Context: an optimization exercise on an open-source flow, tuned for small area, a short achievable clock period and few clock cycles. The choices shown serve that exercise and are no tape-out recipe. The RTL was checked by simulation tests, not by an equivalence proof against the original design. Some runs may be left out. An edit can pass the tests and still lose a function that they never use.

### config.mk
export PLATFORM = sky130hd
export DESIGN_NAME = huffman
export DESIGN_NICKNAME = huffman
export VERILOG_FILES = /design/flow/design.v
export SDC_FILE = /design/flow/constraint.sdc
export NUM_CORES = 4
export LEC_CHECK = 0
export CAP_MARGIN = 20
export CORE_MARGIN = 2
export CORE_UTILIZATION = 30
export SLEW_MARGIN = 20
### constraint.sdc
create_clock -name core_clock -period 7.0 [get_ports {clk}]
set_input_delay 1.4000 -clock core_clock [delete_from_list [all_inputs] [get_ports {clk}]]
set_output_delay 1.4000 -clock core_clock [all_outputs]
set_load 0.01 [all_outputs]
### design.v
module huffman(clk, reset, sram_a, sram_d, sram_wen, sram_q, finish);
input            clk;
input            reset;
output reg [9:0] sram_a;
output reg [7:0] sram_d;
output reg       sram_wen;
input  [7:0]     sram_q;
output reg       finish;
reg [7:0] sram_a_r;
wire [9:0] sram_a_w;
wire [7:0] sram_d_w;
wire sram_wen_w;
wire finish_w;
reg [6:0] CNT [0:5];  
reg [6:0] n_CNT [0:5];
reg [5:0] index_value [0:5]; 
reg [5:0] n_index_value [0:5];
reg [2:0] CNT_size;
wire [2:0] CNT_size_w;
wire [12:0] insert_value_w;
wire [5:0] sort_w, insert_w;
reg [4:0] HC [0:5];  
reg [4:0] n_HC [0:5];
reg [4:0] M [0:5];  
reg [4:0] n_M [0:5];
integer i, j;
assign sram_a_w = sram_a_r == 10'd100 ? 8'd128 :
                  sram_a_r == 10'd133 ? 8'd123 :
                  sram_a_r == 10'd127 ? 8'd134 : sram_a_r + 8'd1;
assign sram_d_w = sram_a_r[4:0] == 5'd0 ? {1'd0, n_CNT[0]} :
                  sram_a_r[4:0] == 5'd6 ? {3'd0, n_HC[0]} :
                  sram_a_r[4:0] < 5'd6 ? {1'd0, CNT[sram_a_r[2:0]]} :
                  sram_a_r[4:0] >= 5'd6 && sram_a_r[4:0] < 5'd12 ? {3'd0, HC[sram_a_r[3:0] - 4'd6]} :
                  {3'd0, M[sram_a_r[4:0] - 5'd12]};
assign sram_wen_w = ~sram_a_r[7];
assign finish_w = (sram_a_r == 10'd146);
assign insert_w[0] = sort_w[0];
generate
genvar g;
    for(g = 0; g < 6; g = g +1) assign sort_w[g] = CNT[g] < insert_value_w[12:6];
    for(g = 1; g < 6; g = g +1) assign  insert_w[g] = sort_w[g] && ~sort_w[g-1] && g <= CNT_size;
endgenerate
assign insert_value_w = sram_a_r[7] || sram_a_r == 8'd123 ? {CNT[CNT_size], index_value[CNT_size]} : {CNT[CNT_size] + CNT[CNT_size + 3'd1], index_value[CNT_size] | index_value[CNT_size + 3'd1]};
assign CNT_size_w = (sram_a_r > 128 && sram_a_r <= 133) ? CNT_size + 3'd1 : 
                    (sram_a_r[7:4] == 4'b0111) ? CNT_size - 3'd1 : 
                    CNT_size;
always @(*) begin
    for(i = 0; i < 6; i = i+1)
        n_CNT[i] = CNT[i];
    for(i = 0; i < 6; i = i+1)
        n_index_value[i] = index_value[i];
    if(CNT_size != 3'd0) begin
        for(i = 0; i < 6; i = i+1) begin
            if(i < CNT_size) begin
                if(insert_w[i]) begin
                    n_CNT[i] = insert_value_w[12:6];
                    n_index_value[i] = insert_value_w[5:0];
                end
                else if (sort_w[i]) begin
                    n_CNT[i] = CNT[i-1];
                    n_index_value[i] = index_value[i-1];
                end
            end else if (i == CNT_size && i != 0) begin
                n_CNT[i] = sort_w[i-1] ? CNT[i-1] : insert_value_w[12:6];
                n_index_value[i] = sort_w[i-1] ? index_value[i-1] : insert_value_w[5:0];
            end
        end
    end else begin
        if((sram_a_r < 8'd101 && sram_a_r > 8'd1) || sram_a_r == 8'd128) begin
            for(i = 0; i < 6; i = i+1)n_CNT[i] = sram_q[2:0] == i+1 ? CNT[i] + 7'd1 : CNT[i];
        end
    end
end
always @(*) begin
    for(i = 0; i < 6; i = i+1)n_HC[i] = HC[i];
    for(i = 0; i < 6; i = i+1)n_M[i]  =  M[i];
    if(sram_a_r[7:2] == 6'b011111 || sram_a_r == 8'd134) begin 
        for(i = 0; i < 6; i = i+1)begin
            if(index_value[CNT_size][i] || index_value[CNT_size + 3'd1][i]) n_M[i] = {M[i][3:0], 1'd1};
            if(index_value[CNT_size + 3'd1][i]) begin
                if(M[i][0] ==1) begin
                    n_HC[i][0] = HC[i][0];
                end else begin
                    n_HC[i][0] = 1'b1;
                end
                for(j = 1; j < 5; j = j+1)
                    if(~M[i][j] & M[i][j-1]) begin
                        n_HC[i][j] = 1'b1;
                    end else begin
                        n_HC[i][j] = HC[i][j];
                    end 
            end
        end
    end
end
always @(posedge clk) begin
    if(reset) begin
        sram_a <= 10'h0;
        sram_a_r <= 8'd1;
        sram_d <= 8'd0;
        sram_wen <= 1'd1;
        finish <= 1'd0;
        for (i = 0; i < 6; i = i+1) begin
            CNT[i] <= 7'd0;
            index_value[i] <= 1 << i;
            HC[i] <= 5'd0;
            M[i] <= 5'd0;
        end
        CNT_size <= 3'd0;
    end else begin
        sram_a <= {2'd0, sram_a_r};
        sram_a_r <= sram_a_w;
        sram_d <= sram_d_w;
        sram_wen <= sram_wen_w;
        finish <= finish_w;
        for (i = 0; i < 6; i = i+1) begin
            CNT[i] <= n_CNT[i];
            index_value[i] <= n_index_value[i];
            HC[i] <= n_HC[i];
            M[i] <= n_M[i];
        end
        CNT_size <= CNT_size_w;
    end
end
endmodule
### run.sh
#!/bin/bash
# synth_recipe.tcl (not shown) runs the flow's synth.tcl, then flattens the netlist and writes it again
# the make line also repeats each setting of config.mk as NAME=value (left out here)
make -C /OpenROAD-flow-scripts/flow DESIGN_CONFIG=/design/flow/config.mk WORK_HOME=/design/flow/orfs CLKGATE_MAP_FILE= SYNTH_SCRIPT=/design/flow/synth_recipe.tcl finish
==> impl_metrics.py, run 1 <==
metrics = {
    "outcome": {
        "status": "finished clean",
    },
    "synthesis": {
        "netlist_instances": 1497,
        "synth.top_cell.area_share": 0.285,
        "synth-seq-cells": 166,
        "yosysTopAreaCell": "dfxtp_1",
        "synth_top_flop_cell": "dfxtp_1",
        "yosys-top-cells-area": "dfxtp_1 29%, nor2_1 6.8%, ha_1 6.1%, mux2i_1 5.2%, a21oi_1 4.8%",
        "yosysWarnings": 11,
        "yosysMostFrequentCell": "nor2_1",
        "synthesis.area_um2": 11600,
        "synth-async-reset-ratio": 0,
        "yosys-top-cells-count": "211 x nor2_1, 166 x dfxtp_1, 118 x nand2_1, 111 x a21oi_1, 78 x clkbuf_1",
        "synth-edff-count": 0,
        "synth.distinct_cells": 96,
        "avgSynthCellArea_um2": 7.78,
    },
    "setup_path": {
        "cp-start-kind": "register",
        "cp_max_fo": 20,
        "r2r_cells": 23,
        "cp.required_ps": 7300,
        "path_class": "reg -> reg",
        "end_kind": "register",
        "worstPathArrival_ps": 6550,
    },
    "timing": {
        "fin_skew_ps": 18.1,
        "finalCritPeriodShare": 0.893,
        "post-route-min-period_ps": 6250,
        "holdWs_ps": 480,
        "relSlewSlack": 0.297,
        "finalSetupViolCount": 0,
        "final.setup.tns_ps": 0,
        "worstMarginPinSlew_ps": 1040,
        "hold_viol_final": 0,
        "maxSlewViolCount": 0,
        "rsz0062_at_grt": "no",
        "setup_ws_ps": 752,
    },
    "cells_and_area": {
        "drive_gt1_frac": 0.0960,
        "area_growth_pct": 10.8,
        "fin_nets": 1534,
    },
    "placement": {
        "dp.final_hpwl_um": 29600,
        "globalplace.congestion": 1.00,
        "port-buffer-count": 21,
    },
    "routing": {
        "ant_nets": 0,
        "viasPerCell": 5.97,
        "dr.first_iter.drc_count": 1560,
        "first_pass_iters": 12,
        "wl_per_cell_um": 20.6,
    },
    "cts": {
        "clk_latency_ps": 450,
        "root_buffer": "clkbuf_16",
        "cts_tree": "done",
        "cts_resized": 0,
        "cts.sinks": 166,
        "cts-buffers-inserted": 17,
        "clkTransAtPathRegs_ps": 70,
        "ctsLongestPathBuffers": 2,
        "post-cts-setup-buffer-count": 0,
    },
    "floorplanning": {
        "coreArea_um2": 38500,
        "die_x_um": 201,
        "die-area_um2": 40400,
        "start_util": 0.303,
    },
    "global_routing": {
        "gr-usage-met1": 0.259,
        "gr-usage-all-layers": 0.198,
        "busiest_layer": "met2",
        "grt_antenna_before_repair": 0,
        "grt_util_met2": 0.316,
        "overflow": 0,
        "grt_util_met3": 0.0394,
        "grt_max_degree": 77,
    },
    "run": {
        "drv_cap": 0,
    },
    "hold_path": {
        "holdPathStages": 2,
    },
}
Testbench counts for the RTL of run 1, summed over its fixed seeds: cycles 8,000.
[run 1: placed cells by master, fill, tap and decap left out, drive strengths merged, types with 21 or more instances in the layout]
cell    instances
inv            56
dfxtp         166
nand3          49
mux2           21
nor3b          22
o211ai         22
ha             57
a22oi          23
buf            42
a211oi         38
a21oi         113
mux2i          60
a222oi         21
nand2         118
nor3           23
o21ai          92
nor2          212
[run 1: worst paths after layout]
path,startpoint,endpoint,slack [ps]
max reg2reg,CNT_size[2],sram_d[4],750
max,CNT_size[2],sram_d[4],750
min,HC[1][4],HC[1][4],480
min reg2reg,HC[1][4],HC[1][4],480
[run 1: flip-flops by register name (all words and copies together) (netlist names)]
signal / cells
sram_wen: 1
M: 30
sram_d: 7
finish: 1
HC: 30
sram_a_r: 8
sram_a: 8
CNT: 42
index_value: 36
CNT_size: 3
[run 1: per-layer routing]
metal | up-vias | part of all wire
li1 | 5468 | -
met1 | 5696 | 0.42
met2 | 655 | 0.45
met3 | 102 | 0.093
met4 | 0 | 0.035
met5 | - | 0
[run 1: stage by stage]
stage                     instance area [um^2]  std cells   util
final                                    12900       1997  0.335
after floorplan                          11600       1499      -
after detailed placement                 12300       1965  0.319
after global routing                     12900       1997  0.335
after global placement                   12300       1965  0.319
after CTS                                12900       1997  0.335
[run 1: final cells by class]
class,count,area (um^2)
inverters,49,184
repair buffers,62,515
well taps,518,648
flip-flops and latches,166,3320
multi-input cells,1170,7630
clock buffers,19,443
clock inverters,13,161
fillers,4075,25600
[run 1: kinds of logic (layout without fill, tap and decap cells)]
family                     Yosys count  in the layout  synth area share
and+or+nand+nor                    531            531             0.215
AOI/OAI and AO/OA                  474            474             0.282
muxes                               81             81            0.0719
xor gates and xnor gates            15             15            0.0119
adders and majority gates           66             66            0.0708
other                                1              3          0.000322
buffers and inverters              163            143            0.0621
DFF                                166            166             0.285
[run 1: critical path, cell delays in order, from the launching register on]
cell	delay, ps
dfxtp_2	620
inv_1	120
ha_1	410
inv_1	180
nand2_1	130
o21ai_0	500
inv_1	100
ha_1	330
a21o_1	160
a21oi_1	170
xnor2_1	140
mux2_2	280
inv_1	80
ha_1	300
o211ai_1	120
nor2_1	80
a211oi_1	180
o21ai_1	120
maj3_2	330
maj3_2	320
maj3_4	460
or2_0	480
a31oi_1	360
a211oi_1	120
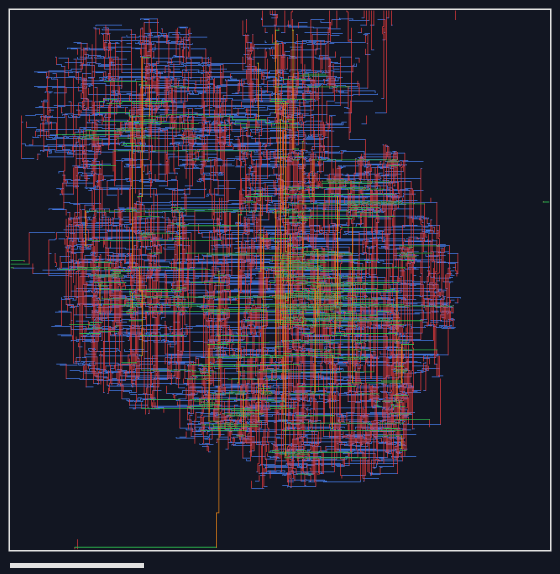
**Above:** run 1 (wiring by layer).
Bar = 50 um.
Key: orange = metal 4 [wire length 1460 um]; red = metal 2 [wire length 18300 um]; green = metal 3 [wire length 3820 um]; blue = metal 1 [wire length 17400 um]
vias: 11921
total wire length: 41100 um

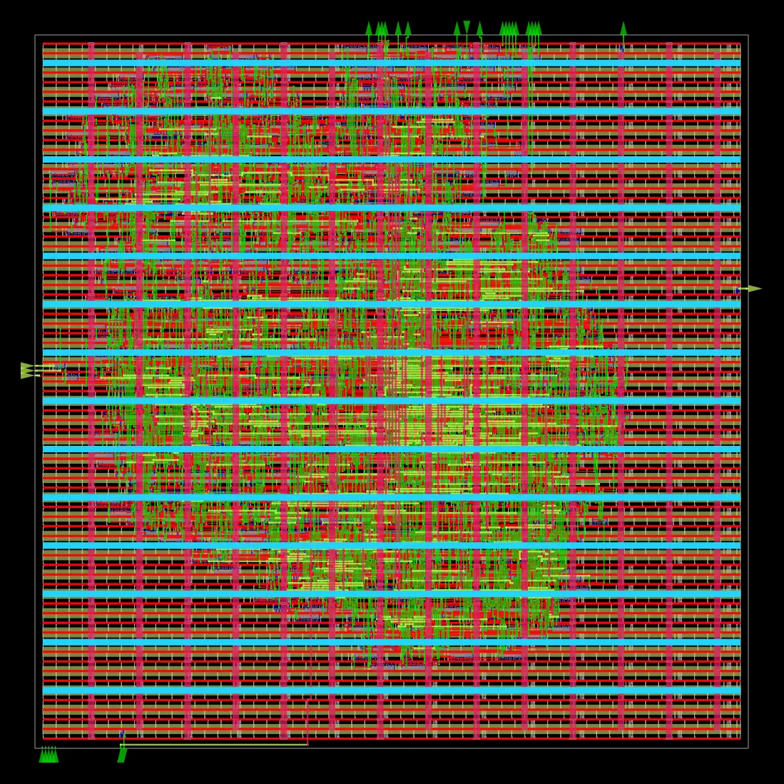
**Above:** run 1 (final layout).
die height: 201 um
num rows: 72
Design Area, Final: 12900 um^2
top-level I/O count: 30
Layout Utilization: 0.335

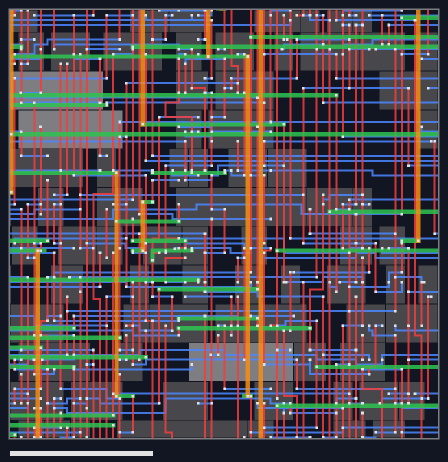
**Above:** run 1 (a small window of the routed layout).
Bar = 10 um. Region (85, 45) to (115, 75) um. Cells in gray, sequential cells in the stronger gray; small squares are vias.
Key: red = metal 2; blue = metal 1; orange = metal 4; green = metal 3
70 logic cells have their middle in the window. Sequential cells in the window: 3. Most frequent: nor2_1 (7), a21oi_1 (6), o21ai_0 (6). Netlist names of flops here include CNT (3).

==> run 2, diff against run 1 <==
==> design.v (replaced) <==
module huffman(clk, reset, sram_a, sram_d, sram_wen, sram_q, finish);
input            clk;
input            reset;
output     [9:0] sram_a;
output     [7:0] sram_d;
output reg       sram_wen;
input      [7:0] sram_q;
output reg       finish;
localparam RD = 2'd0, LF = 2'd1, MG = 2'd2, WR = 2'd3;
reg [7:0] a;           
reg [6:0] X;           
reg [1:0] ph;
reg [2:0] k;           
reg       hm;          
reg       v;           
reg [6:0] cnt [0:5];
reg [2:0] rk  [0:5];
reg [4:0] HC  [0:5];
reg [4:0] M   [0:5];
assign sram_a = {2'b00, a};
assign sram_d = {1'b0, X};
integer s, r;
reg [6:0] n_cnt [0:5];
reg [4:0] n_HC  [0:5];
reg [5:0] lt;
reg [5:0] T;
reg [2:0] Kl, Km;
reg [6:0] selA, selB, selL;
reg [4:0] selH, selM;
always @(*) begin
    for (s = 0; s < 6; s = s + 1) begin
        n_cnt[s] = cnt[s] + {6'd0, v && ph == RD && sram_q[2:0] == s + 1};
        lt[s] = cnt[s] < X;
        for (r = 0; r < 5; r = r + 1)
            n_HC[s][r] = HC[s][r] | (rk[s] == 3'd0 && (r == 0 || M[s][r-1]) && !M[s][r]);
    end
    for (r = 0; r < 6; r = r + 1) begin
        T[r] = 1'b0;
        for (s = 0; s < 6; s = s + 1)
            if (rk[s] == r && lt[s] && (ph != LF || s < k)) T[r] = 1'b1;
    end
    Kl = T[4] ? 3'd5 : T[3] ? 3'd4 : T[2] ? 3'd3 : T[1] ? 3'd2 : T[0] ? 3'd1 : 3'd0;
    Km = T[5] ? 3'd4 : T[4] ? 3'd3 : T[3] ? 3'd2 : T[2] ? 3'd1 : 3'd0;
    selA = 7'd0; selB = 7'd0; selL = 7'd0; selH = 5'd0; selM = 5'd0;
    for (s = 0; s < 6; s = s + 1) begin
        if (rk[s] == 3'd0) selB = selB | cnt[s];
        if (rk[s] == 3'd1) selA = selA | cnt[s];
        if (k == (s + 5) % 6) selL = selL | cnt[s];
        if (k == s) selH = selH | HC[s];
        if (k == s) selM = selM | M[s];
    end
end
always @(posedge clk) begin
    if (reset) begin
        a <= 8'd0;
        sram_wen <= 1'b1;
        finish <= 1'b0;
        ph <= RD;
        v <= 1'b0;
        for (s = 0; s < 6; s = s + 1) begin
            cnt[s] <= 7'd0;
            HC[s] <= 5'd0;
            M[s] <= 5'd0;
        end
    end else begin
        case (ph)
        RD: begin
            v <= 1'b1;
            for (s = 0; s < 6; s = s + 1) cnt[s] <= n_cnt[s];
            if (a == 8'd100) begin
                ph <= LF;
                k <= 3'd1;
                a <= 8'd129;
                sram_wen <= 1'b0;
                X <= n_cnt[1];
                rk[0] <= 3'd0;
            end else begin
                a <= a + 8'd1;
            end
        end
        LF: begin
            for (s = 0; s < 6; s = s + 1) begin
                if (s < k) rk[s] <= rk[s] + {2'd0, !lt[s]};
                else if (s == k) rk[s] <= Kl;
            end
            X <= selL;
            if (k == 3'd5) begin
                ph <= MG;
                k <= 3'd0;
                hm <= 1'b0;
                a <= 8'd128;
            end else begin
                k <= k + 3'd1;
                a <= a + 8'd1;
            end
        end
        MG: begin
            sram_wen <= 1'b1;
            if (!hm) begin
                X <= selA + selB;
                hm <= 1'b1;
            end else begin
                for (s = 0; s < 6; s = s + 1) begin
                    if (rk[s][2:1] == 2'd0) begin
                        cnt[s] <= X;
                        rk[s] <= Km;
                        M[s] <= {M[s][3:0], 1'b1};
                        HC[s] <= n_HC[s];
                    end else begin
                        rk[s] <= rk[s] - (lt[s] ? 3'd2 : 3'd1);
                    end
                end
                if (k == 3'd4) begin
                    ph <= WR;
                    X <= {2'd0, n_HC[0]};
                    a <= 8'd134;
                    sram_wen <= 1'b0;
                    k <= 3'd1;
                    hm <= 1'b0;
                end else begin
                    k <= k + 3'd1;
                    hm <= (k == 3'd3);
                end
            end
        end
        WR: begin
            X <= {2'd0, hm ? selM : selH};
            a <= a + 8'd1;
            if (k == 3'd5) begin
                k <= 3'd0;
                hm <= 1'b1;
            end else begin
                k <= k + 3'd1;
            end
            if (a == 8'd145) finish <= 1'b1;
        end
        endcase
    end
end
endmodule
--- a/config.mk
+++ b/config.mk
@@ -5,7 +5,9 @@
 export SDC_FILE = /design/flow/constraint.sdc
 export NUM_CORES = 4
 export LEC_CHECK = 0
+export ABC_CLOCK_PERIOD_IN_PS = 3000
 export CAP_MARGIN = 20
 export CORE_MARGIN = 2
 export CORE_UTILIZATION = 30
+export SETUP_SLACK_MARGIN = 4.0
 export SLEW_MARGIN = 20
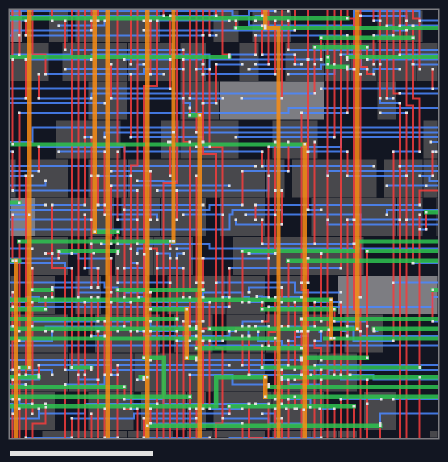
**Above:** run 2 (a small window of the routed layout).
Bar = 10 um. Region (81, 43) to (111, 73) um. Cells in gray, sequential cells in the stronger gray; small squares are vias.
Key: red = metal 2; orange = metal 4; blue = metal 1; green = metal 3
Sequential cells in the window: 2. 68 logic cells have their middle in the window. Netlist names of flops here include cnt (2). Most frequent: a22oi_1 (12), nand3_1 (6), buf_4 (5).

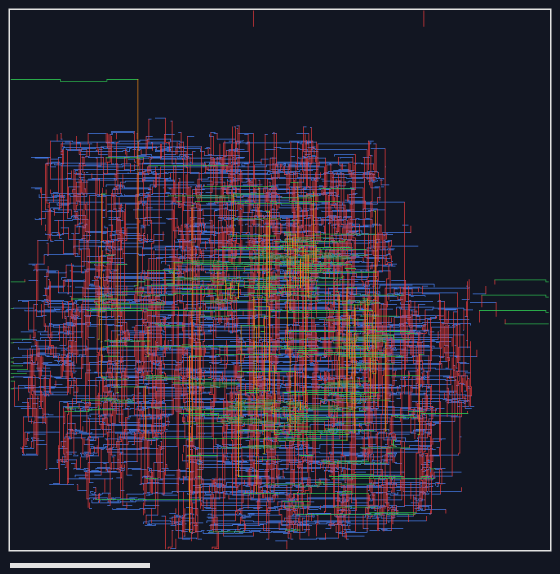
**Above:** run 2 (wiring by layer).
Bar = 50 um.
Key: blue = metal 1 [wire length 16200 um]; red = metal 2 [wire length 17700 um]; green = metal 3 [wire length 3610 um]; orange = metal 4 [wire length 1530 um]
vias: 11171
GRT Resource Usage Total: 0.207
total wire length: 39000 um

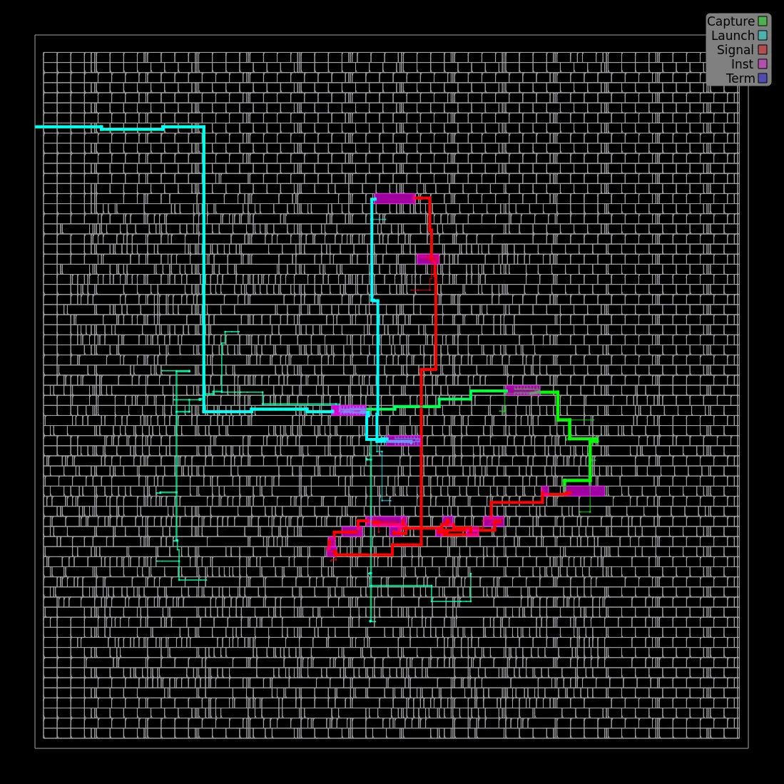
**Above:** run 2 (worst path highlighted).
post-route minimum period: 3120 ps
Layout Utilization: 0.383
Final Non-Filler Cells: 1921
Fin Setup TNS: 0 ps
post-route setup slack: 3880 ps

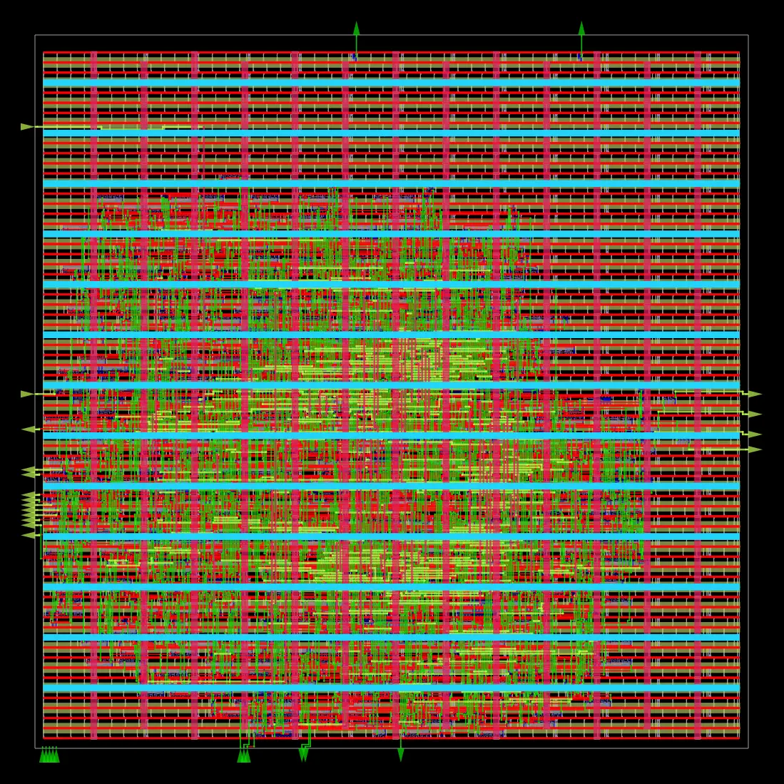
**Above:** run 2 (final layout).
die height: 192 um
die footprint: 37000 um^2

==> run 2 against run 1 <==
  * Still clean
  * Non-clock buffer count up 81
  * Global-route usage up 0.89 points
  * Maximum frequency up 100%
  * Clock-buffer cell count down 1
  * Sequential share of layout area down 1.9 points
  * Worst setup slack better by 3100 ps
  * Hold slack worse by 9.3 ps
  * First-iteration DRC count down 18%
  * Utilization up 4.8 points
  * Design area up 3.1%
==> impl_metrics.py, run 2 <==
metrics = {
    "cells_and_area": {
        "area_growth_pct": 25.0,
        "fill_cells": 3585,
        "fin_nets": 1555,
        "register_area_um2": 3180,
        "drive_gt1_frac": 0.203,
        "largest_register_ffs": 42,
        "final_common_cell": "nand2_1",
        "final_cell_mix": "150 x nand2_1, 135 x nor2_1, 133 x a21oi_1",
        "finish.instance_area_um2": 13300,
        "reg_top3": "cnt (42), HC (30), M (30)",
    },
    "placement": {
        "port-buffer-count": 21,
        "dpl_cell_area_um2": 11300,
        "placed_cells": 1785,
        "dp.final_hpwl_um": 25800,
        "globalplace.congestion": 0.985,
    },
    "synthesis": {
        "synth-async-reset-ratio": 0,
        "netlist_instances": 1369,
        "yosys-top-cells-area": "dfxtp_1 22%, ha_1 10%, edfxtp_1 8.2%, a21oi_1 7.1%, nand2_1 5.3%",
        "yosys-top-cells-count": "150 x a21oi_1, 150 x nand2_1, 141 x nor2_1, 115 x dfxtp_1, 96 x o21ai_0",
        "synth-seq-cells": 144,
        "avgSynthCellArea_um2": 7.78,
        "yosysWarnings": 13,
        "synth_top_flop_cell": "dfxtp_1",
        "synth-edff-count": 29,
    },
    "outcome": {
        "status": "finished clean",
    },
    "floorplanning": {
        "die_x_um": 192,
        "start_util": 0.307,
        "io_pins": 30,
    },
    "timing": {
        "finalSetupViolCount": 0,
        "maxSlewViolCount": 0,
        "holdWs_ps": 470,
        "rsz0062_at_grt": "yes",
        "fin_skew_ps": 19.3,
        "finalCritPeriodShare": 0.445,
        "hold_viol_final": 0,
        "relSlewSlack": 0.370,
        "worstMarginPinSlew_ps": 945,
    },
    "global_routing": {
        "grt_max_degree": 82,
        "grt_antenna_before_repair": 0,
        "overflow": 0,
    },
    "cts": {
        "clk_latency_ps": 440,
        "root_buffer": "clkbuf_16",
        "ctsLongestPathBuffers": 2,
        "cts-buffers-inserted": 17,
    },
    "setup_path": {
        "crit_buf_inv": 2,
        "cp_max_fo": 4,
        "path_class": "reg -> reg",
        "cpMostUsedCell": "inv_2",
        "worstPathArrival_ps": 3270,
        "end_kind": "register",
        "cpLargestDelayFamily": "compound AO/OA/AOI/OAI gates",
        "cp.required_ps": 7160,
        "cp-start-kind": "register",
        "critPathSlowestCell": "edfxtp_1",
        "critical-path-max-stage-delay_ps": 510,
    },
    "routing": {
        "dr.first_iter.drc_count": 1287,
        "ant_nets": 0,
        "viasPerCell": 5.82,
        "wl_per_cell_um": 20.3,
    },
    "run": {
        "drv_cap": 0,
    },
}
Testbench counts for the RTL of run 2, summed over its fixed seeds: cycles 8,192.
## run 2: changes by cell type after synthesis, sizes merged, moves of 28 or more
cell,before,now
a21oi,113,153
ha,57,85
nor2,212,142
edfxtp,0,29
a22oi,23,56
mux2i,60,31
dfxtp,166,115
nand2,118,150
## run 2: tightest hold or removal path: stages, from the launching register on
cell and delay (ps):
dfxtp_1 330, a31oi_1 40, nor2_1 70
## run 2: what timing repair did
item	CTS	global route
setup endpoints to repair	41	43
resized for setup	66	74
pin swaps	21	46
buffers inserted	50	54
## run 2: logic make-up after synthesis
| kind of cell | after synthesis | synth area share |
|---|---|---|
| simple gates | 468 | 0.206 |
| compound gates | 437 | 0.256 |
| buf+inv | 153 | 0.0570 |
| flops | 144 | 0.298 |
| fa+ha+maj | 92 | 0.113 |
| mux | 51 | 0.0503 |
| xor+xnor | 23 | 0.0189 |
| other cells | 1 | 0.000352 |
## run 2: worst paths after layout
kind	cells after the start	from	endpoint	slack [ps]
hold / removal	2	HC[2][4]	HC[2][4]	470
hold reg to reg	2	HC[2][4]	HC[2][4]	470
setup / recovery	13	rk[1][1]	X[4]	3880
setup reg to reg	13	rk[1][1]	X[4]	3880
## run 2: area by class of cell
type,instances,share of cell area
Clock buffer,18,0.0339
Clock inverter,14,0.0135
Inverter,73,0.0219
Multi-Input combinational cell,1074,0.561
Sequential cell,144,0.239
Tap cell,455,0.0428
Timing Repair Buffer,143,0.0881
## run 2: metal layers
layer  track usage  part of all wire
met3        0.0416             0.092
met4        0.0863             0.039
met1         0.274              0.42
met2         0.328              0.45
met5             0                 0
==> run 3, diff against run 2 <==
--- a/config.mk
+++ b/config.mk
@@ -5,9 +5,7 @@
 export SDC_FILE = /design/flow/constraint.sdc
 export NUM_CORES = 4
 export LEC_CHECK = 0
-export ABC_CLOCK_PERIOD_IN_PS = 3000
 export CAP_MARGIN = 20
 export CORE_MARGIN = 2
 export CORE_UTILIZATION = 30
-export SETUP_SLACK_MARGIN = 4.0
 export SLEW_MARGIN = 20
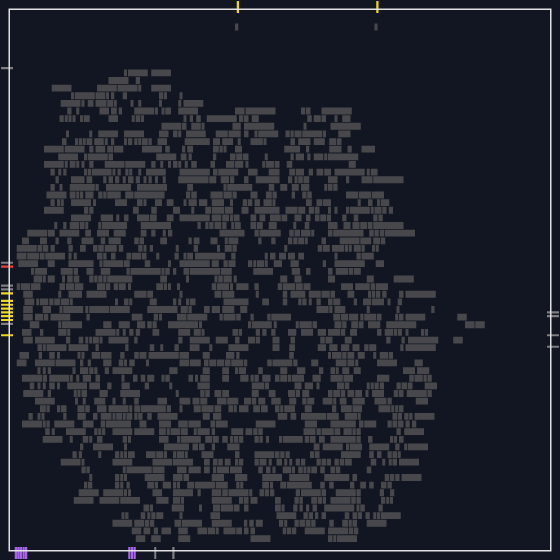
**Above:** run 3 (ports around the boundary).
Pins as bars across the die edge, other pins in gray.
Key: red = sram_wen [pins 1, direction output, edge left]; yellow = sram_a [pins 10, direction output, edge 8 left, 2 top]; purple = sram_q [pins 8, direction input, edge bottom]
Port Buffer Count: 21
die width: 192 um

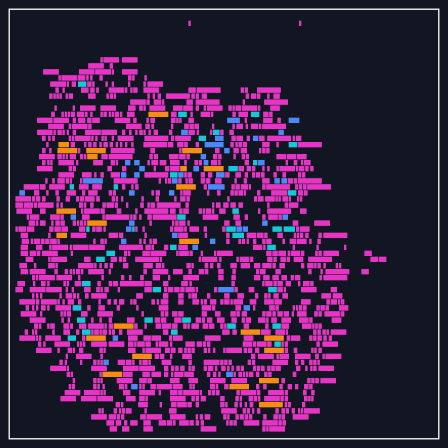
**Above:** run 3 (sizing map).
Key: blue = _3 and _4 cells [cells 44, share 3.2%]; orange = _6 and larger [cells 23, share 1.7%]; magenta = _0 and _1 cells [cells 1267, share 92%]; cyan = _2 cells [cells 37, share 2.7%]
Signal buffers: 48
Design Area, Final: 11900 um^2
P&R area growth vs syn: 11.9%
post-route setup slack: 3180 ps

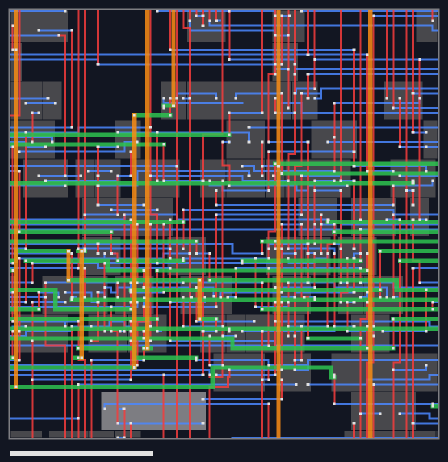
**Above:** run 3 (a small window of the routed layout).
Bar = 10 um. Region (81, 43) to (111, 73) um. Cells in gray, sequential cells in the stronger gray; small squares are vias.
Key: red = metal 2; green = metal 3; blue = metal 1; orange = metal 4
53 logic cells have their middle in the window. Sequential cells in the window: 1. Netlist names of flops here include cnt (1). Most frequent: a22oi_1 (13), nand3_1 (5), a21oi_1 (5).

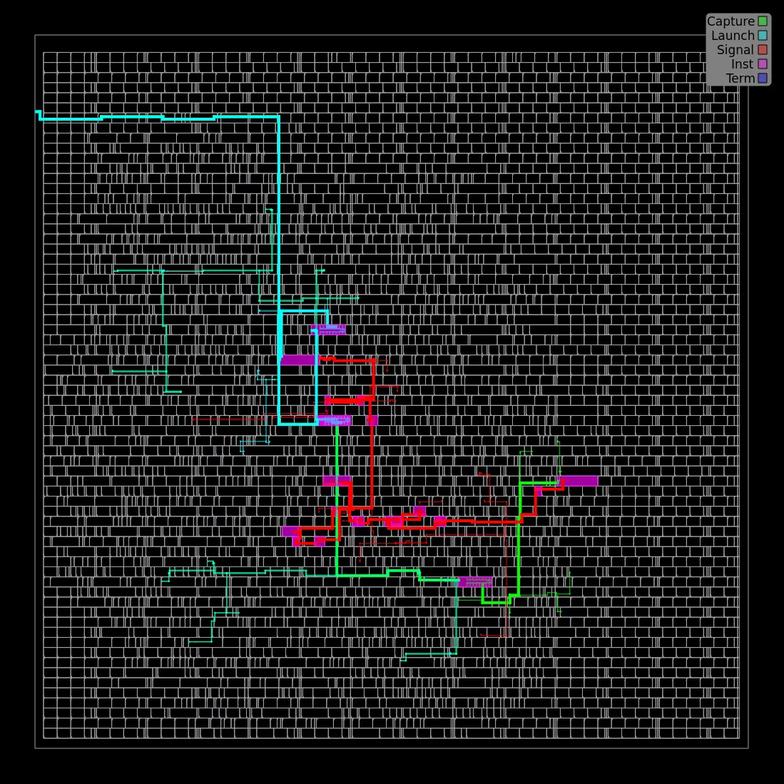
**Above:** run 3 (worst path highlighted).
Layout Utilization: 0.343
post-route minimum period: 3820 ps
Final Non-Filler Cells: 1826

==> run 3 against run 2 <==
  * Synthesized cell count unchanged
  * Via count decreased by 5.6%
  * Synthesized area unchanged
  * Sequential share of layout area increased by 2.7 points
  * Register-to-register slack got worse by 710 ps
  * Critical path depth increased by 2
  * Cell count decreased by 4.9%
==> impl_metrics.py, run 3 <==
metrics = {
    "cts": {
        "clkTransAtPathRegs_ps": 70,
        "cts.sinks": 144,
        "cts-buffers-inserted": 17,
        "ctsLongestPathBuffers": 2,
        "post-cts-setup-buffer-count": 0,
        "root_buffer": "clkbuf_16",
        "cts_tree": "done",
        "cts_resized": 0,
    },
    "setup_path": {
        "cp-start-kind": "register",
        "reg2reg_slack_ps": 3180,
        "cpMostUsedCell": "inv_1",
        "crit_chain": "inv_1, nor3_1, buf_4, a22oi_1, nand3_1, ha_1, inv_1, fa_1, inv_1, a21oi_1, o21bai_1, xnor2_1, o21ai_0, a2111oi_0, a21oi_1",
        "end_kind": "register",
        "worstPathArrival_ps": 3970,
        "critPathSlowestCell": "a2111oi_0",
        "cp_max_fo": 7,
        "critical-path-max-stage-delay_ps": 690,
        "path_class": "reg -> reg",
    },
    "synthesis": {
        "yosys-top-cells-area": "dfxtp_1 22%, ha_1 10%, edfxtp_1 8.2%, a21oi_1 7.1%, nand2_1 5.3%",
        "synth_top_flop_cell": "dfxtp_1",
        "synthesis.area_um2": 10600,
        "avgSynthCellArea_um2": 7.78,
        "netlist_instances": 1369,
        "yosysTopAreaCell": "dfxtp_1",
        "synth-edff-count": 29,
        "synth.distinct_cells": 77,
        "synth-async-reset-ratio": 0,
        "synth-seq-cells": 144,
        "synth.top_cell.area_share": 0.216,
        "yosys-top-cells-count": "150 x a21oi_1, 150 x nand2_1, 141 x nor2_1, 115 x dfxtp_1, 96 x o21ai_0",
    },
    "outcome": {
        "status": "finished clean",
    },
    "global_routing": {
        "grt_antenna_before_repair": 0,
        "overflow": 0,
        "grt_pass1_wl_um": 57600,
        "grt_max_degree": 87,
        "gr-usage-all-layers": 0.203,
    },
    "timing": {
        "max_clock_freq_mhz": 262,
        "finalCritPeriodShare": 0.546,
        "relSlewSlack": 0.181,
        "maxSlewViolCount": 0,
        "hold_viol_final": 0,
        "final.setup.tns_ps": 0,
        "finalSetupViolCount": 0,
        "worstMarginPinSlew_ps": 1220,
        "rsz0062_at_grt": "no",
    },
    "cells_and_area": {
        "top_register": "cnt",
        "final_cell_mix": "150 x nand2_1, 150 x a21oi_1, 141 x nor2_1",
        "fin_nets": 1460,
        "multi_input_comb_area_um2": 6890,
        "register_area_um2": 3170,
        "fill_cells": 3686,
        "reg_top3": "cnt (42), HC (30), M (30)",
        "largest_register_ffs": 42,
        "drive_gt1_frac": 0.0759,
    },
    "run": {
        "drv_cap": 0,
    },
    "routing": {
        "wl_per_cell_um": 20.3,
        "first_pass_iters": 8,
        "num_vias": 10545,
        "dr.first_iter.drc_count": 971,
        "viasPerCell": 5.77,
        "routed_wl_um": 37000,
        "ant_nets": 0,
    },
    "floorplanning": {
        "start_util": 0.307,
        "coreArea_um2": 34700,
        "io_pins": 30,
        "core.rowCount": 68,
    },
    "placement": {
        "dp.final_hpwl_um": 26300,
        "globalplace.congestion": 0.975,
    },
}
==> run 3: cell counts after synthesis <==
No cell type changed its count.
==> run 3: worst paths after layout <==
kind	startpoint	end	cells after the start
max	rk[4][0]	X[4]	15
min	HC[4][2]	HC[4][2]	2
min reg2reg	HC[4][2]	HC[4][2]	2
max reg2reg	rk[4][0]	X[4]	15
==> run 3: final cells by class <==
type / count / area share
Clock buffer: 22 / 0.0416
Clock inverter: 10 / 0.00841
Inverter: 73 / 0.0230
Multi-Input combinational cell: 1074 / 0.578
Sequential cell: 144 / 0.266
Tap cell: 455 / 0.0478
Timing Repair Buffer: 48 / 0.0345
==> run 3: logic make-up (layout without fill, tap and decap cells) <==
kind of cell,count (synthesis),after routing,synth area share
adder cells (fa/ha/maj),92,92,0.113
flip-flops,144,144,0.298
multiplexers,51,51,0.0503
AO/OA/AOI/OAI,437,437,0.256
XOR/XNOR,23,23,0.0189
AND/OR/NAND/NOR,468,468,0.206
other,1,3,0.000352
buffers and inverters,153,153,0.0570
==> run 3: critical path, delay by kind of cell (launching register included) <==
| family | cells | cell delay (ps) |
|---|---|---|
| compound gates | 6 | 1280 |
| fa+ha+maj | 2 | 590 |
| flops | 1 | 550 |
| buf+inv | 4 | 550 |
| simple gates | 2 | 410 |
| xor+xnor | 1 | 160 |
==> run 3: metal layers <==
layer,routed length (um),track usage,share of wire
met1,16100,0.272,0.44
met2,16400,0.314,0.44
met3,2880,0.0384,0.078
met4,1580,0.0969,0.043
met5,0,0,0
==> run 3: per-stage QoR <==
step / worst slack [ps] / instance area (um^2) / hold WS [ps]
after floorplan: 3760 / 10700 / 431
after detailed placement: 2950 / 11300 / 455
after global placement: 3020 / 11300 / 446
after CTS: 3320 / 11900 / 470
after global routing: 2900 / 11900 / 494
final: 3180 / 11900 / 467
==> run 4, diff against run 3 <==
==> design.v (replaced) <==
module huffman(clk, reset, sram_a, sram_d, sram_wen, sram_q, finish);
input            clk;
input            reset;
output     [9:0] sram_a;
output     [7:0] sram_d;
output reg       sram_wen;
input      [7:0] sram_q;
output reg       finish;
localparam RD = 2'd0, LF = 2'd1, MG = 2'd2, WR = 2'd3;
reg [7:0] a;           
reg [6:0] X;           
reg [1:0] ph;
reg [2:0] k;           
reg       hm;          
reg       v;           
reg [6:0] cnt [0:5];
reg [2:0] rk  [0:5];
reg [5:0] Q   [0:5];
assign sram_a = {2'b00, a};
assign sram_d = {1'b0, X};
integer s, j;
function ge3(input [2:0] x, input integer c);
    begin
        case (c)
        0: ge3 = 1'b1;
        1: ge3 = |x;
        2: ge3 = x[2] | x[1];
        3: ge3 = x[2] | (x[1] & x[0]);
        4: ge3 = x[2];
        5: ge3 = x[2] & (x[1] | x[0]);
        6: ge3 = x[2] & x[1];
        7: ge3 = &x;
        default: ge3 = 1'b0;
        endcase
    end
endfunction
function lt7(input [6:0] x, input [6:0] y);
    integer i;
    begin
        lt7 = 1'b0;
        for (i = 0; i < 7; i = i + 1)
            lt7 = (~x[i] & y[i]) | (~(x[i] & ~y[i]) & lt7);
    end
endfunction
reg [6:0] n_cnt [0:5];
reg [5:0] lt;
reg [5:0] tl, tm;
reg [2:0] Kl, Km;
reg [6:0] selA, selB, selL;
reg [5:0] selQ, W;
reg [4:0] Mo, Ho;
wire      S2 = ph == MG && hm;
always @(*) begin
    for (s = 0; s < 6; s = s + 1) begin
        n_cnt[s] = cnt[s] + {6'd0, v && ph == RD && sram_q[2:0] == s + 1};
        lt[s] = lt7(cnt[s], X);
    end
    for (j = 0; j < 6; j = j + 1) begin
        tl[j] = 1'b0;
        tm[j] = 1'b0;
        for (s = 0; s < 6; s = s + 1) begin
            if (lt[s] && ge3(k, s + 1) && ge3(rk[s], j)) tl[j] = 1'b1;
            if (lt[s] && ge3(rk[s], j + 2)) tm[j] = 1'b1;
        end
    end
    Kl = {tl[3], tl[1] & ~tl[3], (tl[0] & ~tl[1]) | (tl[2] & ~tl[3]) | tl[4]};
    Km = {tm[3], tm[1] & ~tm[3], (tm[0] & ~tm[1]) | (tm[2] & ~tm[3])};
    selA = 7'd0; selB = 7'd0; selL = 7'd0; selQ = 6'd0;
    for (s = 0; s < 6; s = s + 1) begin
        if (rk[s] == 3'd0) selB = selB | cnt[s];
        if (rk[s] == 3'd1) selA = selA | cnt[s];
        if (k == (s + 5) % 6) selL = selL | cnt[s];
        if (k == s) selQ = selQ | Q[s];
    end
    W = ph == MG ? {Q[0][4:0], rk[0] == 3'd0} : selQ;
    for (j = 0; j < 5; j = j + 1) begin
        Mo[j] = |(W >> (j + 1));
        Ho[j] = 1'b0;
        for (s = j + 1; s < 6; s = s + 1)
            if (W[s] && !(|(W >> (s + 1))) && W[s - 1 - j]) Ho[j] = 1'b1;
    end
end
always @(posedge clk) begin
    for (s = 0; s < 6; s = s + 1) begin
        if (reset) cnt[s] <= 7'd0;
        else if (S2 && rk[s][2:1] == 2'd0) cnt[s] <= X;
        else cnt[s] <= n_cnt[s];
        if (reset) Q[s] <= 6'd1;
        else if (S2 && rk[s][2:1] == 2'd0) Q[s] <= {Q[s][4:0], rk[s] == 3'd0};
        if (ph == MG) begin
            if (!hm) rk[s] <= rk[s];
            else if (rk[s][2:1] == 2'd0) rk[s] <= Km;
            else rk[s] <= rk[s] - (lt[s] ? 3'd2 : 3'd1);
        end else begin
            if (ge3(k, s + 1)) rk[s] <= rk[s] + {2'd0, !lt[s]};
            else rk[s] <= Kl;
        end
    end
    if (reset) begin
        a <= 8'd0;
        sram_wen <= 1'b1;
        finish <= 1'b0;
        ph <= RD;
        v <= 1'b0;
        k <= 3'd0;
    end else begin
        case (ph)
        RD: begin
            v <= 1'b1;
            X <= n_cnt[1];
            if (a == 8'd100) begin
                ph <= LF;
                k <= 3'd1;
                a <= 8'd129;
                sram_wen <= 1'b0;
            end else begin
                a <= a + 8'd1;
            end
        end
        LF: begin
            X <= selL;
            if (k == 3'd5) begin
                ph <= MG;
                k <= 3'd0;
                hm <= 1'b0;
                a <= 8'd128;
            end else begin
                k <= k + 3'd1;
                a <= a + 8'd1;
            end
        end
        MG: begin
            sram_wen <= 1'b1;
            a <= 8'd134;
            if (!hm) begin
                X <= selA + selB;
                hm <= 1'b1;
            end else begin
                X <= {2'd0, Ho};
                if (k == 3'd4) begin
                    ph <= WR;
                    sram_wen <= 1'b0;
                    k <= 3'd1;
                    hm <= 1'b0;
                end else begin
                    k <= k + 3'd1;
                    hm <= (k == 3'd3);
                end
            end
        end
        WR: begin
            X <= {2'd0, hm ? Mo : Ho};
            a <= a + 8'd1;
            if (k == 3'd5) begin
                k <= 3'd0;
                hm <= 1'b1;
            end else begin
                k <= k + 3'd1;
            end
            if (a == 8'd145) finish <= 1'b1;
        end
        endcase
    end
end
endmodule
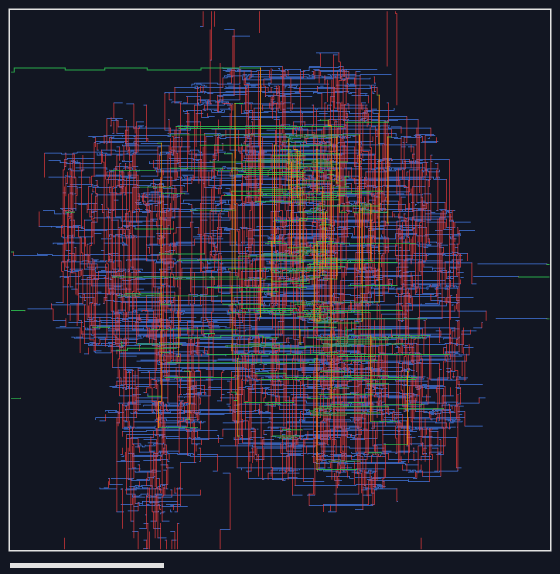
**Above:** run 4 (wiring by layer).
Bar = 50 um.
Key: red = metal 2 [wire length 13800 um]; orange = metal 4 [wire length 1060 um]; blue = metal 1 [wire length 12900 um]; green = metal 3 [wire length 2510 um]
WL per Instance: 20.2 um
vias: 8555
total wire length: 30300 um
GRT Resource Usage Total: 0.199

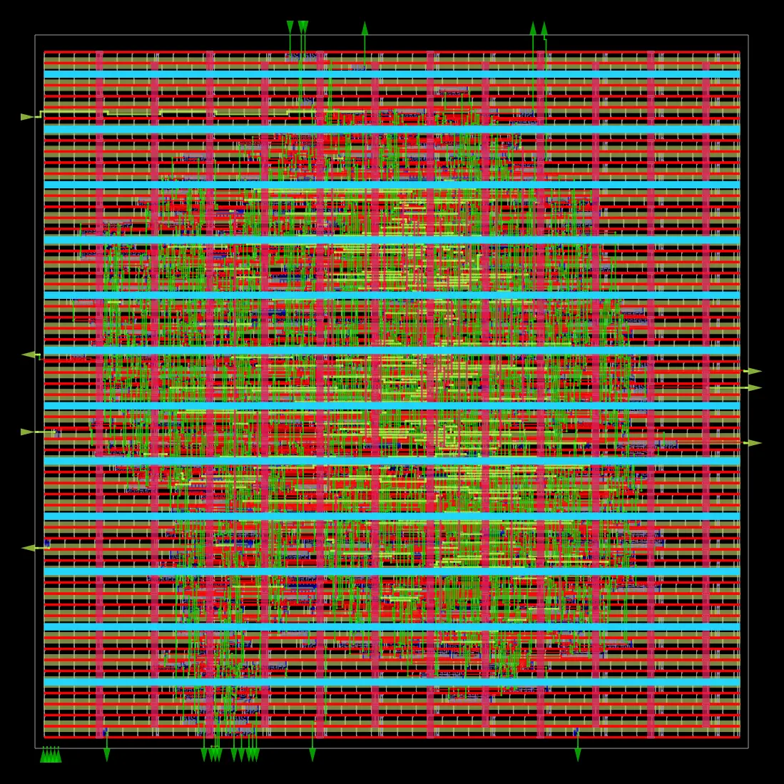
**Above:** run 4 (final layout).
die footprint: 30800 um^2
num rows: 62
die height: 176 um
die width: 176 um
Design Area, Final: 9920 um^2

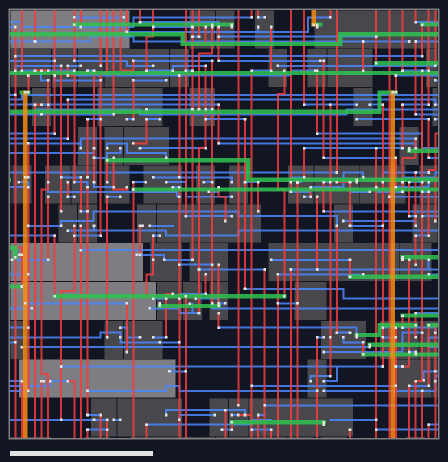
**Above:** run 4 (a small window of the routed layout).
Bar = 10 um. Region (73, 38) to (103, 68) um. Cells in gray, sequential cells in the stronger gray; small squares are vias.
Key: green = metal 3; blue = metal 1; orange = metal 4; red = metal 2
Netlist names of flops here include rk (4). Most frequent: nor2_1 (11), nand2_1 (7). Sequential cells in the window: 4. 61 logic cells have their middle in the window.

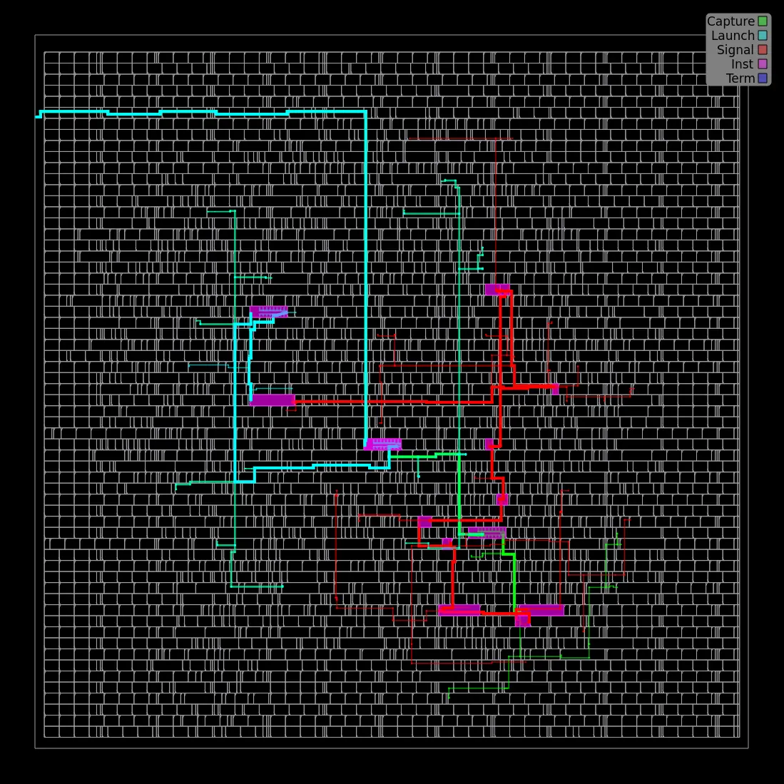
**Above:** run 4 (worst path highlighted).
post-route setup slack: 3010 ps
Layout Utilization: 0.344
Final Non-Filler Cells: 1505
post-route minimum period: 3990 ps

==> run 4 against run 3 <==
  * Still clean
  * Flip-flop and latch count is 24 lower
  * Sequential share of layout area is 0.19 points higher
  * Worst setup slack worse by 170 ps
  * Synthesized cell count is 17% lower
  * Register-to-register slack worse by 170 ps
  * Design area is 17% lower
  * Clock skew is 2.8 ps lower
  * Cell count is 18% lower
  * Maximum frequency is 4.2% lower
  * Synthesized area is 17% lower
  * Utilization is 0.080 points higher
  * Critical path type unchanged
  * Largest cell class unchanged
  * Highest routed layer unchanged
==> impl_metrics.py, run 4 <==
metrics = {
    "cells_and_area": {
        "final_common_cell": "nand2_1",
        "reg_top3": "cnt (42), Q (36), rk (18)",
        "drive_gt1_frac": 0.0633,
        "largest_register_ffs": 42,
        "register_area_um2": 2660,
        "top_register": "cnt",
        "multi_input_comb_area_um2": 5620,
        "fill_cells": 3098,
        "area_growth_pct": 12.4,
    },
    "cts": {
        "cts_resized": 0,
        "ctsLongestPathBuffers": 2,
        "post-cts-setup-buffer-count": 0,
        "cts.sinks": 120,
        "cts-buffers-inserted": 17,
        "clkTransAtPathRegs_ps": 60,
        "clk_latency_ps": 440,
    },
    "synthesis": {
        "synth_top_flop_cell": "dfxtp_1",
        "synth.distinct_cells": 73,
        "synth.top_cell.area_share": 0.213,
        "yosys-top-cells-area": "dfxtp_1 21%, edfxtp_1 8.8%, ha_1 7.1%, nand2_1 7.0%, a21oi_1 5.0%",
        "synth_xor_area_frac": 0.0476,
        "synth_top_family_by_area": "compound AO/OA/AOI/OAI gates",
        "yosysWarnings": 5,
        "yosys-top-cells-count": "165 x nand2_1, 104 x nor2_1, 94 x dfxtp_1, 88 x a21oi_1",
        "yosysMostFrequentCell": "nand2_1",
    },
    "routing": {
        "viasPerCell": 5.68,
        "first_pass_iters": 8,
        "dr.first_iter.drc_count": 1104,
    },
    "timing": {
        "finalSetupViolCount": 0,
        "worstMarginPinSlew_ps": 1110,
        "max_clock_freq_mhz": 251,
        "rsz0062_at_grt": "no",
        "fin_skew_ps": 8.67,
        "hold_viol_final": 0,
    },
    "setup_path": {
        "cp.required_ps": 7150,
        "crit_path_start": "X[4]",
        "cpLargestDelayFamily": "compound AO/OA/AOI/OAI gates",
        "critPathSlowestCell": "edfxtp_1",
        "reg2reg_slack_ps": 3010,
        "path_class": "reg -> reg",
        "cp.depth": 9,
        "r2r_cells": 9,
        "cp-start-kind": "register",
        "end_kind": "register",
        "r2r-end": "rk[2][0]",
        "worstPathArrival_ps": 4140,
        "crit_buf_inv": 1,
        "cpMostUsedCell": "a31oi_1",
    },
    "run": {
        "drv_cap": 0,
    },
    "placement": {
        "placed_cells": 1473,
        "globalplace.congestion": 0.945,
        "dp.final_hpwl_um": 21000,
    },
    "outcome": {
        "status": "finished clean",
    },
    "global_routing": {
        "grt_antenna_before_repair": 0,
        "overflow": 0,
        "grt_max_degree": 67,
    },
    "floorplanning": {
        "start_util": 0.306,
    },
}
Testbench counts for the RTL of run 4, summed over its fixed seeds: cycles 8,192.
-- run 4: cell types whose count changed after synthesis, moves of 14 or more --
cell      previous run  this run
a211oi_1            23        37
a21oi_1            150        88
a31oi_1             38         5
and3_1              23         9
dfxtp_1            115        94
ha_1                85        50
mux2i_1             31         8
nand2_1            150       165
nand2b_1             5        25
nor2_1             141       104
nor3_1              36        14
o21ai_0             96        43
xnor2_1             16        33
-- run 4: kinds of logic (layout without fill, tap and decap cells) --
family | count (synthesis) | count (layout)
mux | 15 | 15
flops | 120 | 120
compound gates | 338 | 338
simple gates | 401 | 401
xor+xnor | 48 | 48
fa+ha+maj | 65 | 65
other cells | 1 | 3
buf+inv | 143 | 131
-- run 4: layout make-up --
| type | instances | area share |
|---|---|---|
| clock buffer | 23 | 0.0513 |
| timing repair buffer | 34 | 0.0305 |
| sequential | 120 | 0.268 |
| tap | 384 | 0.0484 |
| clock inverter | 9 | 0.0110 |
| inverter | 65 | 0.0246 |
| multi-input combinational | 870 | 0.566 |
-- run 4: routing by layer --
metal  vias to the layer above  wire, um  track usage  part of all wire
met4                         0      1060       0.0871             0.035
met5                         -         0            0                 0
met1                      4045     12900        0.264              0.43
li1                       4041         -            -                 -
met3                        92      2510       0.0316             0.083
met2                       377     13800        0.320              0.46
-- run 4: worst min-delay path by stage --
| stage | endpoint | startpoint | depth (start not counted) | slack (ps) |
|---|---|---|---|---|
| global placement | Q[1][5] | Q[1][5] | 2 | 440 |
| detailed placement | Q[5][5] | Q[5][5] | 2 | 450 |
| CTS | Q[5][5] | Q[5][5] | 2 | 460 |
| global route | Q[5][5] | Q[5][5] | 2 | 490 |
| floorplan | Q[4][5] | Q[4][5] | 2 | 430 |
| finish | Q[5][5] | Q[5][5] | 2 | 450 |
-- run 4: worst register-to-register path: cells and delay by family (launching register included) --
family          cells  cell delay [ps]
buf+inv             1              500
compound gates      7             2410
flops               1              630
simple gates        1              180
-- run 4: stage by stage --
step                setup slack [ps]  instance area (um^2)  hold WS [ps]
floorplan                       3960                  8840           433
global placement                3010                  9310           443
detailed placement              3130                  9310           451
CTS                             3120                  9920           459
global route                    2800                  9920           489
finish                          3010                  9920           455
==> run 5, diff against run 4 <==
--- a/config.mk
+++ b/config.mk
@@ -8,4 +8,5 @@
 export CAP_MARGIN = 20
 export CORE_MARGIN = 2
 export CORE_UTILIZATION = 30
+export SETUP_SLACK_MARGIN = 4.5
 export SLEW_MARGIN = 20
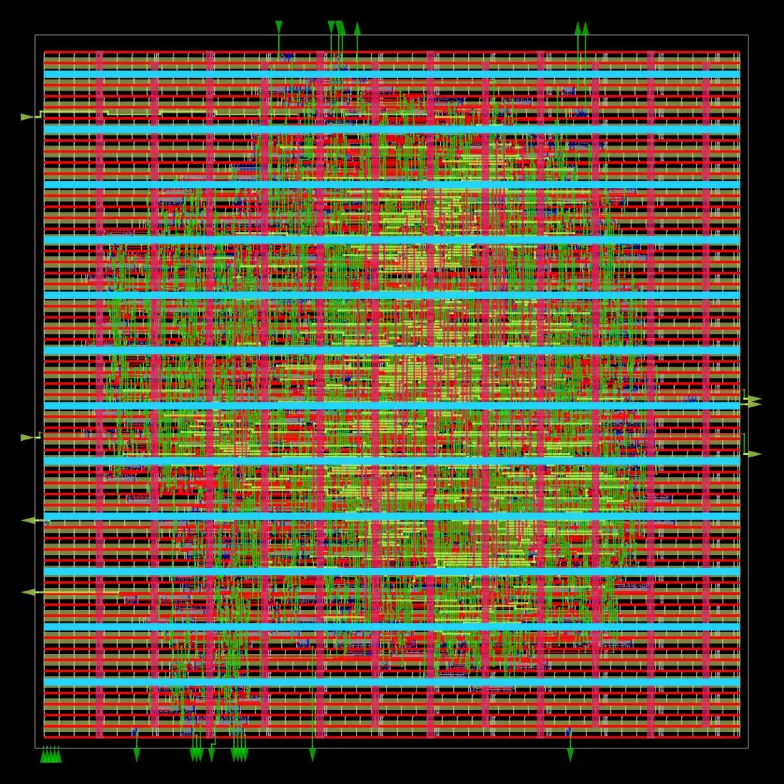
**Above:** run 5 (final layout).
Final Non-Filler Cells: 1671
Design Area, Final: 12400 um^2
total wire length: 35200 um
Layout Utilization: 0.429

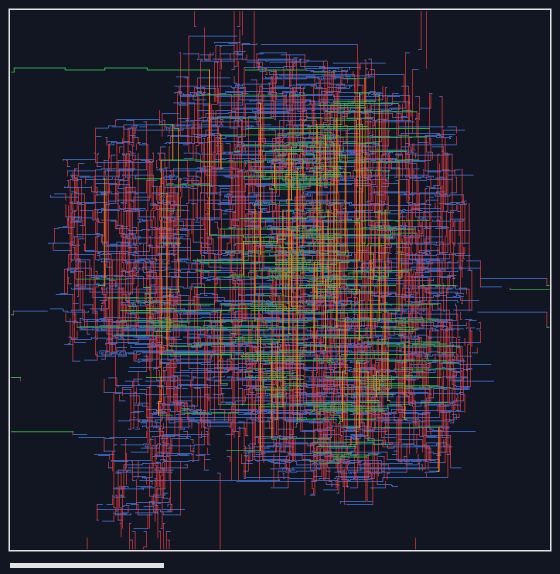
**Above:** run 5 (wiring by layer).
Bar = 50 um.
Key: blue = metal 1 [wire length 13800 um]; green = metal 3 [wire length 3590 um]; red = metal 2 [wire length 15900 um]; orange = metal 4 [wire length 1860 um]
GRT Resource Usage Total: 0.225
WL per Instance: 21.1 um
vias: 9708

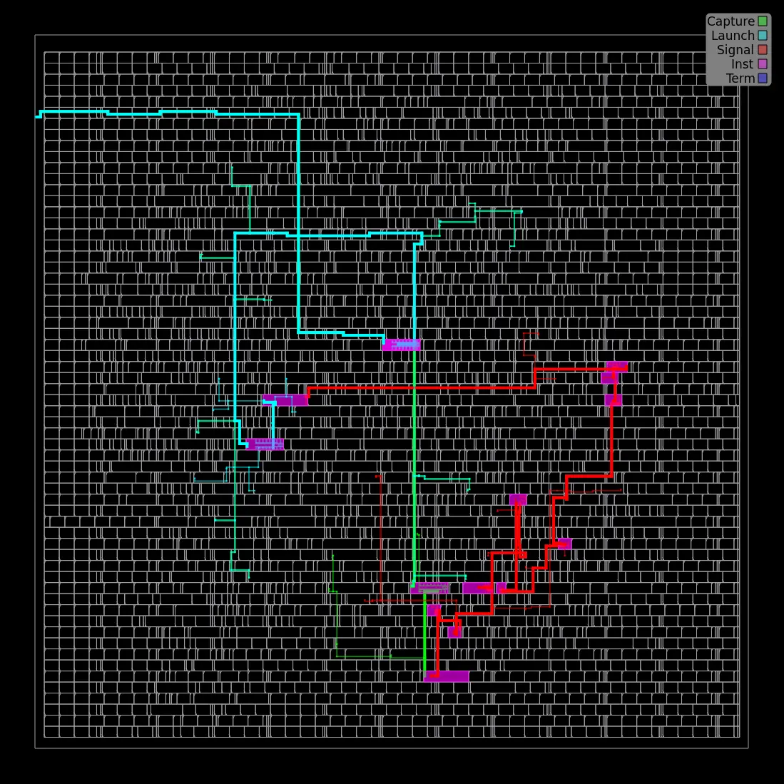
**Above:** run 5 (worst path highlighted).
post-route setup slack: 3830 ps
post-route minimum period: 3170 ps

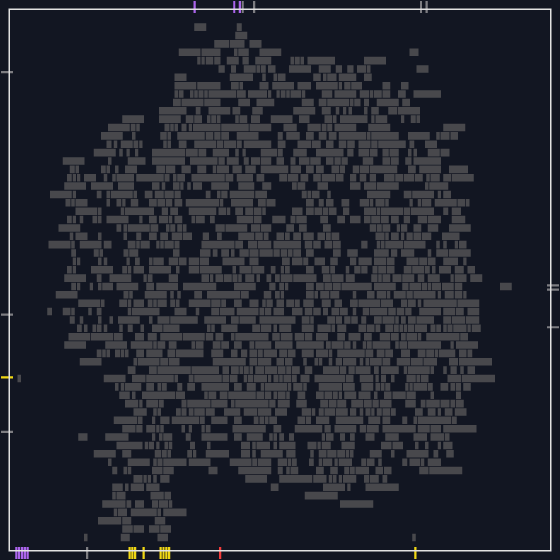
**Above:** run 5 (ports around the boundary).
Pins as bars across the die edge, other pins in gray.
Key: purple = sram_q [pins 8, direction input, edge 5 bottom, 3 top]; red = sram_wen [pins 1, direction output, edge bottom]; yellow = sram_a [pins 10, direction output, edge 9 bottom, 1 left]
All pins by edge: 16 bottom, 7 top, 4 left, 3 right.

==> run 5 against run 4 <==
  * Register-to-register slack better by 820 ps
  * Global-route usage up 2.6 points
  * First-iteration DRC count up 15%
  * Clock-buffer cell count down 5
  * Via count up 13%
  * Design area up 25%
  * Flip-flop and latch count unchanged
  * Hold slack worse by 1.2 ps
  * Non-clock buffer count up 163
  * Critical path depth unchanged
  * Critical path type unchanged
  * Critical endpoint is now rk[4][0]
==> impl_metrics.py, run 5 <==
metrics = {
    "global_routing": {
        "overflow": 0,
        "grt_pass1_wl_um": 53600,
        "grt_max_degree": 84,
        "grt_antenna_before_repair": 0,
    },
    "timing": {
        "relSlewSlack": 0.358,
        "finalCritPeriodShare": 0.454,
        "worstMarginPinSlew_ps": 963,
        "max_clock_freq_mhz": 315,
        "rsz0062_at_grt": "yes",
        "finalSetupViolCount": 0,
        "maxSlewViolCount": 0,
        "hold_viol_final": 0,
        "final.setup.tns_ps": 0,
        "fin_skew_ps": 8.94,
    },
    "cts": {
        "cts_hold_buf": 0,
        "cts.sinks": 120,
        "cts_tree": "done",
        "cts-buffers-inserted": 17,
        "root_buffer": "clkbuf_16",
        "ctsLongestPathBuffers": 2,
        "clk_latency_ps": 440,
        "clkTransAtPathRegs_ps": 60,
    },
    "cells_and_area": {
        "largest_register_ffs": 42,
        "drive_gt1_frac": 0.332,
        "top_register": "cnt",
        "area_growth_pct": 40.3,
        "final_common_cell": "nand2_1",
        "fin_nets": 1341,
        "reg_top3": "cnt (42), Q (36), rk (18)",
        "final_cell_mix": "156 x nand2_1, 142 x buf_4, 81 x dfxtp_1, 81 x a21oi_1, 76 x nor2_1",
    },
    "synthesis": {
        "synth_top_flop_cell": "dfxtp_1",
        "synth.top_cell.area_share": 0.213,
        "synth-edff-count": 26,
        "synth-seq-cells": 120,
        "avgSynthCellArea_um2": 7.81,
        "netlist_instances": 1131,
        "yosys-top-cells-area": "dfxtp_1 21%, edfxtp_1 8.8%, ha_1 7.1%, nand2_1 7.0%, a21oi_1 5.0%",
        "yosysTopAreaCell": "dfxtp_1",
        "synth.distinct_cells": 73,
        "yosysMostFrequentCell": "nand2_1",
        "yosys-top-cells-count": "165 x nand2_1, 104 x nor2_1, 94 x dfxtp_1, 88 x a21oi_1",
        "synth-async-reset-ratio": 0,
        "yosysWarnings": 5,
        "synthesis.area_um2": 8830,
    },
    "setup_path": {
        "critical-path-max-stage-delay_ps": 610,
        "worstPathArrival_ps": 3460,
        "critPathSlowestCell": "or4_4",
        "end_kind": "register",
        "cp.required_ps": 7290,
        "path_class": "reg -> reg",
        "cpMostUsedCell": "maj3_2",
        "cp-start-kind": "register",
        "crit_chain": "nor2b_4, maj3_2, maj3_2, o21ai_2, o22ai_1, or4_4, o221a_4, a22o_1, a21oi_2",
        "cp_max_fo": 6,
    },
    "floorplanning": {
        "die-area_um2": 30800,
        "die_x_um": 176,
        "io_pins": 30,
        "coreArea_um2": 28900,
        "fp.dieH_um": 176,
        "start_util": 0.306,
        "core.rowCount": 62,
    },
    "routing": {
        "first_pass_iters": 9,
        "viasPerCell": 5.81,
        "ant_nets": 0,
        "dr.first_iter.drc_count": 1270,
    },
    "outcome": {
        "status": "finished clean",
    },
    "run": {
        "drv_cap": 0,
    },
    "placement": {
        "port-buffer-count": 21,
        "dp_slack_ps": 3010,
        "globalplace.congestion": 0.941,
        "dp.final_hpwl_um": 21200,
    },
}
==> run 5: per-layer routing <==
| layer | share of wire | routed length (um) | vias up | track usage |
|---|---|---|---|---|
| li1 | - | - | 4380 | - |
| met1 | 0.39 | 13800 | 4607 | 0.288 |
| met2 | 0.45 | 15900 | 572 | 0.356 |
| met3 | 0.10 | 3590 | 149 | 0.0522 |
| met4 | 0.053 | 1860 | 0 | 0.111 |
| met5 | 0 | 0 | - | 0 |
==> run 5: layout make-up <==
class	count	area, um^2
clock buffer	18	450
fill	2821	16500
multi-input combinational	870	6640
sequential	120	2690
timing repair inverter	3	20.0
tap	384	480
clock inverter	14	138
inverter	65	272
timing repair buffer	197	1710
==> run 5: kinds of logic (layout without fill, tap and decap cells) <==
group	Yosys count	count (layout)	share of synthesized area
muxes	15	15	0.0180
DFF	120	120	0.302
AOI/OAI and AO/OA	338	338	0.268
and+or+nand+nor	401	401	0.204
buffers and inverters	143	297	0.0640
adders and majority gates	65	65	0.0963
other	1	3	0.000425
xor gates and xnor gates	48	48	0.0476
==> run 5: path summary, 6_finish.rpt <==
kind	start	endpoint	slack, ps	depth (start not counted)
worst min-delay path	Q[4][5]	Q[4][5]	450	2
worst max-delay path	X[4]	rk[4][0]	3830	9
worst min register to register	Q[4][5]	Q[4][5]	450	2
worst max register to register	X[4]	rk[4][0]	3830	9
==> run 5: what timing repair did <==
action	4_1_cts	5_1_grt
pin swaps	52	74
setup endpoints to repair	122	93
resized for setup	210	83
buffers inserted	132	33
cloned	4	0
==> run 5: per-stage QoR <==
step | utilization | std cells | area (um^2) | hold slack (ps)
2_1_floorplan | - | 1133 | 9180 | 433
3_3_place_gp | 0.332 | 1470 | 9590 | 444
3_5_place_dp | 0.332 | 1470 | 9590 | 446
4_1_cts | 0.409 | 1638 | 11800 | 454
5_1_grt | 0.429 | 1671 | 12400 | 479
6_report | 0.429 | 1671 | 12400 | 454
==> run 5: worst max-delay path: cells and delay by family (launching register included) <==
family / cells / cell delay, ps
simple gates: 2 / 800
flops: 1 / 530
compound gates: 5 / 1020
fa+ha+maj: 2 / 680
==> run 6, diff against run 5 <==
--- a/design.v
+++ b/design.v
@@ -35,11 +35,17 @@
     end
 endfunction
 function lt7(input [6:0] x, input [6:0] y);
-    integer i;
+    reg [6:0] l, g;
+    reg l10, g10, l32, g32, l54, g54, l30, g30, l64, g64;
     begin
-        lt7 = 1'b0;
-        for (i = 0; i < 7; i = i + 1)
-            lt7 = (~x[i] & y[i]) | (~(x[i] & ~y[i]) & lt7);
+        l = ~x & y;
+        g = x & ~y;
+        l10 = l[1] | (~g[1] & l[0]);  g10 = g[1] | (~l[1] & g[0]);
+        l32 = l[3] | (~g[3] & l[2]);  g32 = g[3] | (~l[3] & g[2]);
+        l54 = l[5] | (~g[5] & l[4]);  g54 = g[5] | (~l[5] & g[4]);
+        l30 = l32 | (~g32 & l10);     g30 = g32 | (~l32 & g10);
+        l64 = l[6] | (~g[6] & l54);   g64 = g[6] | (~l[6] & g54);
+        lt7 = l64 | (~g64 & l30);
     end
 endfunction
 reg [6:0] n_cnt [0:5];
@@ -49,6 +55,7 @@
 reg [6:0] selA, selB, selL;
 reg [5:0] selQ, W;
 reg [4:0] Mo, Ho;
+reg [6:0] nX;
 wire      S2 = ph == MG && hm;
 always @(*) begin
     for (s = 0; s < 6; s = s + 1) begin
@@ -79,8 +86,17 @@
         for (s = j + 1; s < 6; s = s + 1)
             if (W[s] && !(|(W >> (s + 1))) && W[s - 1 - j]) Ho[j] = 1'b1;
     end
+    case (ph)
+    RD: nX = n_cnt[1];
+    LF: nX = selL;
+    MG: nX = hm ? {2'd0, Ho} : selA + selB;
+    default: nX = {2'd0, hm ? Mo : Ho};
+    endcase
 end
 always @(posedge clk) begin
+    X <= nX;
+    sram_wen <= reset || (ph == RD && a != 8'd100) || (ph == MG && !(hm && k == 3'd4));
+    finish <= !reset && ph == WR && a == 8'd145;
     for (s = 0; s < 6; s = s + 1) begin
         if (reset) cnt[s] <= 7'd0;
         else if (S2 && rk[s][2:1] == 2'd0) cnt[s] <= X;
@@ -98,8 +114,6 @@
     end
     if (reset) begin
         a <= 8'd0;
-        sram_wen <= 1'b1;
-        finish <= 1'b0;
         ph <= RD;
         v <= 1'b0;
         k <= 3'd0;
@@ -107,18 +121,15 @@
         case (ph)
         RD: begin
             v <= 1'b1;
-            X <= n_cnt[1];
             if (a == 8'd100) begin
                 ph <= LF;
                 k <= 3'd1;
                 a <= 8'd129;
-                sram_wen <= 1'b0;
             end else begin
                 a <= a + 8'd1;
             end
         end
         LF: begin
-            X <= selL;
             if (k == 3'd5) begin
                 ph <= MG;
                 k <= 3'd0;
@@ -130,26 +141,19 @@
             end
         end
         MG: begin
-            sram_wen <= 1'b1;
             a <= 8'd134;
             if (!hm) begin
-                X <= selA + selB;
                 hm <= 1'b1;
+            end else if (k == 3'd4) begin
+                ph <= WR;
+                k <= 3'd1;
+                hm <= 1'b0;
             end else begin
-                X <= {2'd0, Ho};
-                if (k == 3'd4) begin
-                    ph <= WR;
-                    sram_wen <= 1'b0;
-                    k <= 3'd1;
-                    hm <= 1'b0;
-                end else begin
-                    k <= k + 3'd1;
-                    hm <= (k == 3'd3);
-                end
+                k <= k + 3'd1;
+                hm <= (k == 3'd3);
             end
         end
         WR: begin
-            X <= {2'd0, hm ? Mo : Ho};
             a <= a + 8'd1;
             if (k == 3'd5) begin
                 k <= 3'd0;
@@ -157,7 +161,6 @@
             end else begin
                 k <= k + 3'd1;
             end
-            if (a == 8'd145) finish <= 1'b1;
         end
         endcase
     end
--- a/config.mk
+++ b/config.mk
@@ -8,5 +8,5 @@
 export CAP_MARGIN = 20
 export CORE_MARGIN = 2
 export CORE_UTILIZATION = 30
-export SETUP_SLACK_MARGIN = 4.5
+export SETUP_SLACK_MARGIN = 3.5
 export SLEW_MARGIN = 20
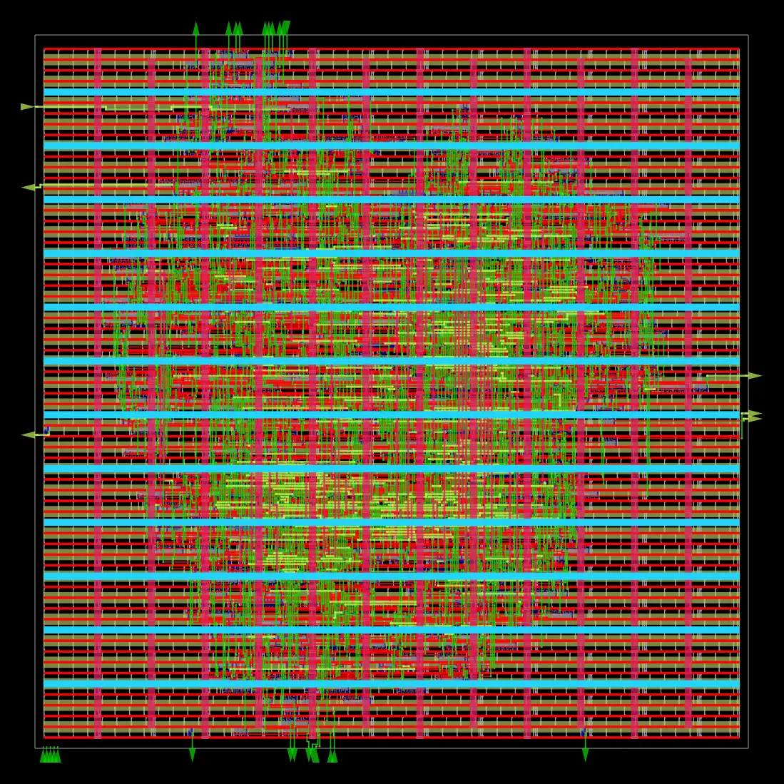
**Above:** run 6 (final layout).
die width: 180 um
total wire length: 32400 um
Final Non-Filler Cells: 1603

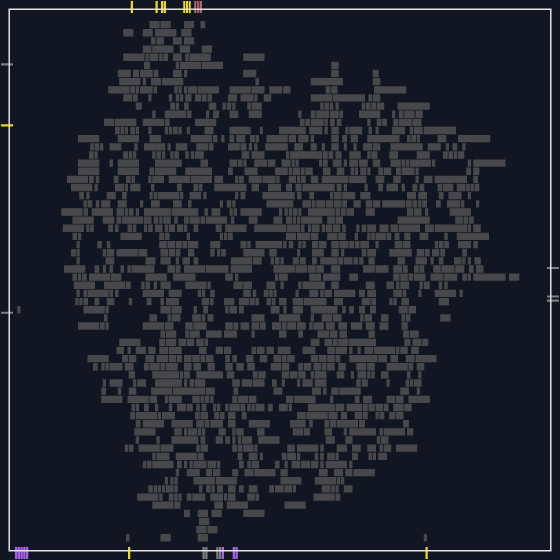
**Above:** run 6 (ports around the boundary).
Pins as bars across the die edge, other pins in gray.
Key: red = sram_wen [pins 1, direction output, edge top]; purple = sram_q [pins 8, direction input, edge bottom]; yellow = sram_a [pins 10, direction output, edge 7 top, 2 bottom, 1 left]
All pins by edge: 14 bottom, 10 top, 3 left, 3 right.
die height: 180 um

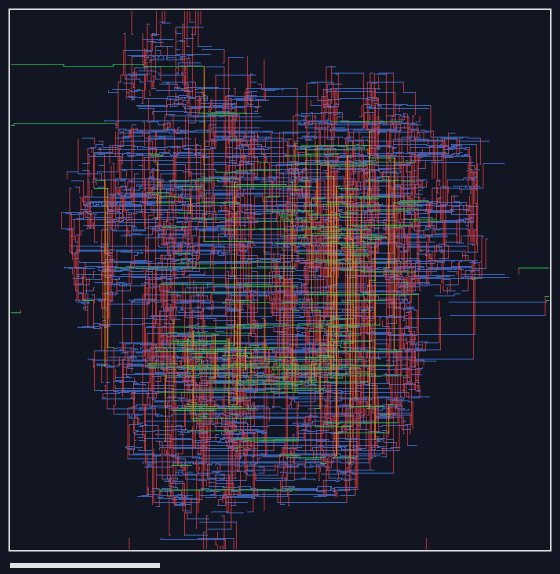
**Above:** run 6 (wiring by layer).
Bar = 50 um.
Key: blue = metal 1 [wire length 14300 um]; orange = metal 4 [wire length 1540 um]; green = metal 3 [wire length 2640 um]; red = metal 2 [wire length 14000 um]
vias: 9327
GRT Resource Usage Total: 0.191
WL per Instance: 20.2 um

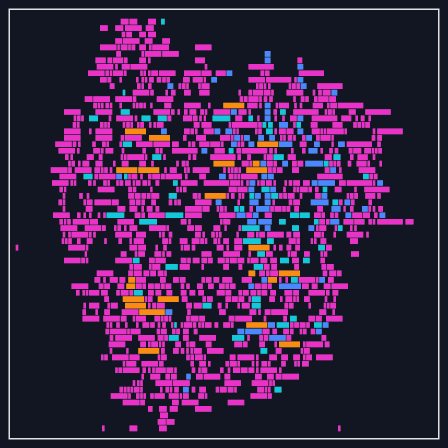
**Above:** run 6 (sizing map).
Key: cyan = _2 cells [cells 63, share 5.2%]; blue = _3 and _4 cells [cells 78, share 6.5%]; magenta = _0 and _1 cells [cells 1043, share 86%]; orange = _6 and larger [cells 23, share 1.9%]
Signal buffers: 73
P&R area growth vs syn: 13.7%

==> run 6 against run 5 <==
  * Hold slack better by 1.6 ps
  * Cell count is 4.1% lower
  * Highest routed layer unchanged
  * Global-route usage is 3.4 points lower
  * Via count is 3.9% lower
  * Sequential share of layout area is 2.8 points higher
  * Routed wire length is 7.8% lower
  * First-iteration DRC count is 1.8% higher
  * Synthesized area is 5.6% higher
==> impl_metrics.py, run 6 <==
metrics = {
    "cells_and_area": {
        "final_common_cell": "nand2_1",
        "drive_gt1_frac": 0.136,
        "register_area_um2": 2600,
        "fin_nets": 1261,
        "finish.instance_area_um2": 10600,
        "largest_register_ffs": 42,
        "top_register": "cnt",
    },
    "setup_path": {
        "r2r_cells": 11,
        "cp.required_ps": 7140,
        "cp-start-kind": "register",
        "path_class": "reg -> reg",
        "cp_max_fo": 17,
        "worstPathArrival_ps": 3600,
        "r2r-end": "rk[3][0]",
    },
    "routing": {
        "dr.first_iter.drc_count": 1293,
        "ant_nets": 0,
    },
    "timing": {
        "post-route-min-period_ps": 3460,
        "rsz0062_at_grt": "yes",
        "finalCritPeriodShare": 0.494,
        "worstMarginPinSlew_ps": 977,
        "fin_skew_ps": 15.3,
        "setup_ws_ps": 3540,
    },
    "global_routing": {
        "grt_max_degree": 54,
        "grt_util_met2": 0.290,
        "overflow": 0,
    },
    "hold_path": {
        "min_from": "Q[0][5]",
        "hold_end": "Q[0][5]",
        "holdPathStages": 2,
    },
    "synthesis": {
        "synth-async-reset-ratio": 0,
        "synth-seq-cells": 120,
        "yosys-top-cells-area": "dfxtp_1 22%, ha_1 6.7%, nand2_1 6.6%, edfxtp_1 6.1%, a21oi_1 5.5%",
        "synth_top_flop_cell": "dfxtp_1",
        "synth.distinct_cells": 95,
        "yosysMostFrequentCell": "nand2_1",
    },
    "placement": {
        "placed_cells": 1533,
        "port-buffer-count": 21,
    },
    "cts": {
        "cts_tree": "done",
        "clkTransAtPathRegs_ps": 70,
        "cts-buffers-inserted": 17,
        "cts.sinks": 120,
    },
    "outcome": {
        "status": "finished clean",
    },
}
Testbench counts for the RTL of run 6, summed over its fixed seeds: cycles 8,192.
==> run 6: changes by cell type after synthesis, sizes merged, moves of 9 or more <==
cell and delta:
a21oi +15, nor2 +13, nand2b -12, a21o +9, clkbuf +9, nor2b -9
o21ai +9
==> run 6: critical path: stages (launching register included) <==
cell and delay (ps):
dfxtp_1 440, inv_4 240, a222oi_1 120, o2bb2ai_1 280
a221oi_4 400, buf_4 190, buf_4 130, nor2_1 70
a2111oi_0 470, a211oi_2 180, nor3_4 430, a222oi_1 180
==> run 6: through the flow <==
stage          hold slack, ps  utilization
2_1_floorplan             436            -
3_3_place_gp              447        0.315
3_5_place_dp              451        0.315
4_1_cts                   460        0.337
5_1_grt                   488        0.347
6_report                  455        0.347
==> run 6: cell type report <==
type	instances	area share
timing repair buffer	73	0.0562
tap	396	0.0467
clock inverter	14	0.0132
inverter	61	0.0225
multi-input combinational	921	0.576
clock buffer	18	0.0405
sequential	120	0.245
==> run 6: routing by layer <==
layer / vias up / part of all wire
met5: - / 0
met4: 0 / 0.047
met3: 103 / 0.081
met2: 490 / 0.43
met1: 4417 / 0.44
li1: 4317 / -
==> run 6: timing repair <==
item	in CTS	in global routing
buffers inserted	7	30
endpoints found under the setup margin	15	23
gates resized for setup	14	15
gates cloned	0	1
endpoints found under the hold margin	0	0
pin swaps	2	5
==> run 6: how the worst max path moves through the flow <==
| stage | startpoint | end | slack, ps |
|---|---|---|---|
| floorplan | rk[5][2] | X[6] | 3910 |
| global placement | X[3] | rk[5][0] | 3070 |
| detailed placement | X[3] | rk[3][0] | 3100 |
| CTS | X[5] | rk[3][0] | 3520 |
| global route | rk[4][2] | X[6] | 3460 |
| finish | X[2] | rk[3][0] | 3540 |
==> run 6: kinds of logic after synthesis <==
| family | synth area share |
|---|---|
| flip-flops | 0.278 |
| multiplexers | 0.0211 |
| AO/OA/AOI/OAI | 0.292 |
| AND/OR/NAND/NOR | 0.197 |
| XOR/XNOR | 0.0451 |
| other | 0.000402 |
| adder cells (fa/ha/maj) | 0.0853 |
| buffers and inverters | 0.0806 |
==> run 7, diff against run 6 <==
--- a/config.mk
+++ b/config.mk
@@ -8,5 +8,5 @@
 export CAP_MARGIN = 20
 export CORE_MARGIN = 2
 export CORE_UTILIZATION = 30
-export SETUP_SLACK_MARGIN = 3.5
+export SETUP_SLACK_MARGIN = 4.0
 export SLEW_MARGIN = 20
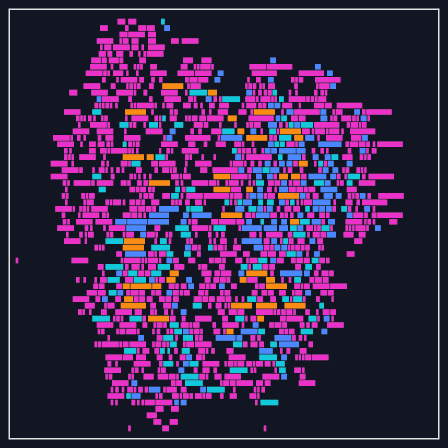
**Above:** run 7 (sizing map).
Key: blue = _3 and _4 cells [cells 147, share 12%]; cyan = _2 cells [cells 107, share 8.5%]; orange = _6 and larger [cells 40, share 3.2%]; magenta = _0 and _1 cells [cells 969, share 77%]
Design Area, Final: 11500 um^2
post-route setup slack: 3890 ps
Signal buffers: 129
P&R area growth vs syn: 23.0%

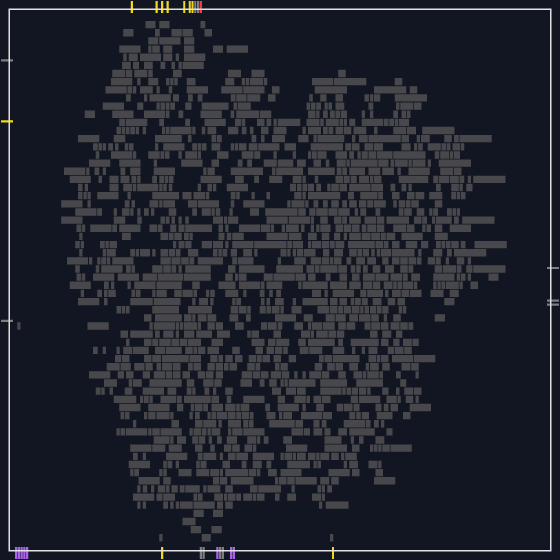
**Above:** run 7 (ports around the boundary).
Pins as bars across the die edge, other pins in gray.
Key: purple = sram_q [pins 8, direction input, edge bottom]; red = sram_wen [pins 1, direction output, edge top]; yellow = sram_a [pins 10, direction output, edge 7 top, 2 bottom, 1 left]

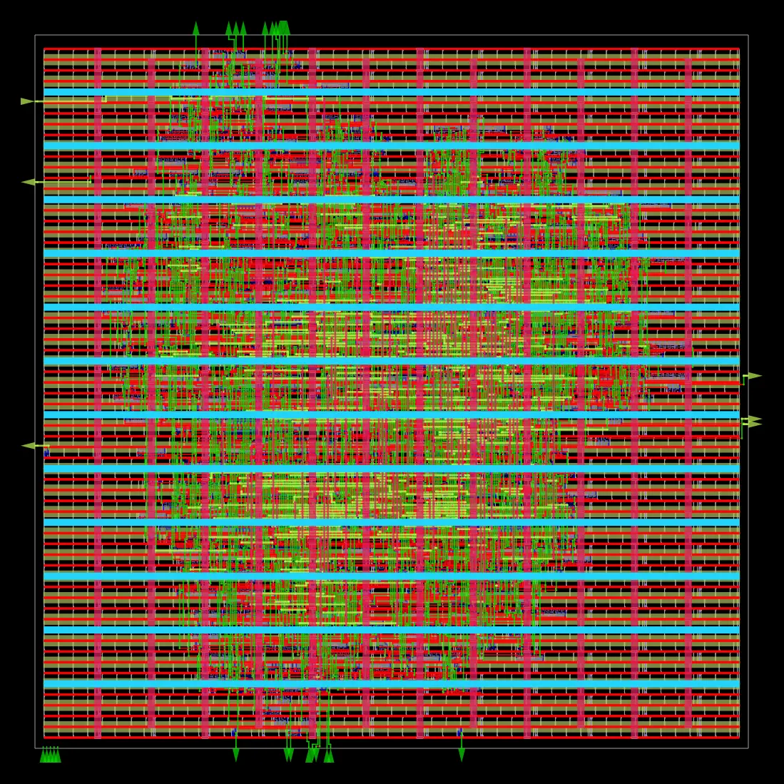
**Above:** run 7 (final layout).
Layout Utilization: 0.375
num rows: 64

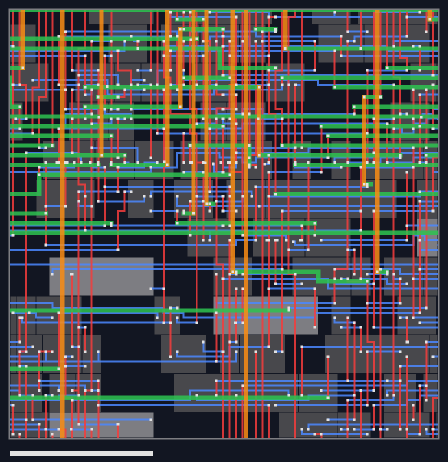
**Above:** run 7 (a small window of the routed layout).
Bar = 10 um. Region (75, 39) to (105, 69) um. Cells in gray, sequential cells in the stronger gray; small squares are vias.
Key: blue = metal 1; green = metal 3; orange = metal 4; red = metal 2
Sequential cells in the window: 3. Most frequent: a22oi_1 (12), nand3_1 (7), buf_4 (5). Netlist names of flops here include cnt (3). 65 logic cells have their middle in the window.

==> run 7 against run 6 <==
  * Via count is 4.8% higher
  * Worst setup slack better by 340 ps
  * Flip-flop and latch count stayed put
  * Critical path depth stayed put
  * Synthesized cell count stayed put
  * Die area stayed put
==> impl_metrics.py, run 7 <==
metrics = {
    "hold_path": {
        "hold_end": "Q[4][5]",
        "hold_path.class": "reg -> reg",
        "holdPathStages": 2,
        "min_from": "Q[4][5]",
    },
    "synthesis": {
        "ys_seq_area_frac": 0.278,
        "synthesis.area_um2": 9330,
        "yosysMostFrequentCell": "nand2_1",
        "synth.top_cell.area_share": 0.217,
        "avgSynthCellArea_um2": 7.83,
        "synth_top_flop_cell": "dfxtp_1",
        "synth.distinct_cells": 95,
        "synth-async-reset-ratio": 0,
        "synth-edff-count": 19,
        "yosysTopAreaCell": "dfxtp_1",
        "yosys-top-cells-area": "dfxtp_1 22%, ha_1 6.7%, nand2_1 6.6%, edfxtp_1 6.1%, a21oi_1 5.5%",
        "synth-seq-cells": 120,
        "yosysWarnings": 5,
        "netlist_instances": 1192,
        "yosys-top-cells-count": "165 x nand2_1, 116 x nor2_1, 103 x a21oi_1, 101 x dfxtp_1, 60 x clkbuf_1",
    },
    "cts": {
        "cts.sinks": 120,
        "ctsLongestPathBuffers": 2,
        "root_buffer": "clkbuf_16",
        "cts_tree": "done",
        "cts-buffers-inserted": 17,
        "clkTransAtPathRegs_ps": 60,
        "cts_max_level": 4,
        "clk_latency_ps": 430,
    },
    "floorplanning": {
        "fp.dieH_um": 180,
        "die-area_um2": 32500,
        "coreArea_um2": 30600,
        "die_x_um": 180,
        "start_util": 0.305,
        "io_pins": 30,
    },
    "routing": {
        "num_vias": 9778,
        "ant_nets": 0,
        "viasPerCell": 5.89,
        "wl_per_cell_um": 20.9,
        "first_pass_iters": 6,
        "routed_wl_um": 34700,
        "drc_errors": 0,
        "dr.first_iter.drc_count": 1136,
    },
    "setup_path": {
        "crit_chain": "buf_4, nor2_1, a21o_1, a211oi_2, a211oi_4, o22ai_1, a2111oi_0, o221ai_1, a211oi_4, buf_4, a221oi_1",
        "cp.required_ps": 7140,
        "r2r-end": "rk[1][0]",
        "worstPathArrival_ps": 3260,
        "critical-path-max-stage-delay_ps": 480,
        "r2r_cells": 11,
        "reg2reg_from": "X[3]",
        "critPathSlowestCell": "a211oi_4",
        "cp-start-kind": "register",
        "cp_max_fo": 6,
        "reg2reg_slack_ps": 3890,
        "path_class": "reg -> reg",
        "end_kind": "register",
    },
    "placement": {
        "port-buffer-count": 21,
        "dp_slack_ps": 3140,
        "dp.final_hpwl_um": 21800,
        "globalplace.congestion": 0.910,
    },
    "cells_and_area": {
        "final_common_cell": "nand2_1",
        "fin_nets": 1317,
        "largest_register_ffs": 42,
        "top_register": "cnt",
        "antenna_cells": 0,
        "reg_top3": "cnt (42), Q (36), rk (18)",
        "drive_gt1_frac": 0.233,
        "final_cell_mix": "158 x nand2_1, 101 x a21oi_1, 98 x nor2_1",
    },
    "timing": {
        "hold_viol_final": 0,
        "fin_skew_ps": 9.29,
        "final.setup.tns_ps": 0,
        "rsz0062_at_grt": "yes",
        "post-route-min-period_ps": 3110,
        "worstMarginPinSlew_ps": 1030,
        "finalCritPeriodShare": 0.445,
        "relSlewSlack": 0.314,
        "maxSlewViolCount": 0,
        "max_clock_freq_mhz": 321,
        "finalSetupViolCount": 0,
    },
    "global_routing": {
        "grt_antenna_before_repair": 0,
        "grt_max_degree": 92,
        "overflow": 0,
        "grt_pass1_vias": 8898,
        "gr-usage-all-layers": 0.203,
        "grt_pass1_wl_um": 52100,
    },
    "run": {
        "drv_cap": 0,
    },
    "outcome": {
        "status": "finished clean",
    },
}
==> run 7: cell types whose count changed in the layout (fill, tap and decap cells not counted), sizes merged <==
cell	previous run	this run
buf	53	108
clkinv	8	2
dlymetal6s2s	0	2
nor3	22	21
clkinvlp	3	5
dlygate4sd2	0	1
inv	63	69
clkdlybuf4s50	20	17
==> run 7: layout make-up <==
cell class                      count  area [um^2]
Fill cell                        3095        19100
Timing Repair Buffer              129         1090
Multi-Input combinational cell    920         6430
Clock inverter                     15          153
Clock buffer                       17          425
Timing Repair inverter              1         7.51
Sequential cell                   120         2630
Inverter                           61          249
Tap cell                          396          495
==> run 7: cells by family after synthesis <==
group | after synthesis | synth area share
compound gates | 386 | 0.292
xor+xnor | 48 | 0.0451
fa+ha+maj | 60 | 0.0853
buf+inv | 154 | 0.0806
flops | 120 | 0.278
mux | 18 | 0.0211
other cells | 1 | 0.000402
simple gates | 405 | 0.197
==> run 7: metal layers <==
layer / GRT usage / part of all wire
met4: 0.105 / 0.061
met1: 0.271 / 0.41
met5: 0 / 0
met3: 0.0398 / 0.092
met2: 0.309 / 0.43
==> run 7: how the worst max path moves through the flow <==
| stage | startpoint | to | cells past startpoint |
|---|---|---|---|
| 2_1_floorplan | rk[5][2] | X[6] | 17 |
| 3_3_place_gp | X[3] | rk[2][0] | 9 |
| 3_5_place_dp | X[5] | rk[3][0] | 9 |
| 4_1_cts | cnt[2][6] | rk[2][0] | 10 |
| 5_1_grt | rk[1][0] | X[6] | 16 |
| 6_report | X[3] | rk[1][0] | 11 |
==> run 7: critical path, delay by kind of cell, from the launching register on <==
| family | cells | cell delay, ps |
|---|---|---|
| and+or+nand+nor | 1 | 160 |
| buffers and inverters | 2 | 340 |
| DFF | 1 | 380 |
| AOI/OAI and AO/OA | 8 | 1970 |
==> run 7: repair_timing <==
item	in CTS	in global routing
setup buffers	72	22
resized for setup	75	74
hold endpoints to repair	0	0
hold buffers	0	0
pin swaps	23	18
gates cloned	1	1
endpoints found under the setup margin	88	86
==> run 7: metrics by stage <==
| step | hold WS (ps) | utilization | instance area, um^2 | cells |
|---|---|---|---|---|
| 2_1_floorplan | 436 | - | 9350 | 1194 |
| 3_5_place_dp | 452 | 0.315 | 9640 | 1531 |
| 3_3_place_gp | 446 | 0.315 | 9630 | 1531 |
| 5_1_grt | 477 | 0.375 | 11500 | 1659 |
| 4_1_cts | 462 | 0.361 | 11100 | 1636 |
| 6_report | 465 | 0.375 | 11500 | 1659 |
==> run 8, diff against run 7 <==
==> flow/run.sh (new file) <==
#!/bin/bash
# Own layout flow: the standard synthesis, then the combinational logic
# re-mapped by ABC with its default (area-recovering) script, keeping every
# register instance of the standard synthesis as it is; then the standard
# layout from floorplan to finish on the re-mapped netlist.
set -euo pipefail
W=$(pwd)
YOSYS=${FLOW_HOME}/../tools/install/yosys/bin/yosys
R=$W/orfs/results/${FLOW_PLATFORM}/huffman/base

bash standard.sh synth > $W/flow_synth.log 2>&1
cp $R/1_2_yosys.v $W/std_synth.v
cd $W
$YOSYS -s $W/flow/remap.ys > $W/flow_remap.log 2>&1
cp $W/remapped.v $R/1_2_yosys.v
rm -f $R/1_synth.odb
bash standard.sh finish > $W/flow_finish.log 2>&1
==> flow/remap.ys (new file) <==
read_liberty -ignore_miss_func /OpenROAD-flow-scripts/flow/platforms/sky130hd/lib/sky130_fd_sc_hd__tt_025C_1v80.lib
read_verilog std_synth.v
hierarchy -top huffman
setattr -mod -set keep_hierarchy 1 sky130_fd_sc_hd__df* sky130_fd_sc_hd__edf* sky130_fd_sc_hd__conb_1
flatten
opt_clean
abc -liberty /OpenROAD-flow-scripts/flow/platforms/sky130hd/lib/sky130_fd_sc_hd__tt_025C_1v80.lib -dont_use *lpflow* -dont_use *probe*
opt_clean -purge
setundef -zero
hilomap -singleton -hicell sky130_fd_sc_hd__conb_1 HI -locell sky130_fd_sc_hd__conb_1 LO
splitnets
insbuf -buf sky130_fd_sc_hd__buf_4 A X
opt_clean -purge
select huffman
stat -liberty /OpenROAD-flow-scripts/flow/platforms/sky130hd/lib/sky130_fd_sc_hd__tt_025C_1v80.lib
write_verilog -noattr -selected remapped.v
==> standard.sh (new file) <==
#!/bin/bash
# synth_recipe.tcl (not shown) runs the flow's synth.tcl, then flattens the netlist and writes it again
# the make line also repeats each setting of config.mk as NAME=value (left out here)
make -C /OpenROAD-flow-scripts/flow DESIGN_CONFIG=/design/flow/config.mk WORK_HOME=/design/flow/orfs CLKGATE_MAP_FILE= SYNTH_SCRIPT=/design/flow/synth_recipe.tcl "${@:-finish}"
--- a/config.mk
+++ b/config.mk
@@ -8,5 +8,4 @@
 export CAP_MARGIN = 20
 export CORE_MARGIN = 2
 export CORE_UTILIZATION = 30
-export SETUP_SLACK_MARGIN = 4.0
 export SLEW_MARGIN = 20
removed: run.sh
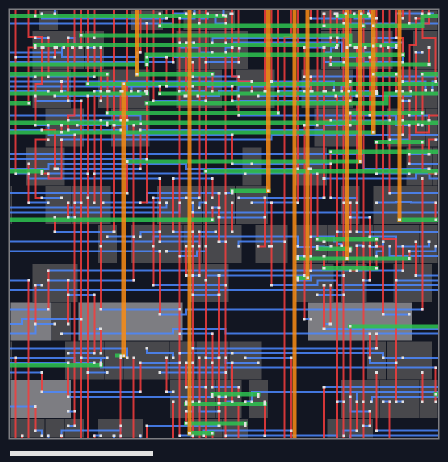
**Above:** run 8 (a small window of the routed layout).
Bar = 10 um. Region (67, 34) to (97, 64) um. Cells in gray, sequential cells in the stronger gray; small squares are vias.
Key: orange = metal 4; green = metal 3; red = metal 2; blue = metal 1
Sequential cells in the window: 3. Netlist names of flops here include cnt (3). 71 logic cells have their middle in the window. Most frequent: a22oi_1 (10), nand2_1 (8), a222oi_1 (7).

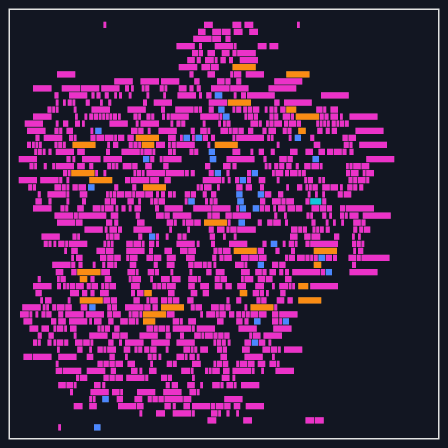
**Above:** run 8 (sizing map).
Key: blue = _3 and _4 cells [cells 33, share 3.1%]; orange = _6 and larger [cells 28, share 2.6%]; cyan = _2 cells [cells 1, share 0.093%]; magenta = _0 and _1 cells [cells 1009, share 94%]
Signal buffers: 49
P&R area growth vs syn: 16.9%
post-route setup slack: 2480 ps
Design Area, Final: 9070 um^2

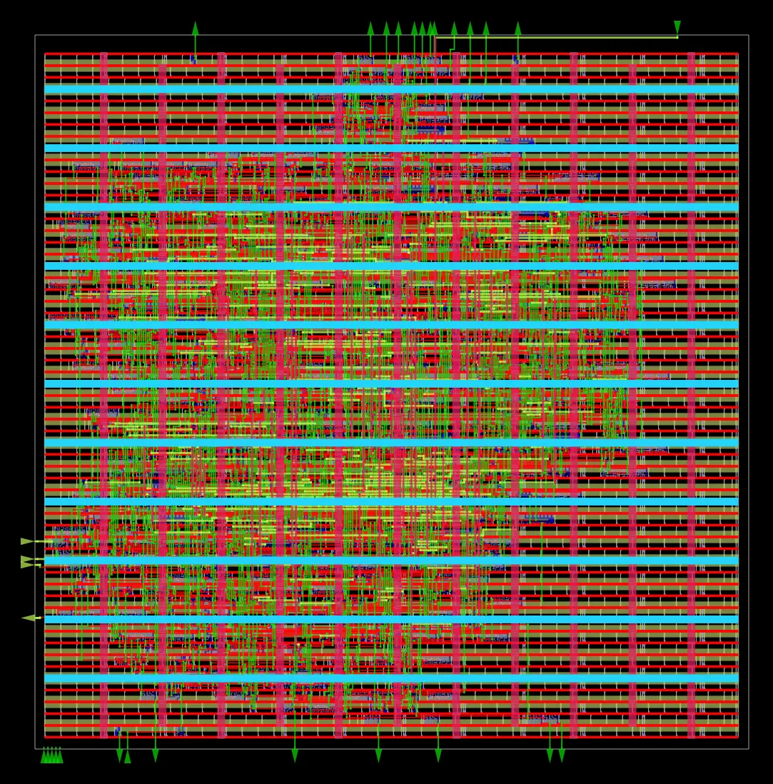
**Above:** run 8 (final layout).
Final Non-Filler Cells: 1401
die width: 165 um
die height: 165 um

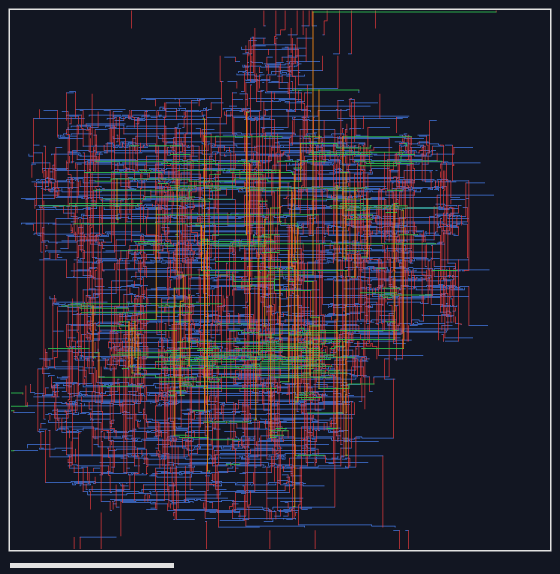
**Above:** run 8 (wiring by layer).
Bar = 50 um.
Key: red = metal 2 [wire length 12100 um]; green = metal 3 [wire length 2480 um]; blue = metal 1 [wire length 12600 um]; orange = metal 4 [wire length 1480 um]
vias: 8352
total wire length: 28700 um
WL per Instance: 20.5 um

==> run 8 against run 7 <==
  * Still clean on timing, DRC and antenna
  * Routed wire length down 17%
  * Die area down 16%
  * Synthesized cell count down 16%
  * Non-clock buffer count down 80
  * Critical path depth down 1
  * Sequential share of layout area up 5.6 points
  * Critical endpoint is now rk[5][1]
  * Largest cell class unchanged
==> impl_metrics.py, run 8 <==
metrics = {
    "hold_path": {
        "holdPathStages": 2,
    },
    "global_routing": {
        "grt_antenna_before_repair": 0,
        "grt_pass1_vias": 7827,
        "gr-usage-all-layers": 0.219,
    },
    "setup_path": {
        "r2r_cells": 10,
        "cp.depth": 10,
        "crit_buf_inv": 0,
        "crit_chain": "nor2b_1, maj3_1, a21o_1, a31oi_1, or2_0, o2111ai_1, a211oi_1, nand2_1, a32o_1, a211oi_1",
        "cpMostUsedCell": "a211oi_1",
        "cpLargestDelayFamily": "compound AO/OA/AOI/OAI gates",
        "cp-start-kind": "register",
        "end_kind": "register",
        "path_class": "reg -> reg",
    },
    "timing": {
        "maxSlewViolCount": 0,
        "finalSetupViolCount": 0,
        "hold_viol_final": 0,
        "rsz0062_at_grt": "no",
        "final.setup.tns_ps": 0,
        "fin_skew_ps": 13.2,
        "finalCritPeriodShare": 0.646,
        "holdWs_ps": 461,
        "relSlewSlack": 0.321,
    },
    "floorplanning": {
        "die-area_um2": 27200,
        "start_util": 0.307,
    },
    "cts": {
        "ctsLongestPathBuffers": 2,
        "clk_latency_ps": 440,
        "cts_hold_buf": 0,
        "root_buffer": "clkbuf_16",
        "cts-buffers-inserted": 17,
        "clkTransAtPathRegs_ps": 70,
        "cts_max_level": 4,
        "cts.sinks": 120,
    },
    "cells_and_area": {
        "antenna_cells": 0,
        "reg_top3": "cnt (42), Q (36), rk (18)",
        "final_cell_mix": "146 x nand2_1, 123 x nor2_1, 101 x dfxtp_1",
        "final_common_cell": "nand2_1",
        "largest_register_ffs": 42,
    },
    "synthesis": {
        "yosysWarnings": 5,
        "synthesis.area_um2": 7760,
        "netlist_instances": 1006,
    },
    "outcome": {
        "status": "finished clean",
    },
    "routing": {
        "dr.first_iter.drc_count": 1108,
    },
    "placement": {
        "dp.final_hpwl_um": 20000,
        "port-buffer-count": 21,
    },
}
## run 8: cell types whose count changed in the layout (fill, tap and decap cells not counted), moves of 18 or more
| cell | previous run | this run |
|---|---|---|
| dfxtp_1 | 83 | 101 |
| clkinv_1 | 0 | 28 |
| nor2_1 | 98 | 123 |
| ha_1 | 43 | 0 |
| buf_4 | 95 | 29 |
| inv_1 | 54 | 0 |
## run 8: per-stage QoR
stage	setup WS (ps)	instances	util
floorplan	3720	1008	-
detailed placement	2760	1369	0.335
CTS	2720	1401	0.359
finish	2480	1401	0.359
global route	2360	1401	0.359
global placement	2750	1369	0.335
## run 8: area by class of cell
class / instances / area, um^2 / share of cell area
multi-input combinational: 842 / 4940 / 0.545
sequential: 120 / 2590 / 0.286
clock buffer: 21 / 503 / 0.0555
timing repair buffer: 49 / 418 / 0.0461
tap: 330 / 413 / 0.0455
inverter: 28 / 105 / 0.0116
clock inverter: 11 / 97.6 / 0.0108
## run 8: layer usage
layer,global-route usage,wire length [um]
met4,0.111,1480
met1,0.293,12600
met3,0.0535,2480
met5,0,0
met2,0.326,12100
## run 8: worst paths after layout
kind,start,to,slack [ps]
max,X[0],rk[5][1],2480
min,Q[1][5],Q[1][5],460
max reg2reg,X[0],rk[5][1],2480
min reg2reg,Q[1][5],Q[1][5],460
## run 8: tightest hold or removal path, stage by stage (launching register included)
cell	delay (ps)
dfxtp_1	310
nand2_1	50
a21oi_1	60
==> run 9, diff against run 8 <==
--- a/config.mk
+++ b/config.mk
@@ -8,4 +8,5 @@
 export CAP_MARGIN = 20
 export CORE_MARGIN = 2
 export CORE_UTILIZATION = 30
+export SETUP_SLACK_MARGIN = 4.0
 export SLEW_MARGIN = 20
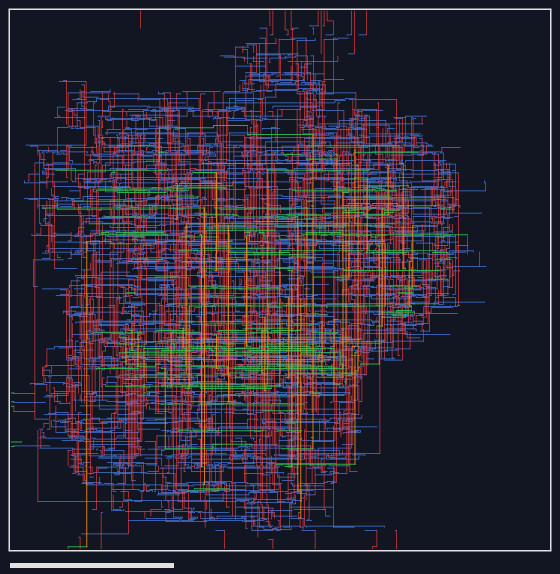
**Above:** run 9 (wiring by layer).
Bar = 50 um.
Key: red = metal 2 [wire length 13700 um]; blue = metal 1 [wire length 12900 um]; orange = metal 4 [wire length 1580 um]; green = metal 3 [wire length 2930 um]
total wire length: 31100 um
GRT Resource Usage Total: 0.227
vias: 8790
WL per Instance: 21.1 um

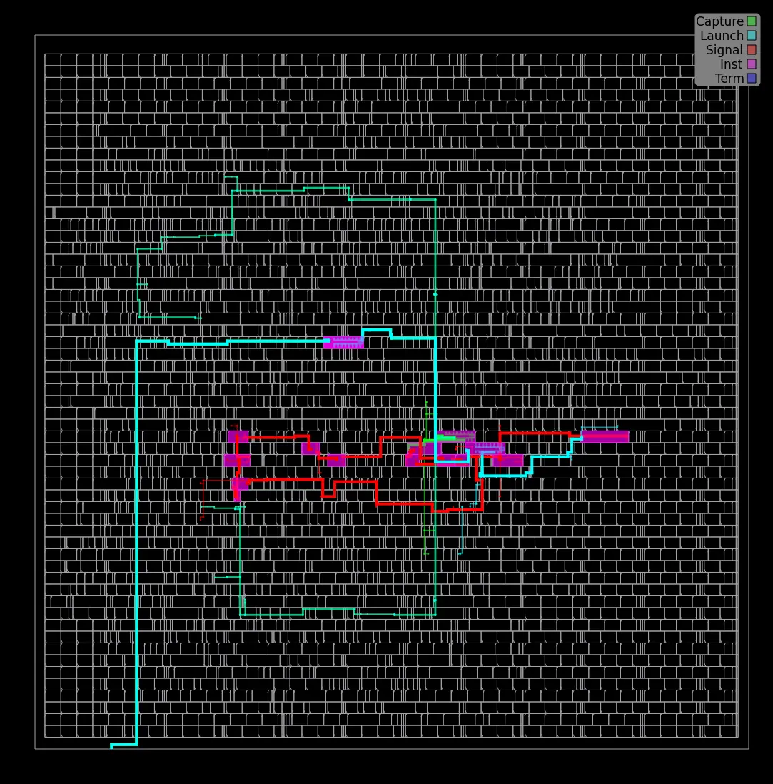
**Above:** run 9 (worst path highlighted).
post-route minimum period: 3000 ps
Final Non-Filler Cells: 1477
Layout Utilization: 0.402
post-route setup slack: 4000 ps

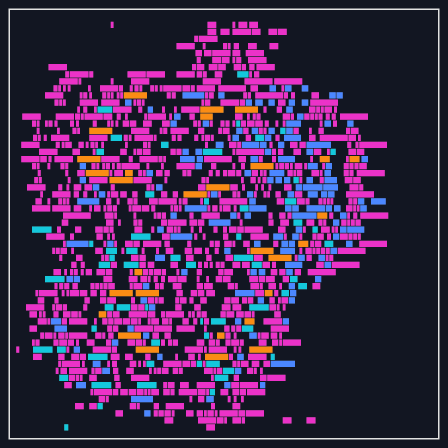
**Above:** run 9 (sizing map).
Key: cyan = _2 cells [cells 60, share 5.2%]; magenta = _0 and _1 cells [cells 912, share 80%]; blue = _3 and _4 cells [cells 146, share 13%]; orange = _6 and larger [cells 29, share 2.5%]
P&R area growth vs syn: 30.7%
Signal buffers: 125
Design Area, Final: 10100 um^2

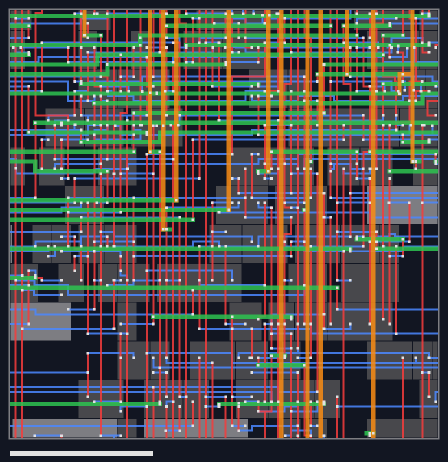
**Above:** run 9 (a small window of the routed layout).
Bar = 10 um. Region (67, 34) to (97, 64) um. Cells in gray, sequential cells in the stronger gray; small squares are vias.
Key: red = metal 2; blue = metal 1; green = metal 3; orange = metal 4
Sequential cells in the window: 4. Most frequent: nand2_1 (9), a22oi_1 (7), a222oi_1 (6). 74 logic cells have their middle in the window. Netlist names of flops here include cnt (4).

==> run 9 against run 8 <==
  * Still clean on timing, DRC and antenna
  * Cell count rose by 5.4%
  * Flip-flop and latch count stayed put
  * Utilization grew 4.3 points
  * Critical path type unchanged
  * Highest routed layer unchanged
  * Hold slack lost 1.5 ps
  * Register-to-register slack better by 1500 ps
==> impl_metrics.py, run 9 <==
metrics = {
    "floorplanning": {
        "core.rowCount": 58,
        "coreArea_um2": 25300,
        "die-area_um2": 27200,
        "io_pins": 30,
        "fp.dieH_um": 165,
        "die_x_um": 165,
        "start_util": 0.307,
    },
    "cells_and_area": {
        "fin_nets": 1144,
        "reg_top3": "cnt (42), Q (36), rk (18)",
        "drive_gt1_frac": 0.205,
        "antenna_cells": 0,
        "top_register": "cnt",
        "largest_register_ffs": 42,
        "final_common_cell": "nand2_1",
        "final_cell_mix": "143 x nand2_1, 111 x nor2_1, 99 x buf_4",
    },
    "cts": {
        "clkTransAtPathRegs_ps": 60,
        "cts_max_level": 4,
        "root_buffer": "clkbuf_16",
        "cts.sinks": 120,
        "cts_tree": "done",
        "cts_hold_buf": 0,
        "cts-buffers-inserted": 17,
        "clk_latency_ps": 430,
        "ctsLongestPathBuffers": 2,
    },
    "timing": {
        "worstMarginPinSlew_ps": 945,
        "relSlewSlack": 0.370,
        "rsz0062_at_grt": "yes",
        "fin_skew_ps": 11.2,
        "max_clock_freq_mhz": 333,
        "finalSetupViolCount": 0,
        "hold_viol_final": 0,
        "holdWs_ps": 459,
        "maxSlewViolCount": 0,
        "final.setup.tns_ps": 0,
        "finalCritPeriodShare": 0.428,
    },
    "global_routing": {
        "grt_pass1_vias": 7955,
        "overflow": 0,
        "grt_max_degree": 50,
        "grt_pass1_wl_um": 47000,
        "grt_antenna_before_repair": 0,
    },
    "setup_path": {
        "worstPathArrival_ps": 3310,
        "cp_max_fo": 7,
        "path_class": "reg -> reg",
        "cp.required_ps": 7310,
        "cp-start-kind": "register",
        "reg2reg_slack_ps": 4000,
        "end_kind": "register",
    },
    "outcome": {
        "status": "finished clean",
    },
    "hold_path": {
        "hold_path.class": "reg -> reg",
    },
    "placement": {
        "globalplace.congestion": 0.935,
        "port-buffer-count": 21,
        "dp.final_hpwl_um": 20000,
    },
    "synthesis": {
        "avgSynthCellArea_um2": 7.71,
        "yosysWarnings": 5,
        "netlist_instances": 1006,
        "synthesis.area_um2": 7760,
    },
    "routing": {
        "first_pass_iters": 11,
        "viasPerCell": 5.95,
        "ant_nets": 0,
        "drc_errors": 0,
        "dr.first_iter.drc_count": 1219,
    },
    "run": {
        "drv_cap": 0,
    },
}
run 9: final timing paths:
path | from | endpoint | cells after the start
setup / recovery | rk[5][1] | X[6] | 10
setup reg to reg | rk[5][1] | X[6] | 10
hold reg to reg | Q[4][5] | Q[4][5] | 2
hold / removal | Q[4][5] | Q[4][5] | 2
run 9: through the flow:
stage / instances / worst slack [ps] / instance area [um^2]
after detailed placement: 1358 / 2590 / 8520
final: 1477 / 4000 / 10100
after floorplan: 1008 / 4020 / 7900
after global routing: 1477 / 3950 / 10100
after global placement: 1357 / 2640 / 8510
after CTS: 1457 / 3960 / 9840
run 9: what timing repair did:
item,4_1_cts,5_1_grt
buffers inserted,67,20
endpoints found under the setup margin,44,30
gates cloned,0,0
pin swaps,26,29
gates resized for setup,75,48
run 9: critical path, cell delays in order (launching register included):
cell and delay, ps:
edfxtp_1 490, nor3b_4 480, a222oi_1 190, nand2_1 160, xnor2_2 150, o31ai_2 110, maj3_2 320, maj3_2 330
maj3_2 320, xnor2_1 140, o22a_1 190
run 9: final cells by class:
class | instances | area [um^2]
Timing Repair Buffer | 125 | 996
Tap cell | 330 | 413
Fill cell | 2604 | 15100
Multi-Input combinational cell | 842 | 5410
Sequential cell | 120 | 2630
Inverter | 28 | 123
Clock inverter | 13 | 109
Clock buffer | 19 | 464
run 9: per-layer routing:
metal | global-route usage | wire length, um
met5 | 0 | 0
met4 | 0.115 | 1580
met3 | 0.0510 | 2930
met2 | 0.347 | 13700
met1 | 0.301 | 12900

## Gallery

Ports around the boundary.
Pins as bars across the die edge, other pins in gray.
Plate I
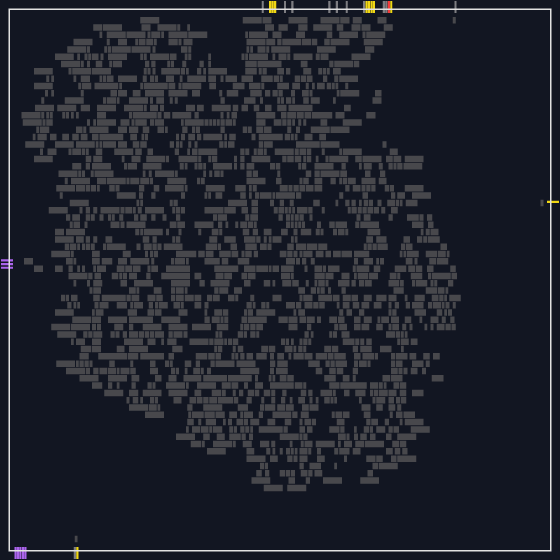
Plate II
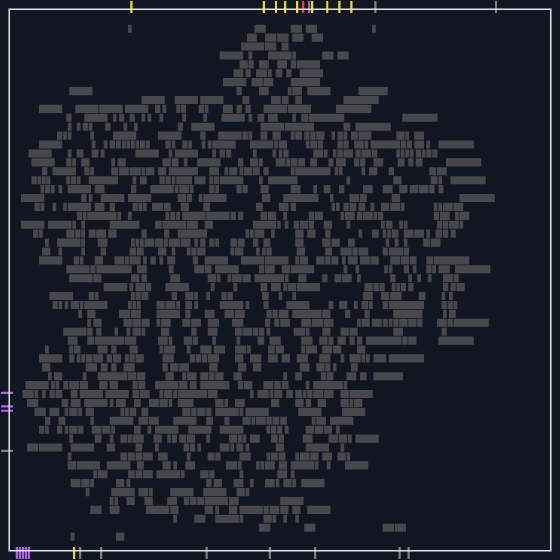
Plate III
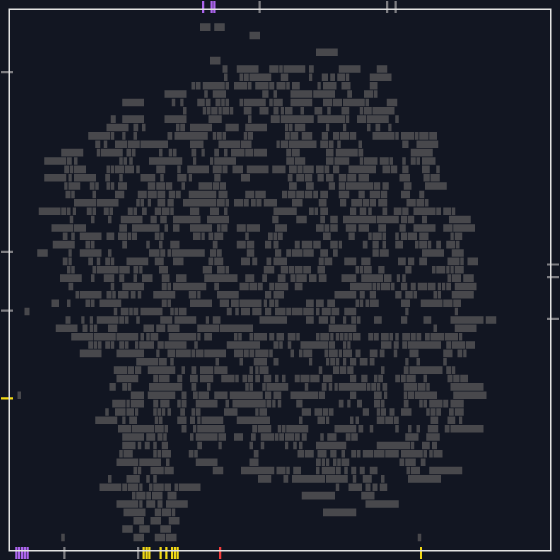
Plate IV
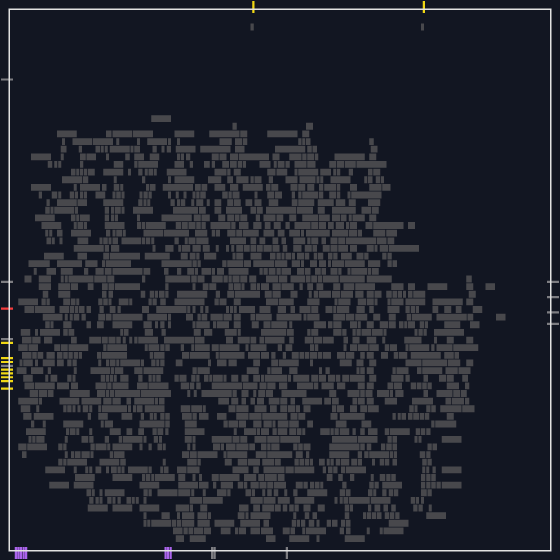
run 1: Plate I
run 8: Plate II
run 2: Plate IV
run 4: Plate III


==> screenshots <==
Sizing map.
image #1
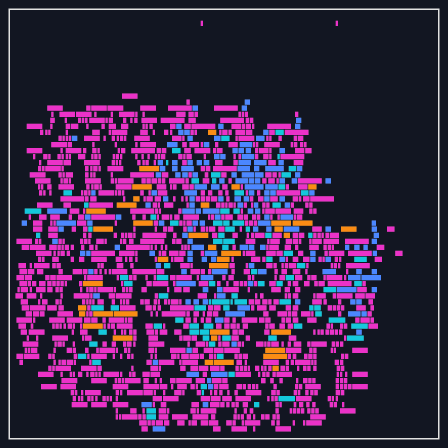
image #2
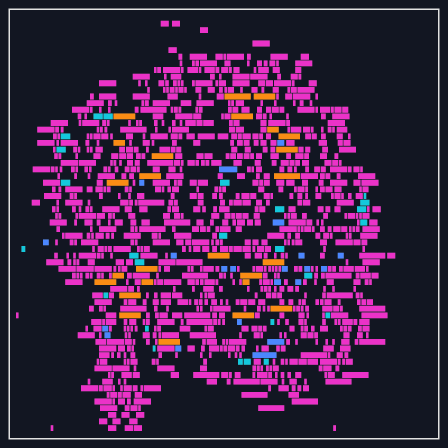
image #3
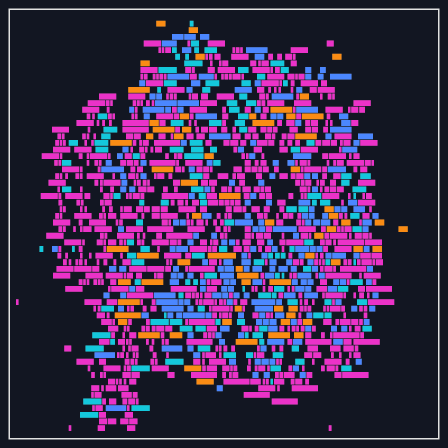
image #4
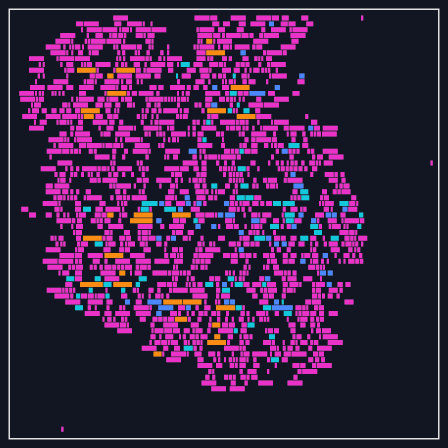
- image #2 = run 4
- image #3 = run 5
- image #1 = run 2
- image #4 = run 1

Key to image #4:
Key: blue = _3 and _4 cells [cells 53, share 3.6%]; magenta = _0 and _1 cells [cells 1337, share 90%]; cyan = _2 cells [cells 61, share 4.1%]; orange = _6 and larger [cells 28, share 1.9%]

-- afterwards: timing with drivers on the ports --
Ports are ideal in the flow. The routed layouts listed here were re-timed in OpenROAD.
Step 1 sets driving cells, clkbuf_16 on the clock port and buf_2 on the other inputs (assumed; they add their load-dependent delay and slew).
Step 2 also shifts input and output timing later by t, the mid clock arrival at the registers, as if the neighbouring blocks saw the same clock.
Slacks: ideal / step 1 / step 2; pairs: ideal / step 1.
| run | shift t [ns] | setup slack, ns | slew at the worst register clock pin (ns) |
|---|---|---|---|
| run 1 | 0.492 | 0.752 / 0.752 / 0.752 | 0.08 / 0.08 |
| run 2 | 0.479 | 3.884 / 3.884 / 3.594 | 0.08 / 0.08 |
| run 3 | 0.484 | 3.176 / 3.176 / 2.920 | 0.07 / 0.07 |
| run 4 | 0.482 | 3.010 / 3.010 / 3.010 | 0.06 / 0.06 |
| run 5 | 0.481 | 3.825 / 3.825 / 3.825 | 0.07 / 0.07 |
| run 6 | 0.471 | 3.543 / 3.543 / 3.278 | 0.07 / 0.07 |
| run 7 | 0.474 | 3.885 / 3.885 / 3.660 | 0.07 / 0.07 |
| run 8 | 0.482 | 2.479 / 2.479 / 2.479 | 0.07 / 0.07 |
| run 9 | 0.475 | 4.001 / 4.001 / 3.686 | 0.07 / 0.07 |
After both steps every run listed still meets setup and hold. The setup slack of run 9, which loses most, moves by 0.000 ns with the drivers and by -0.315 ns with both steps.
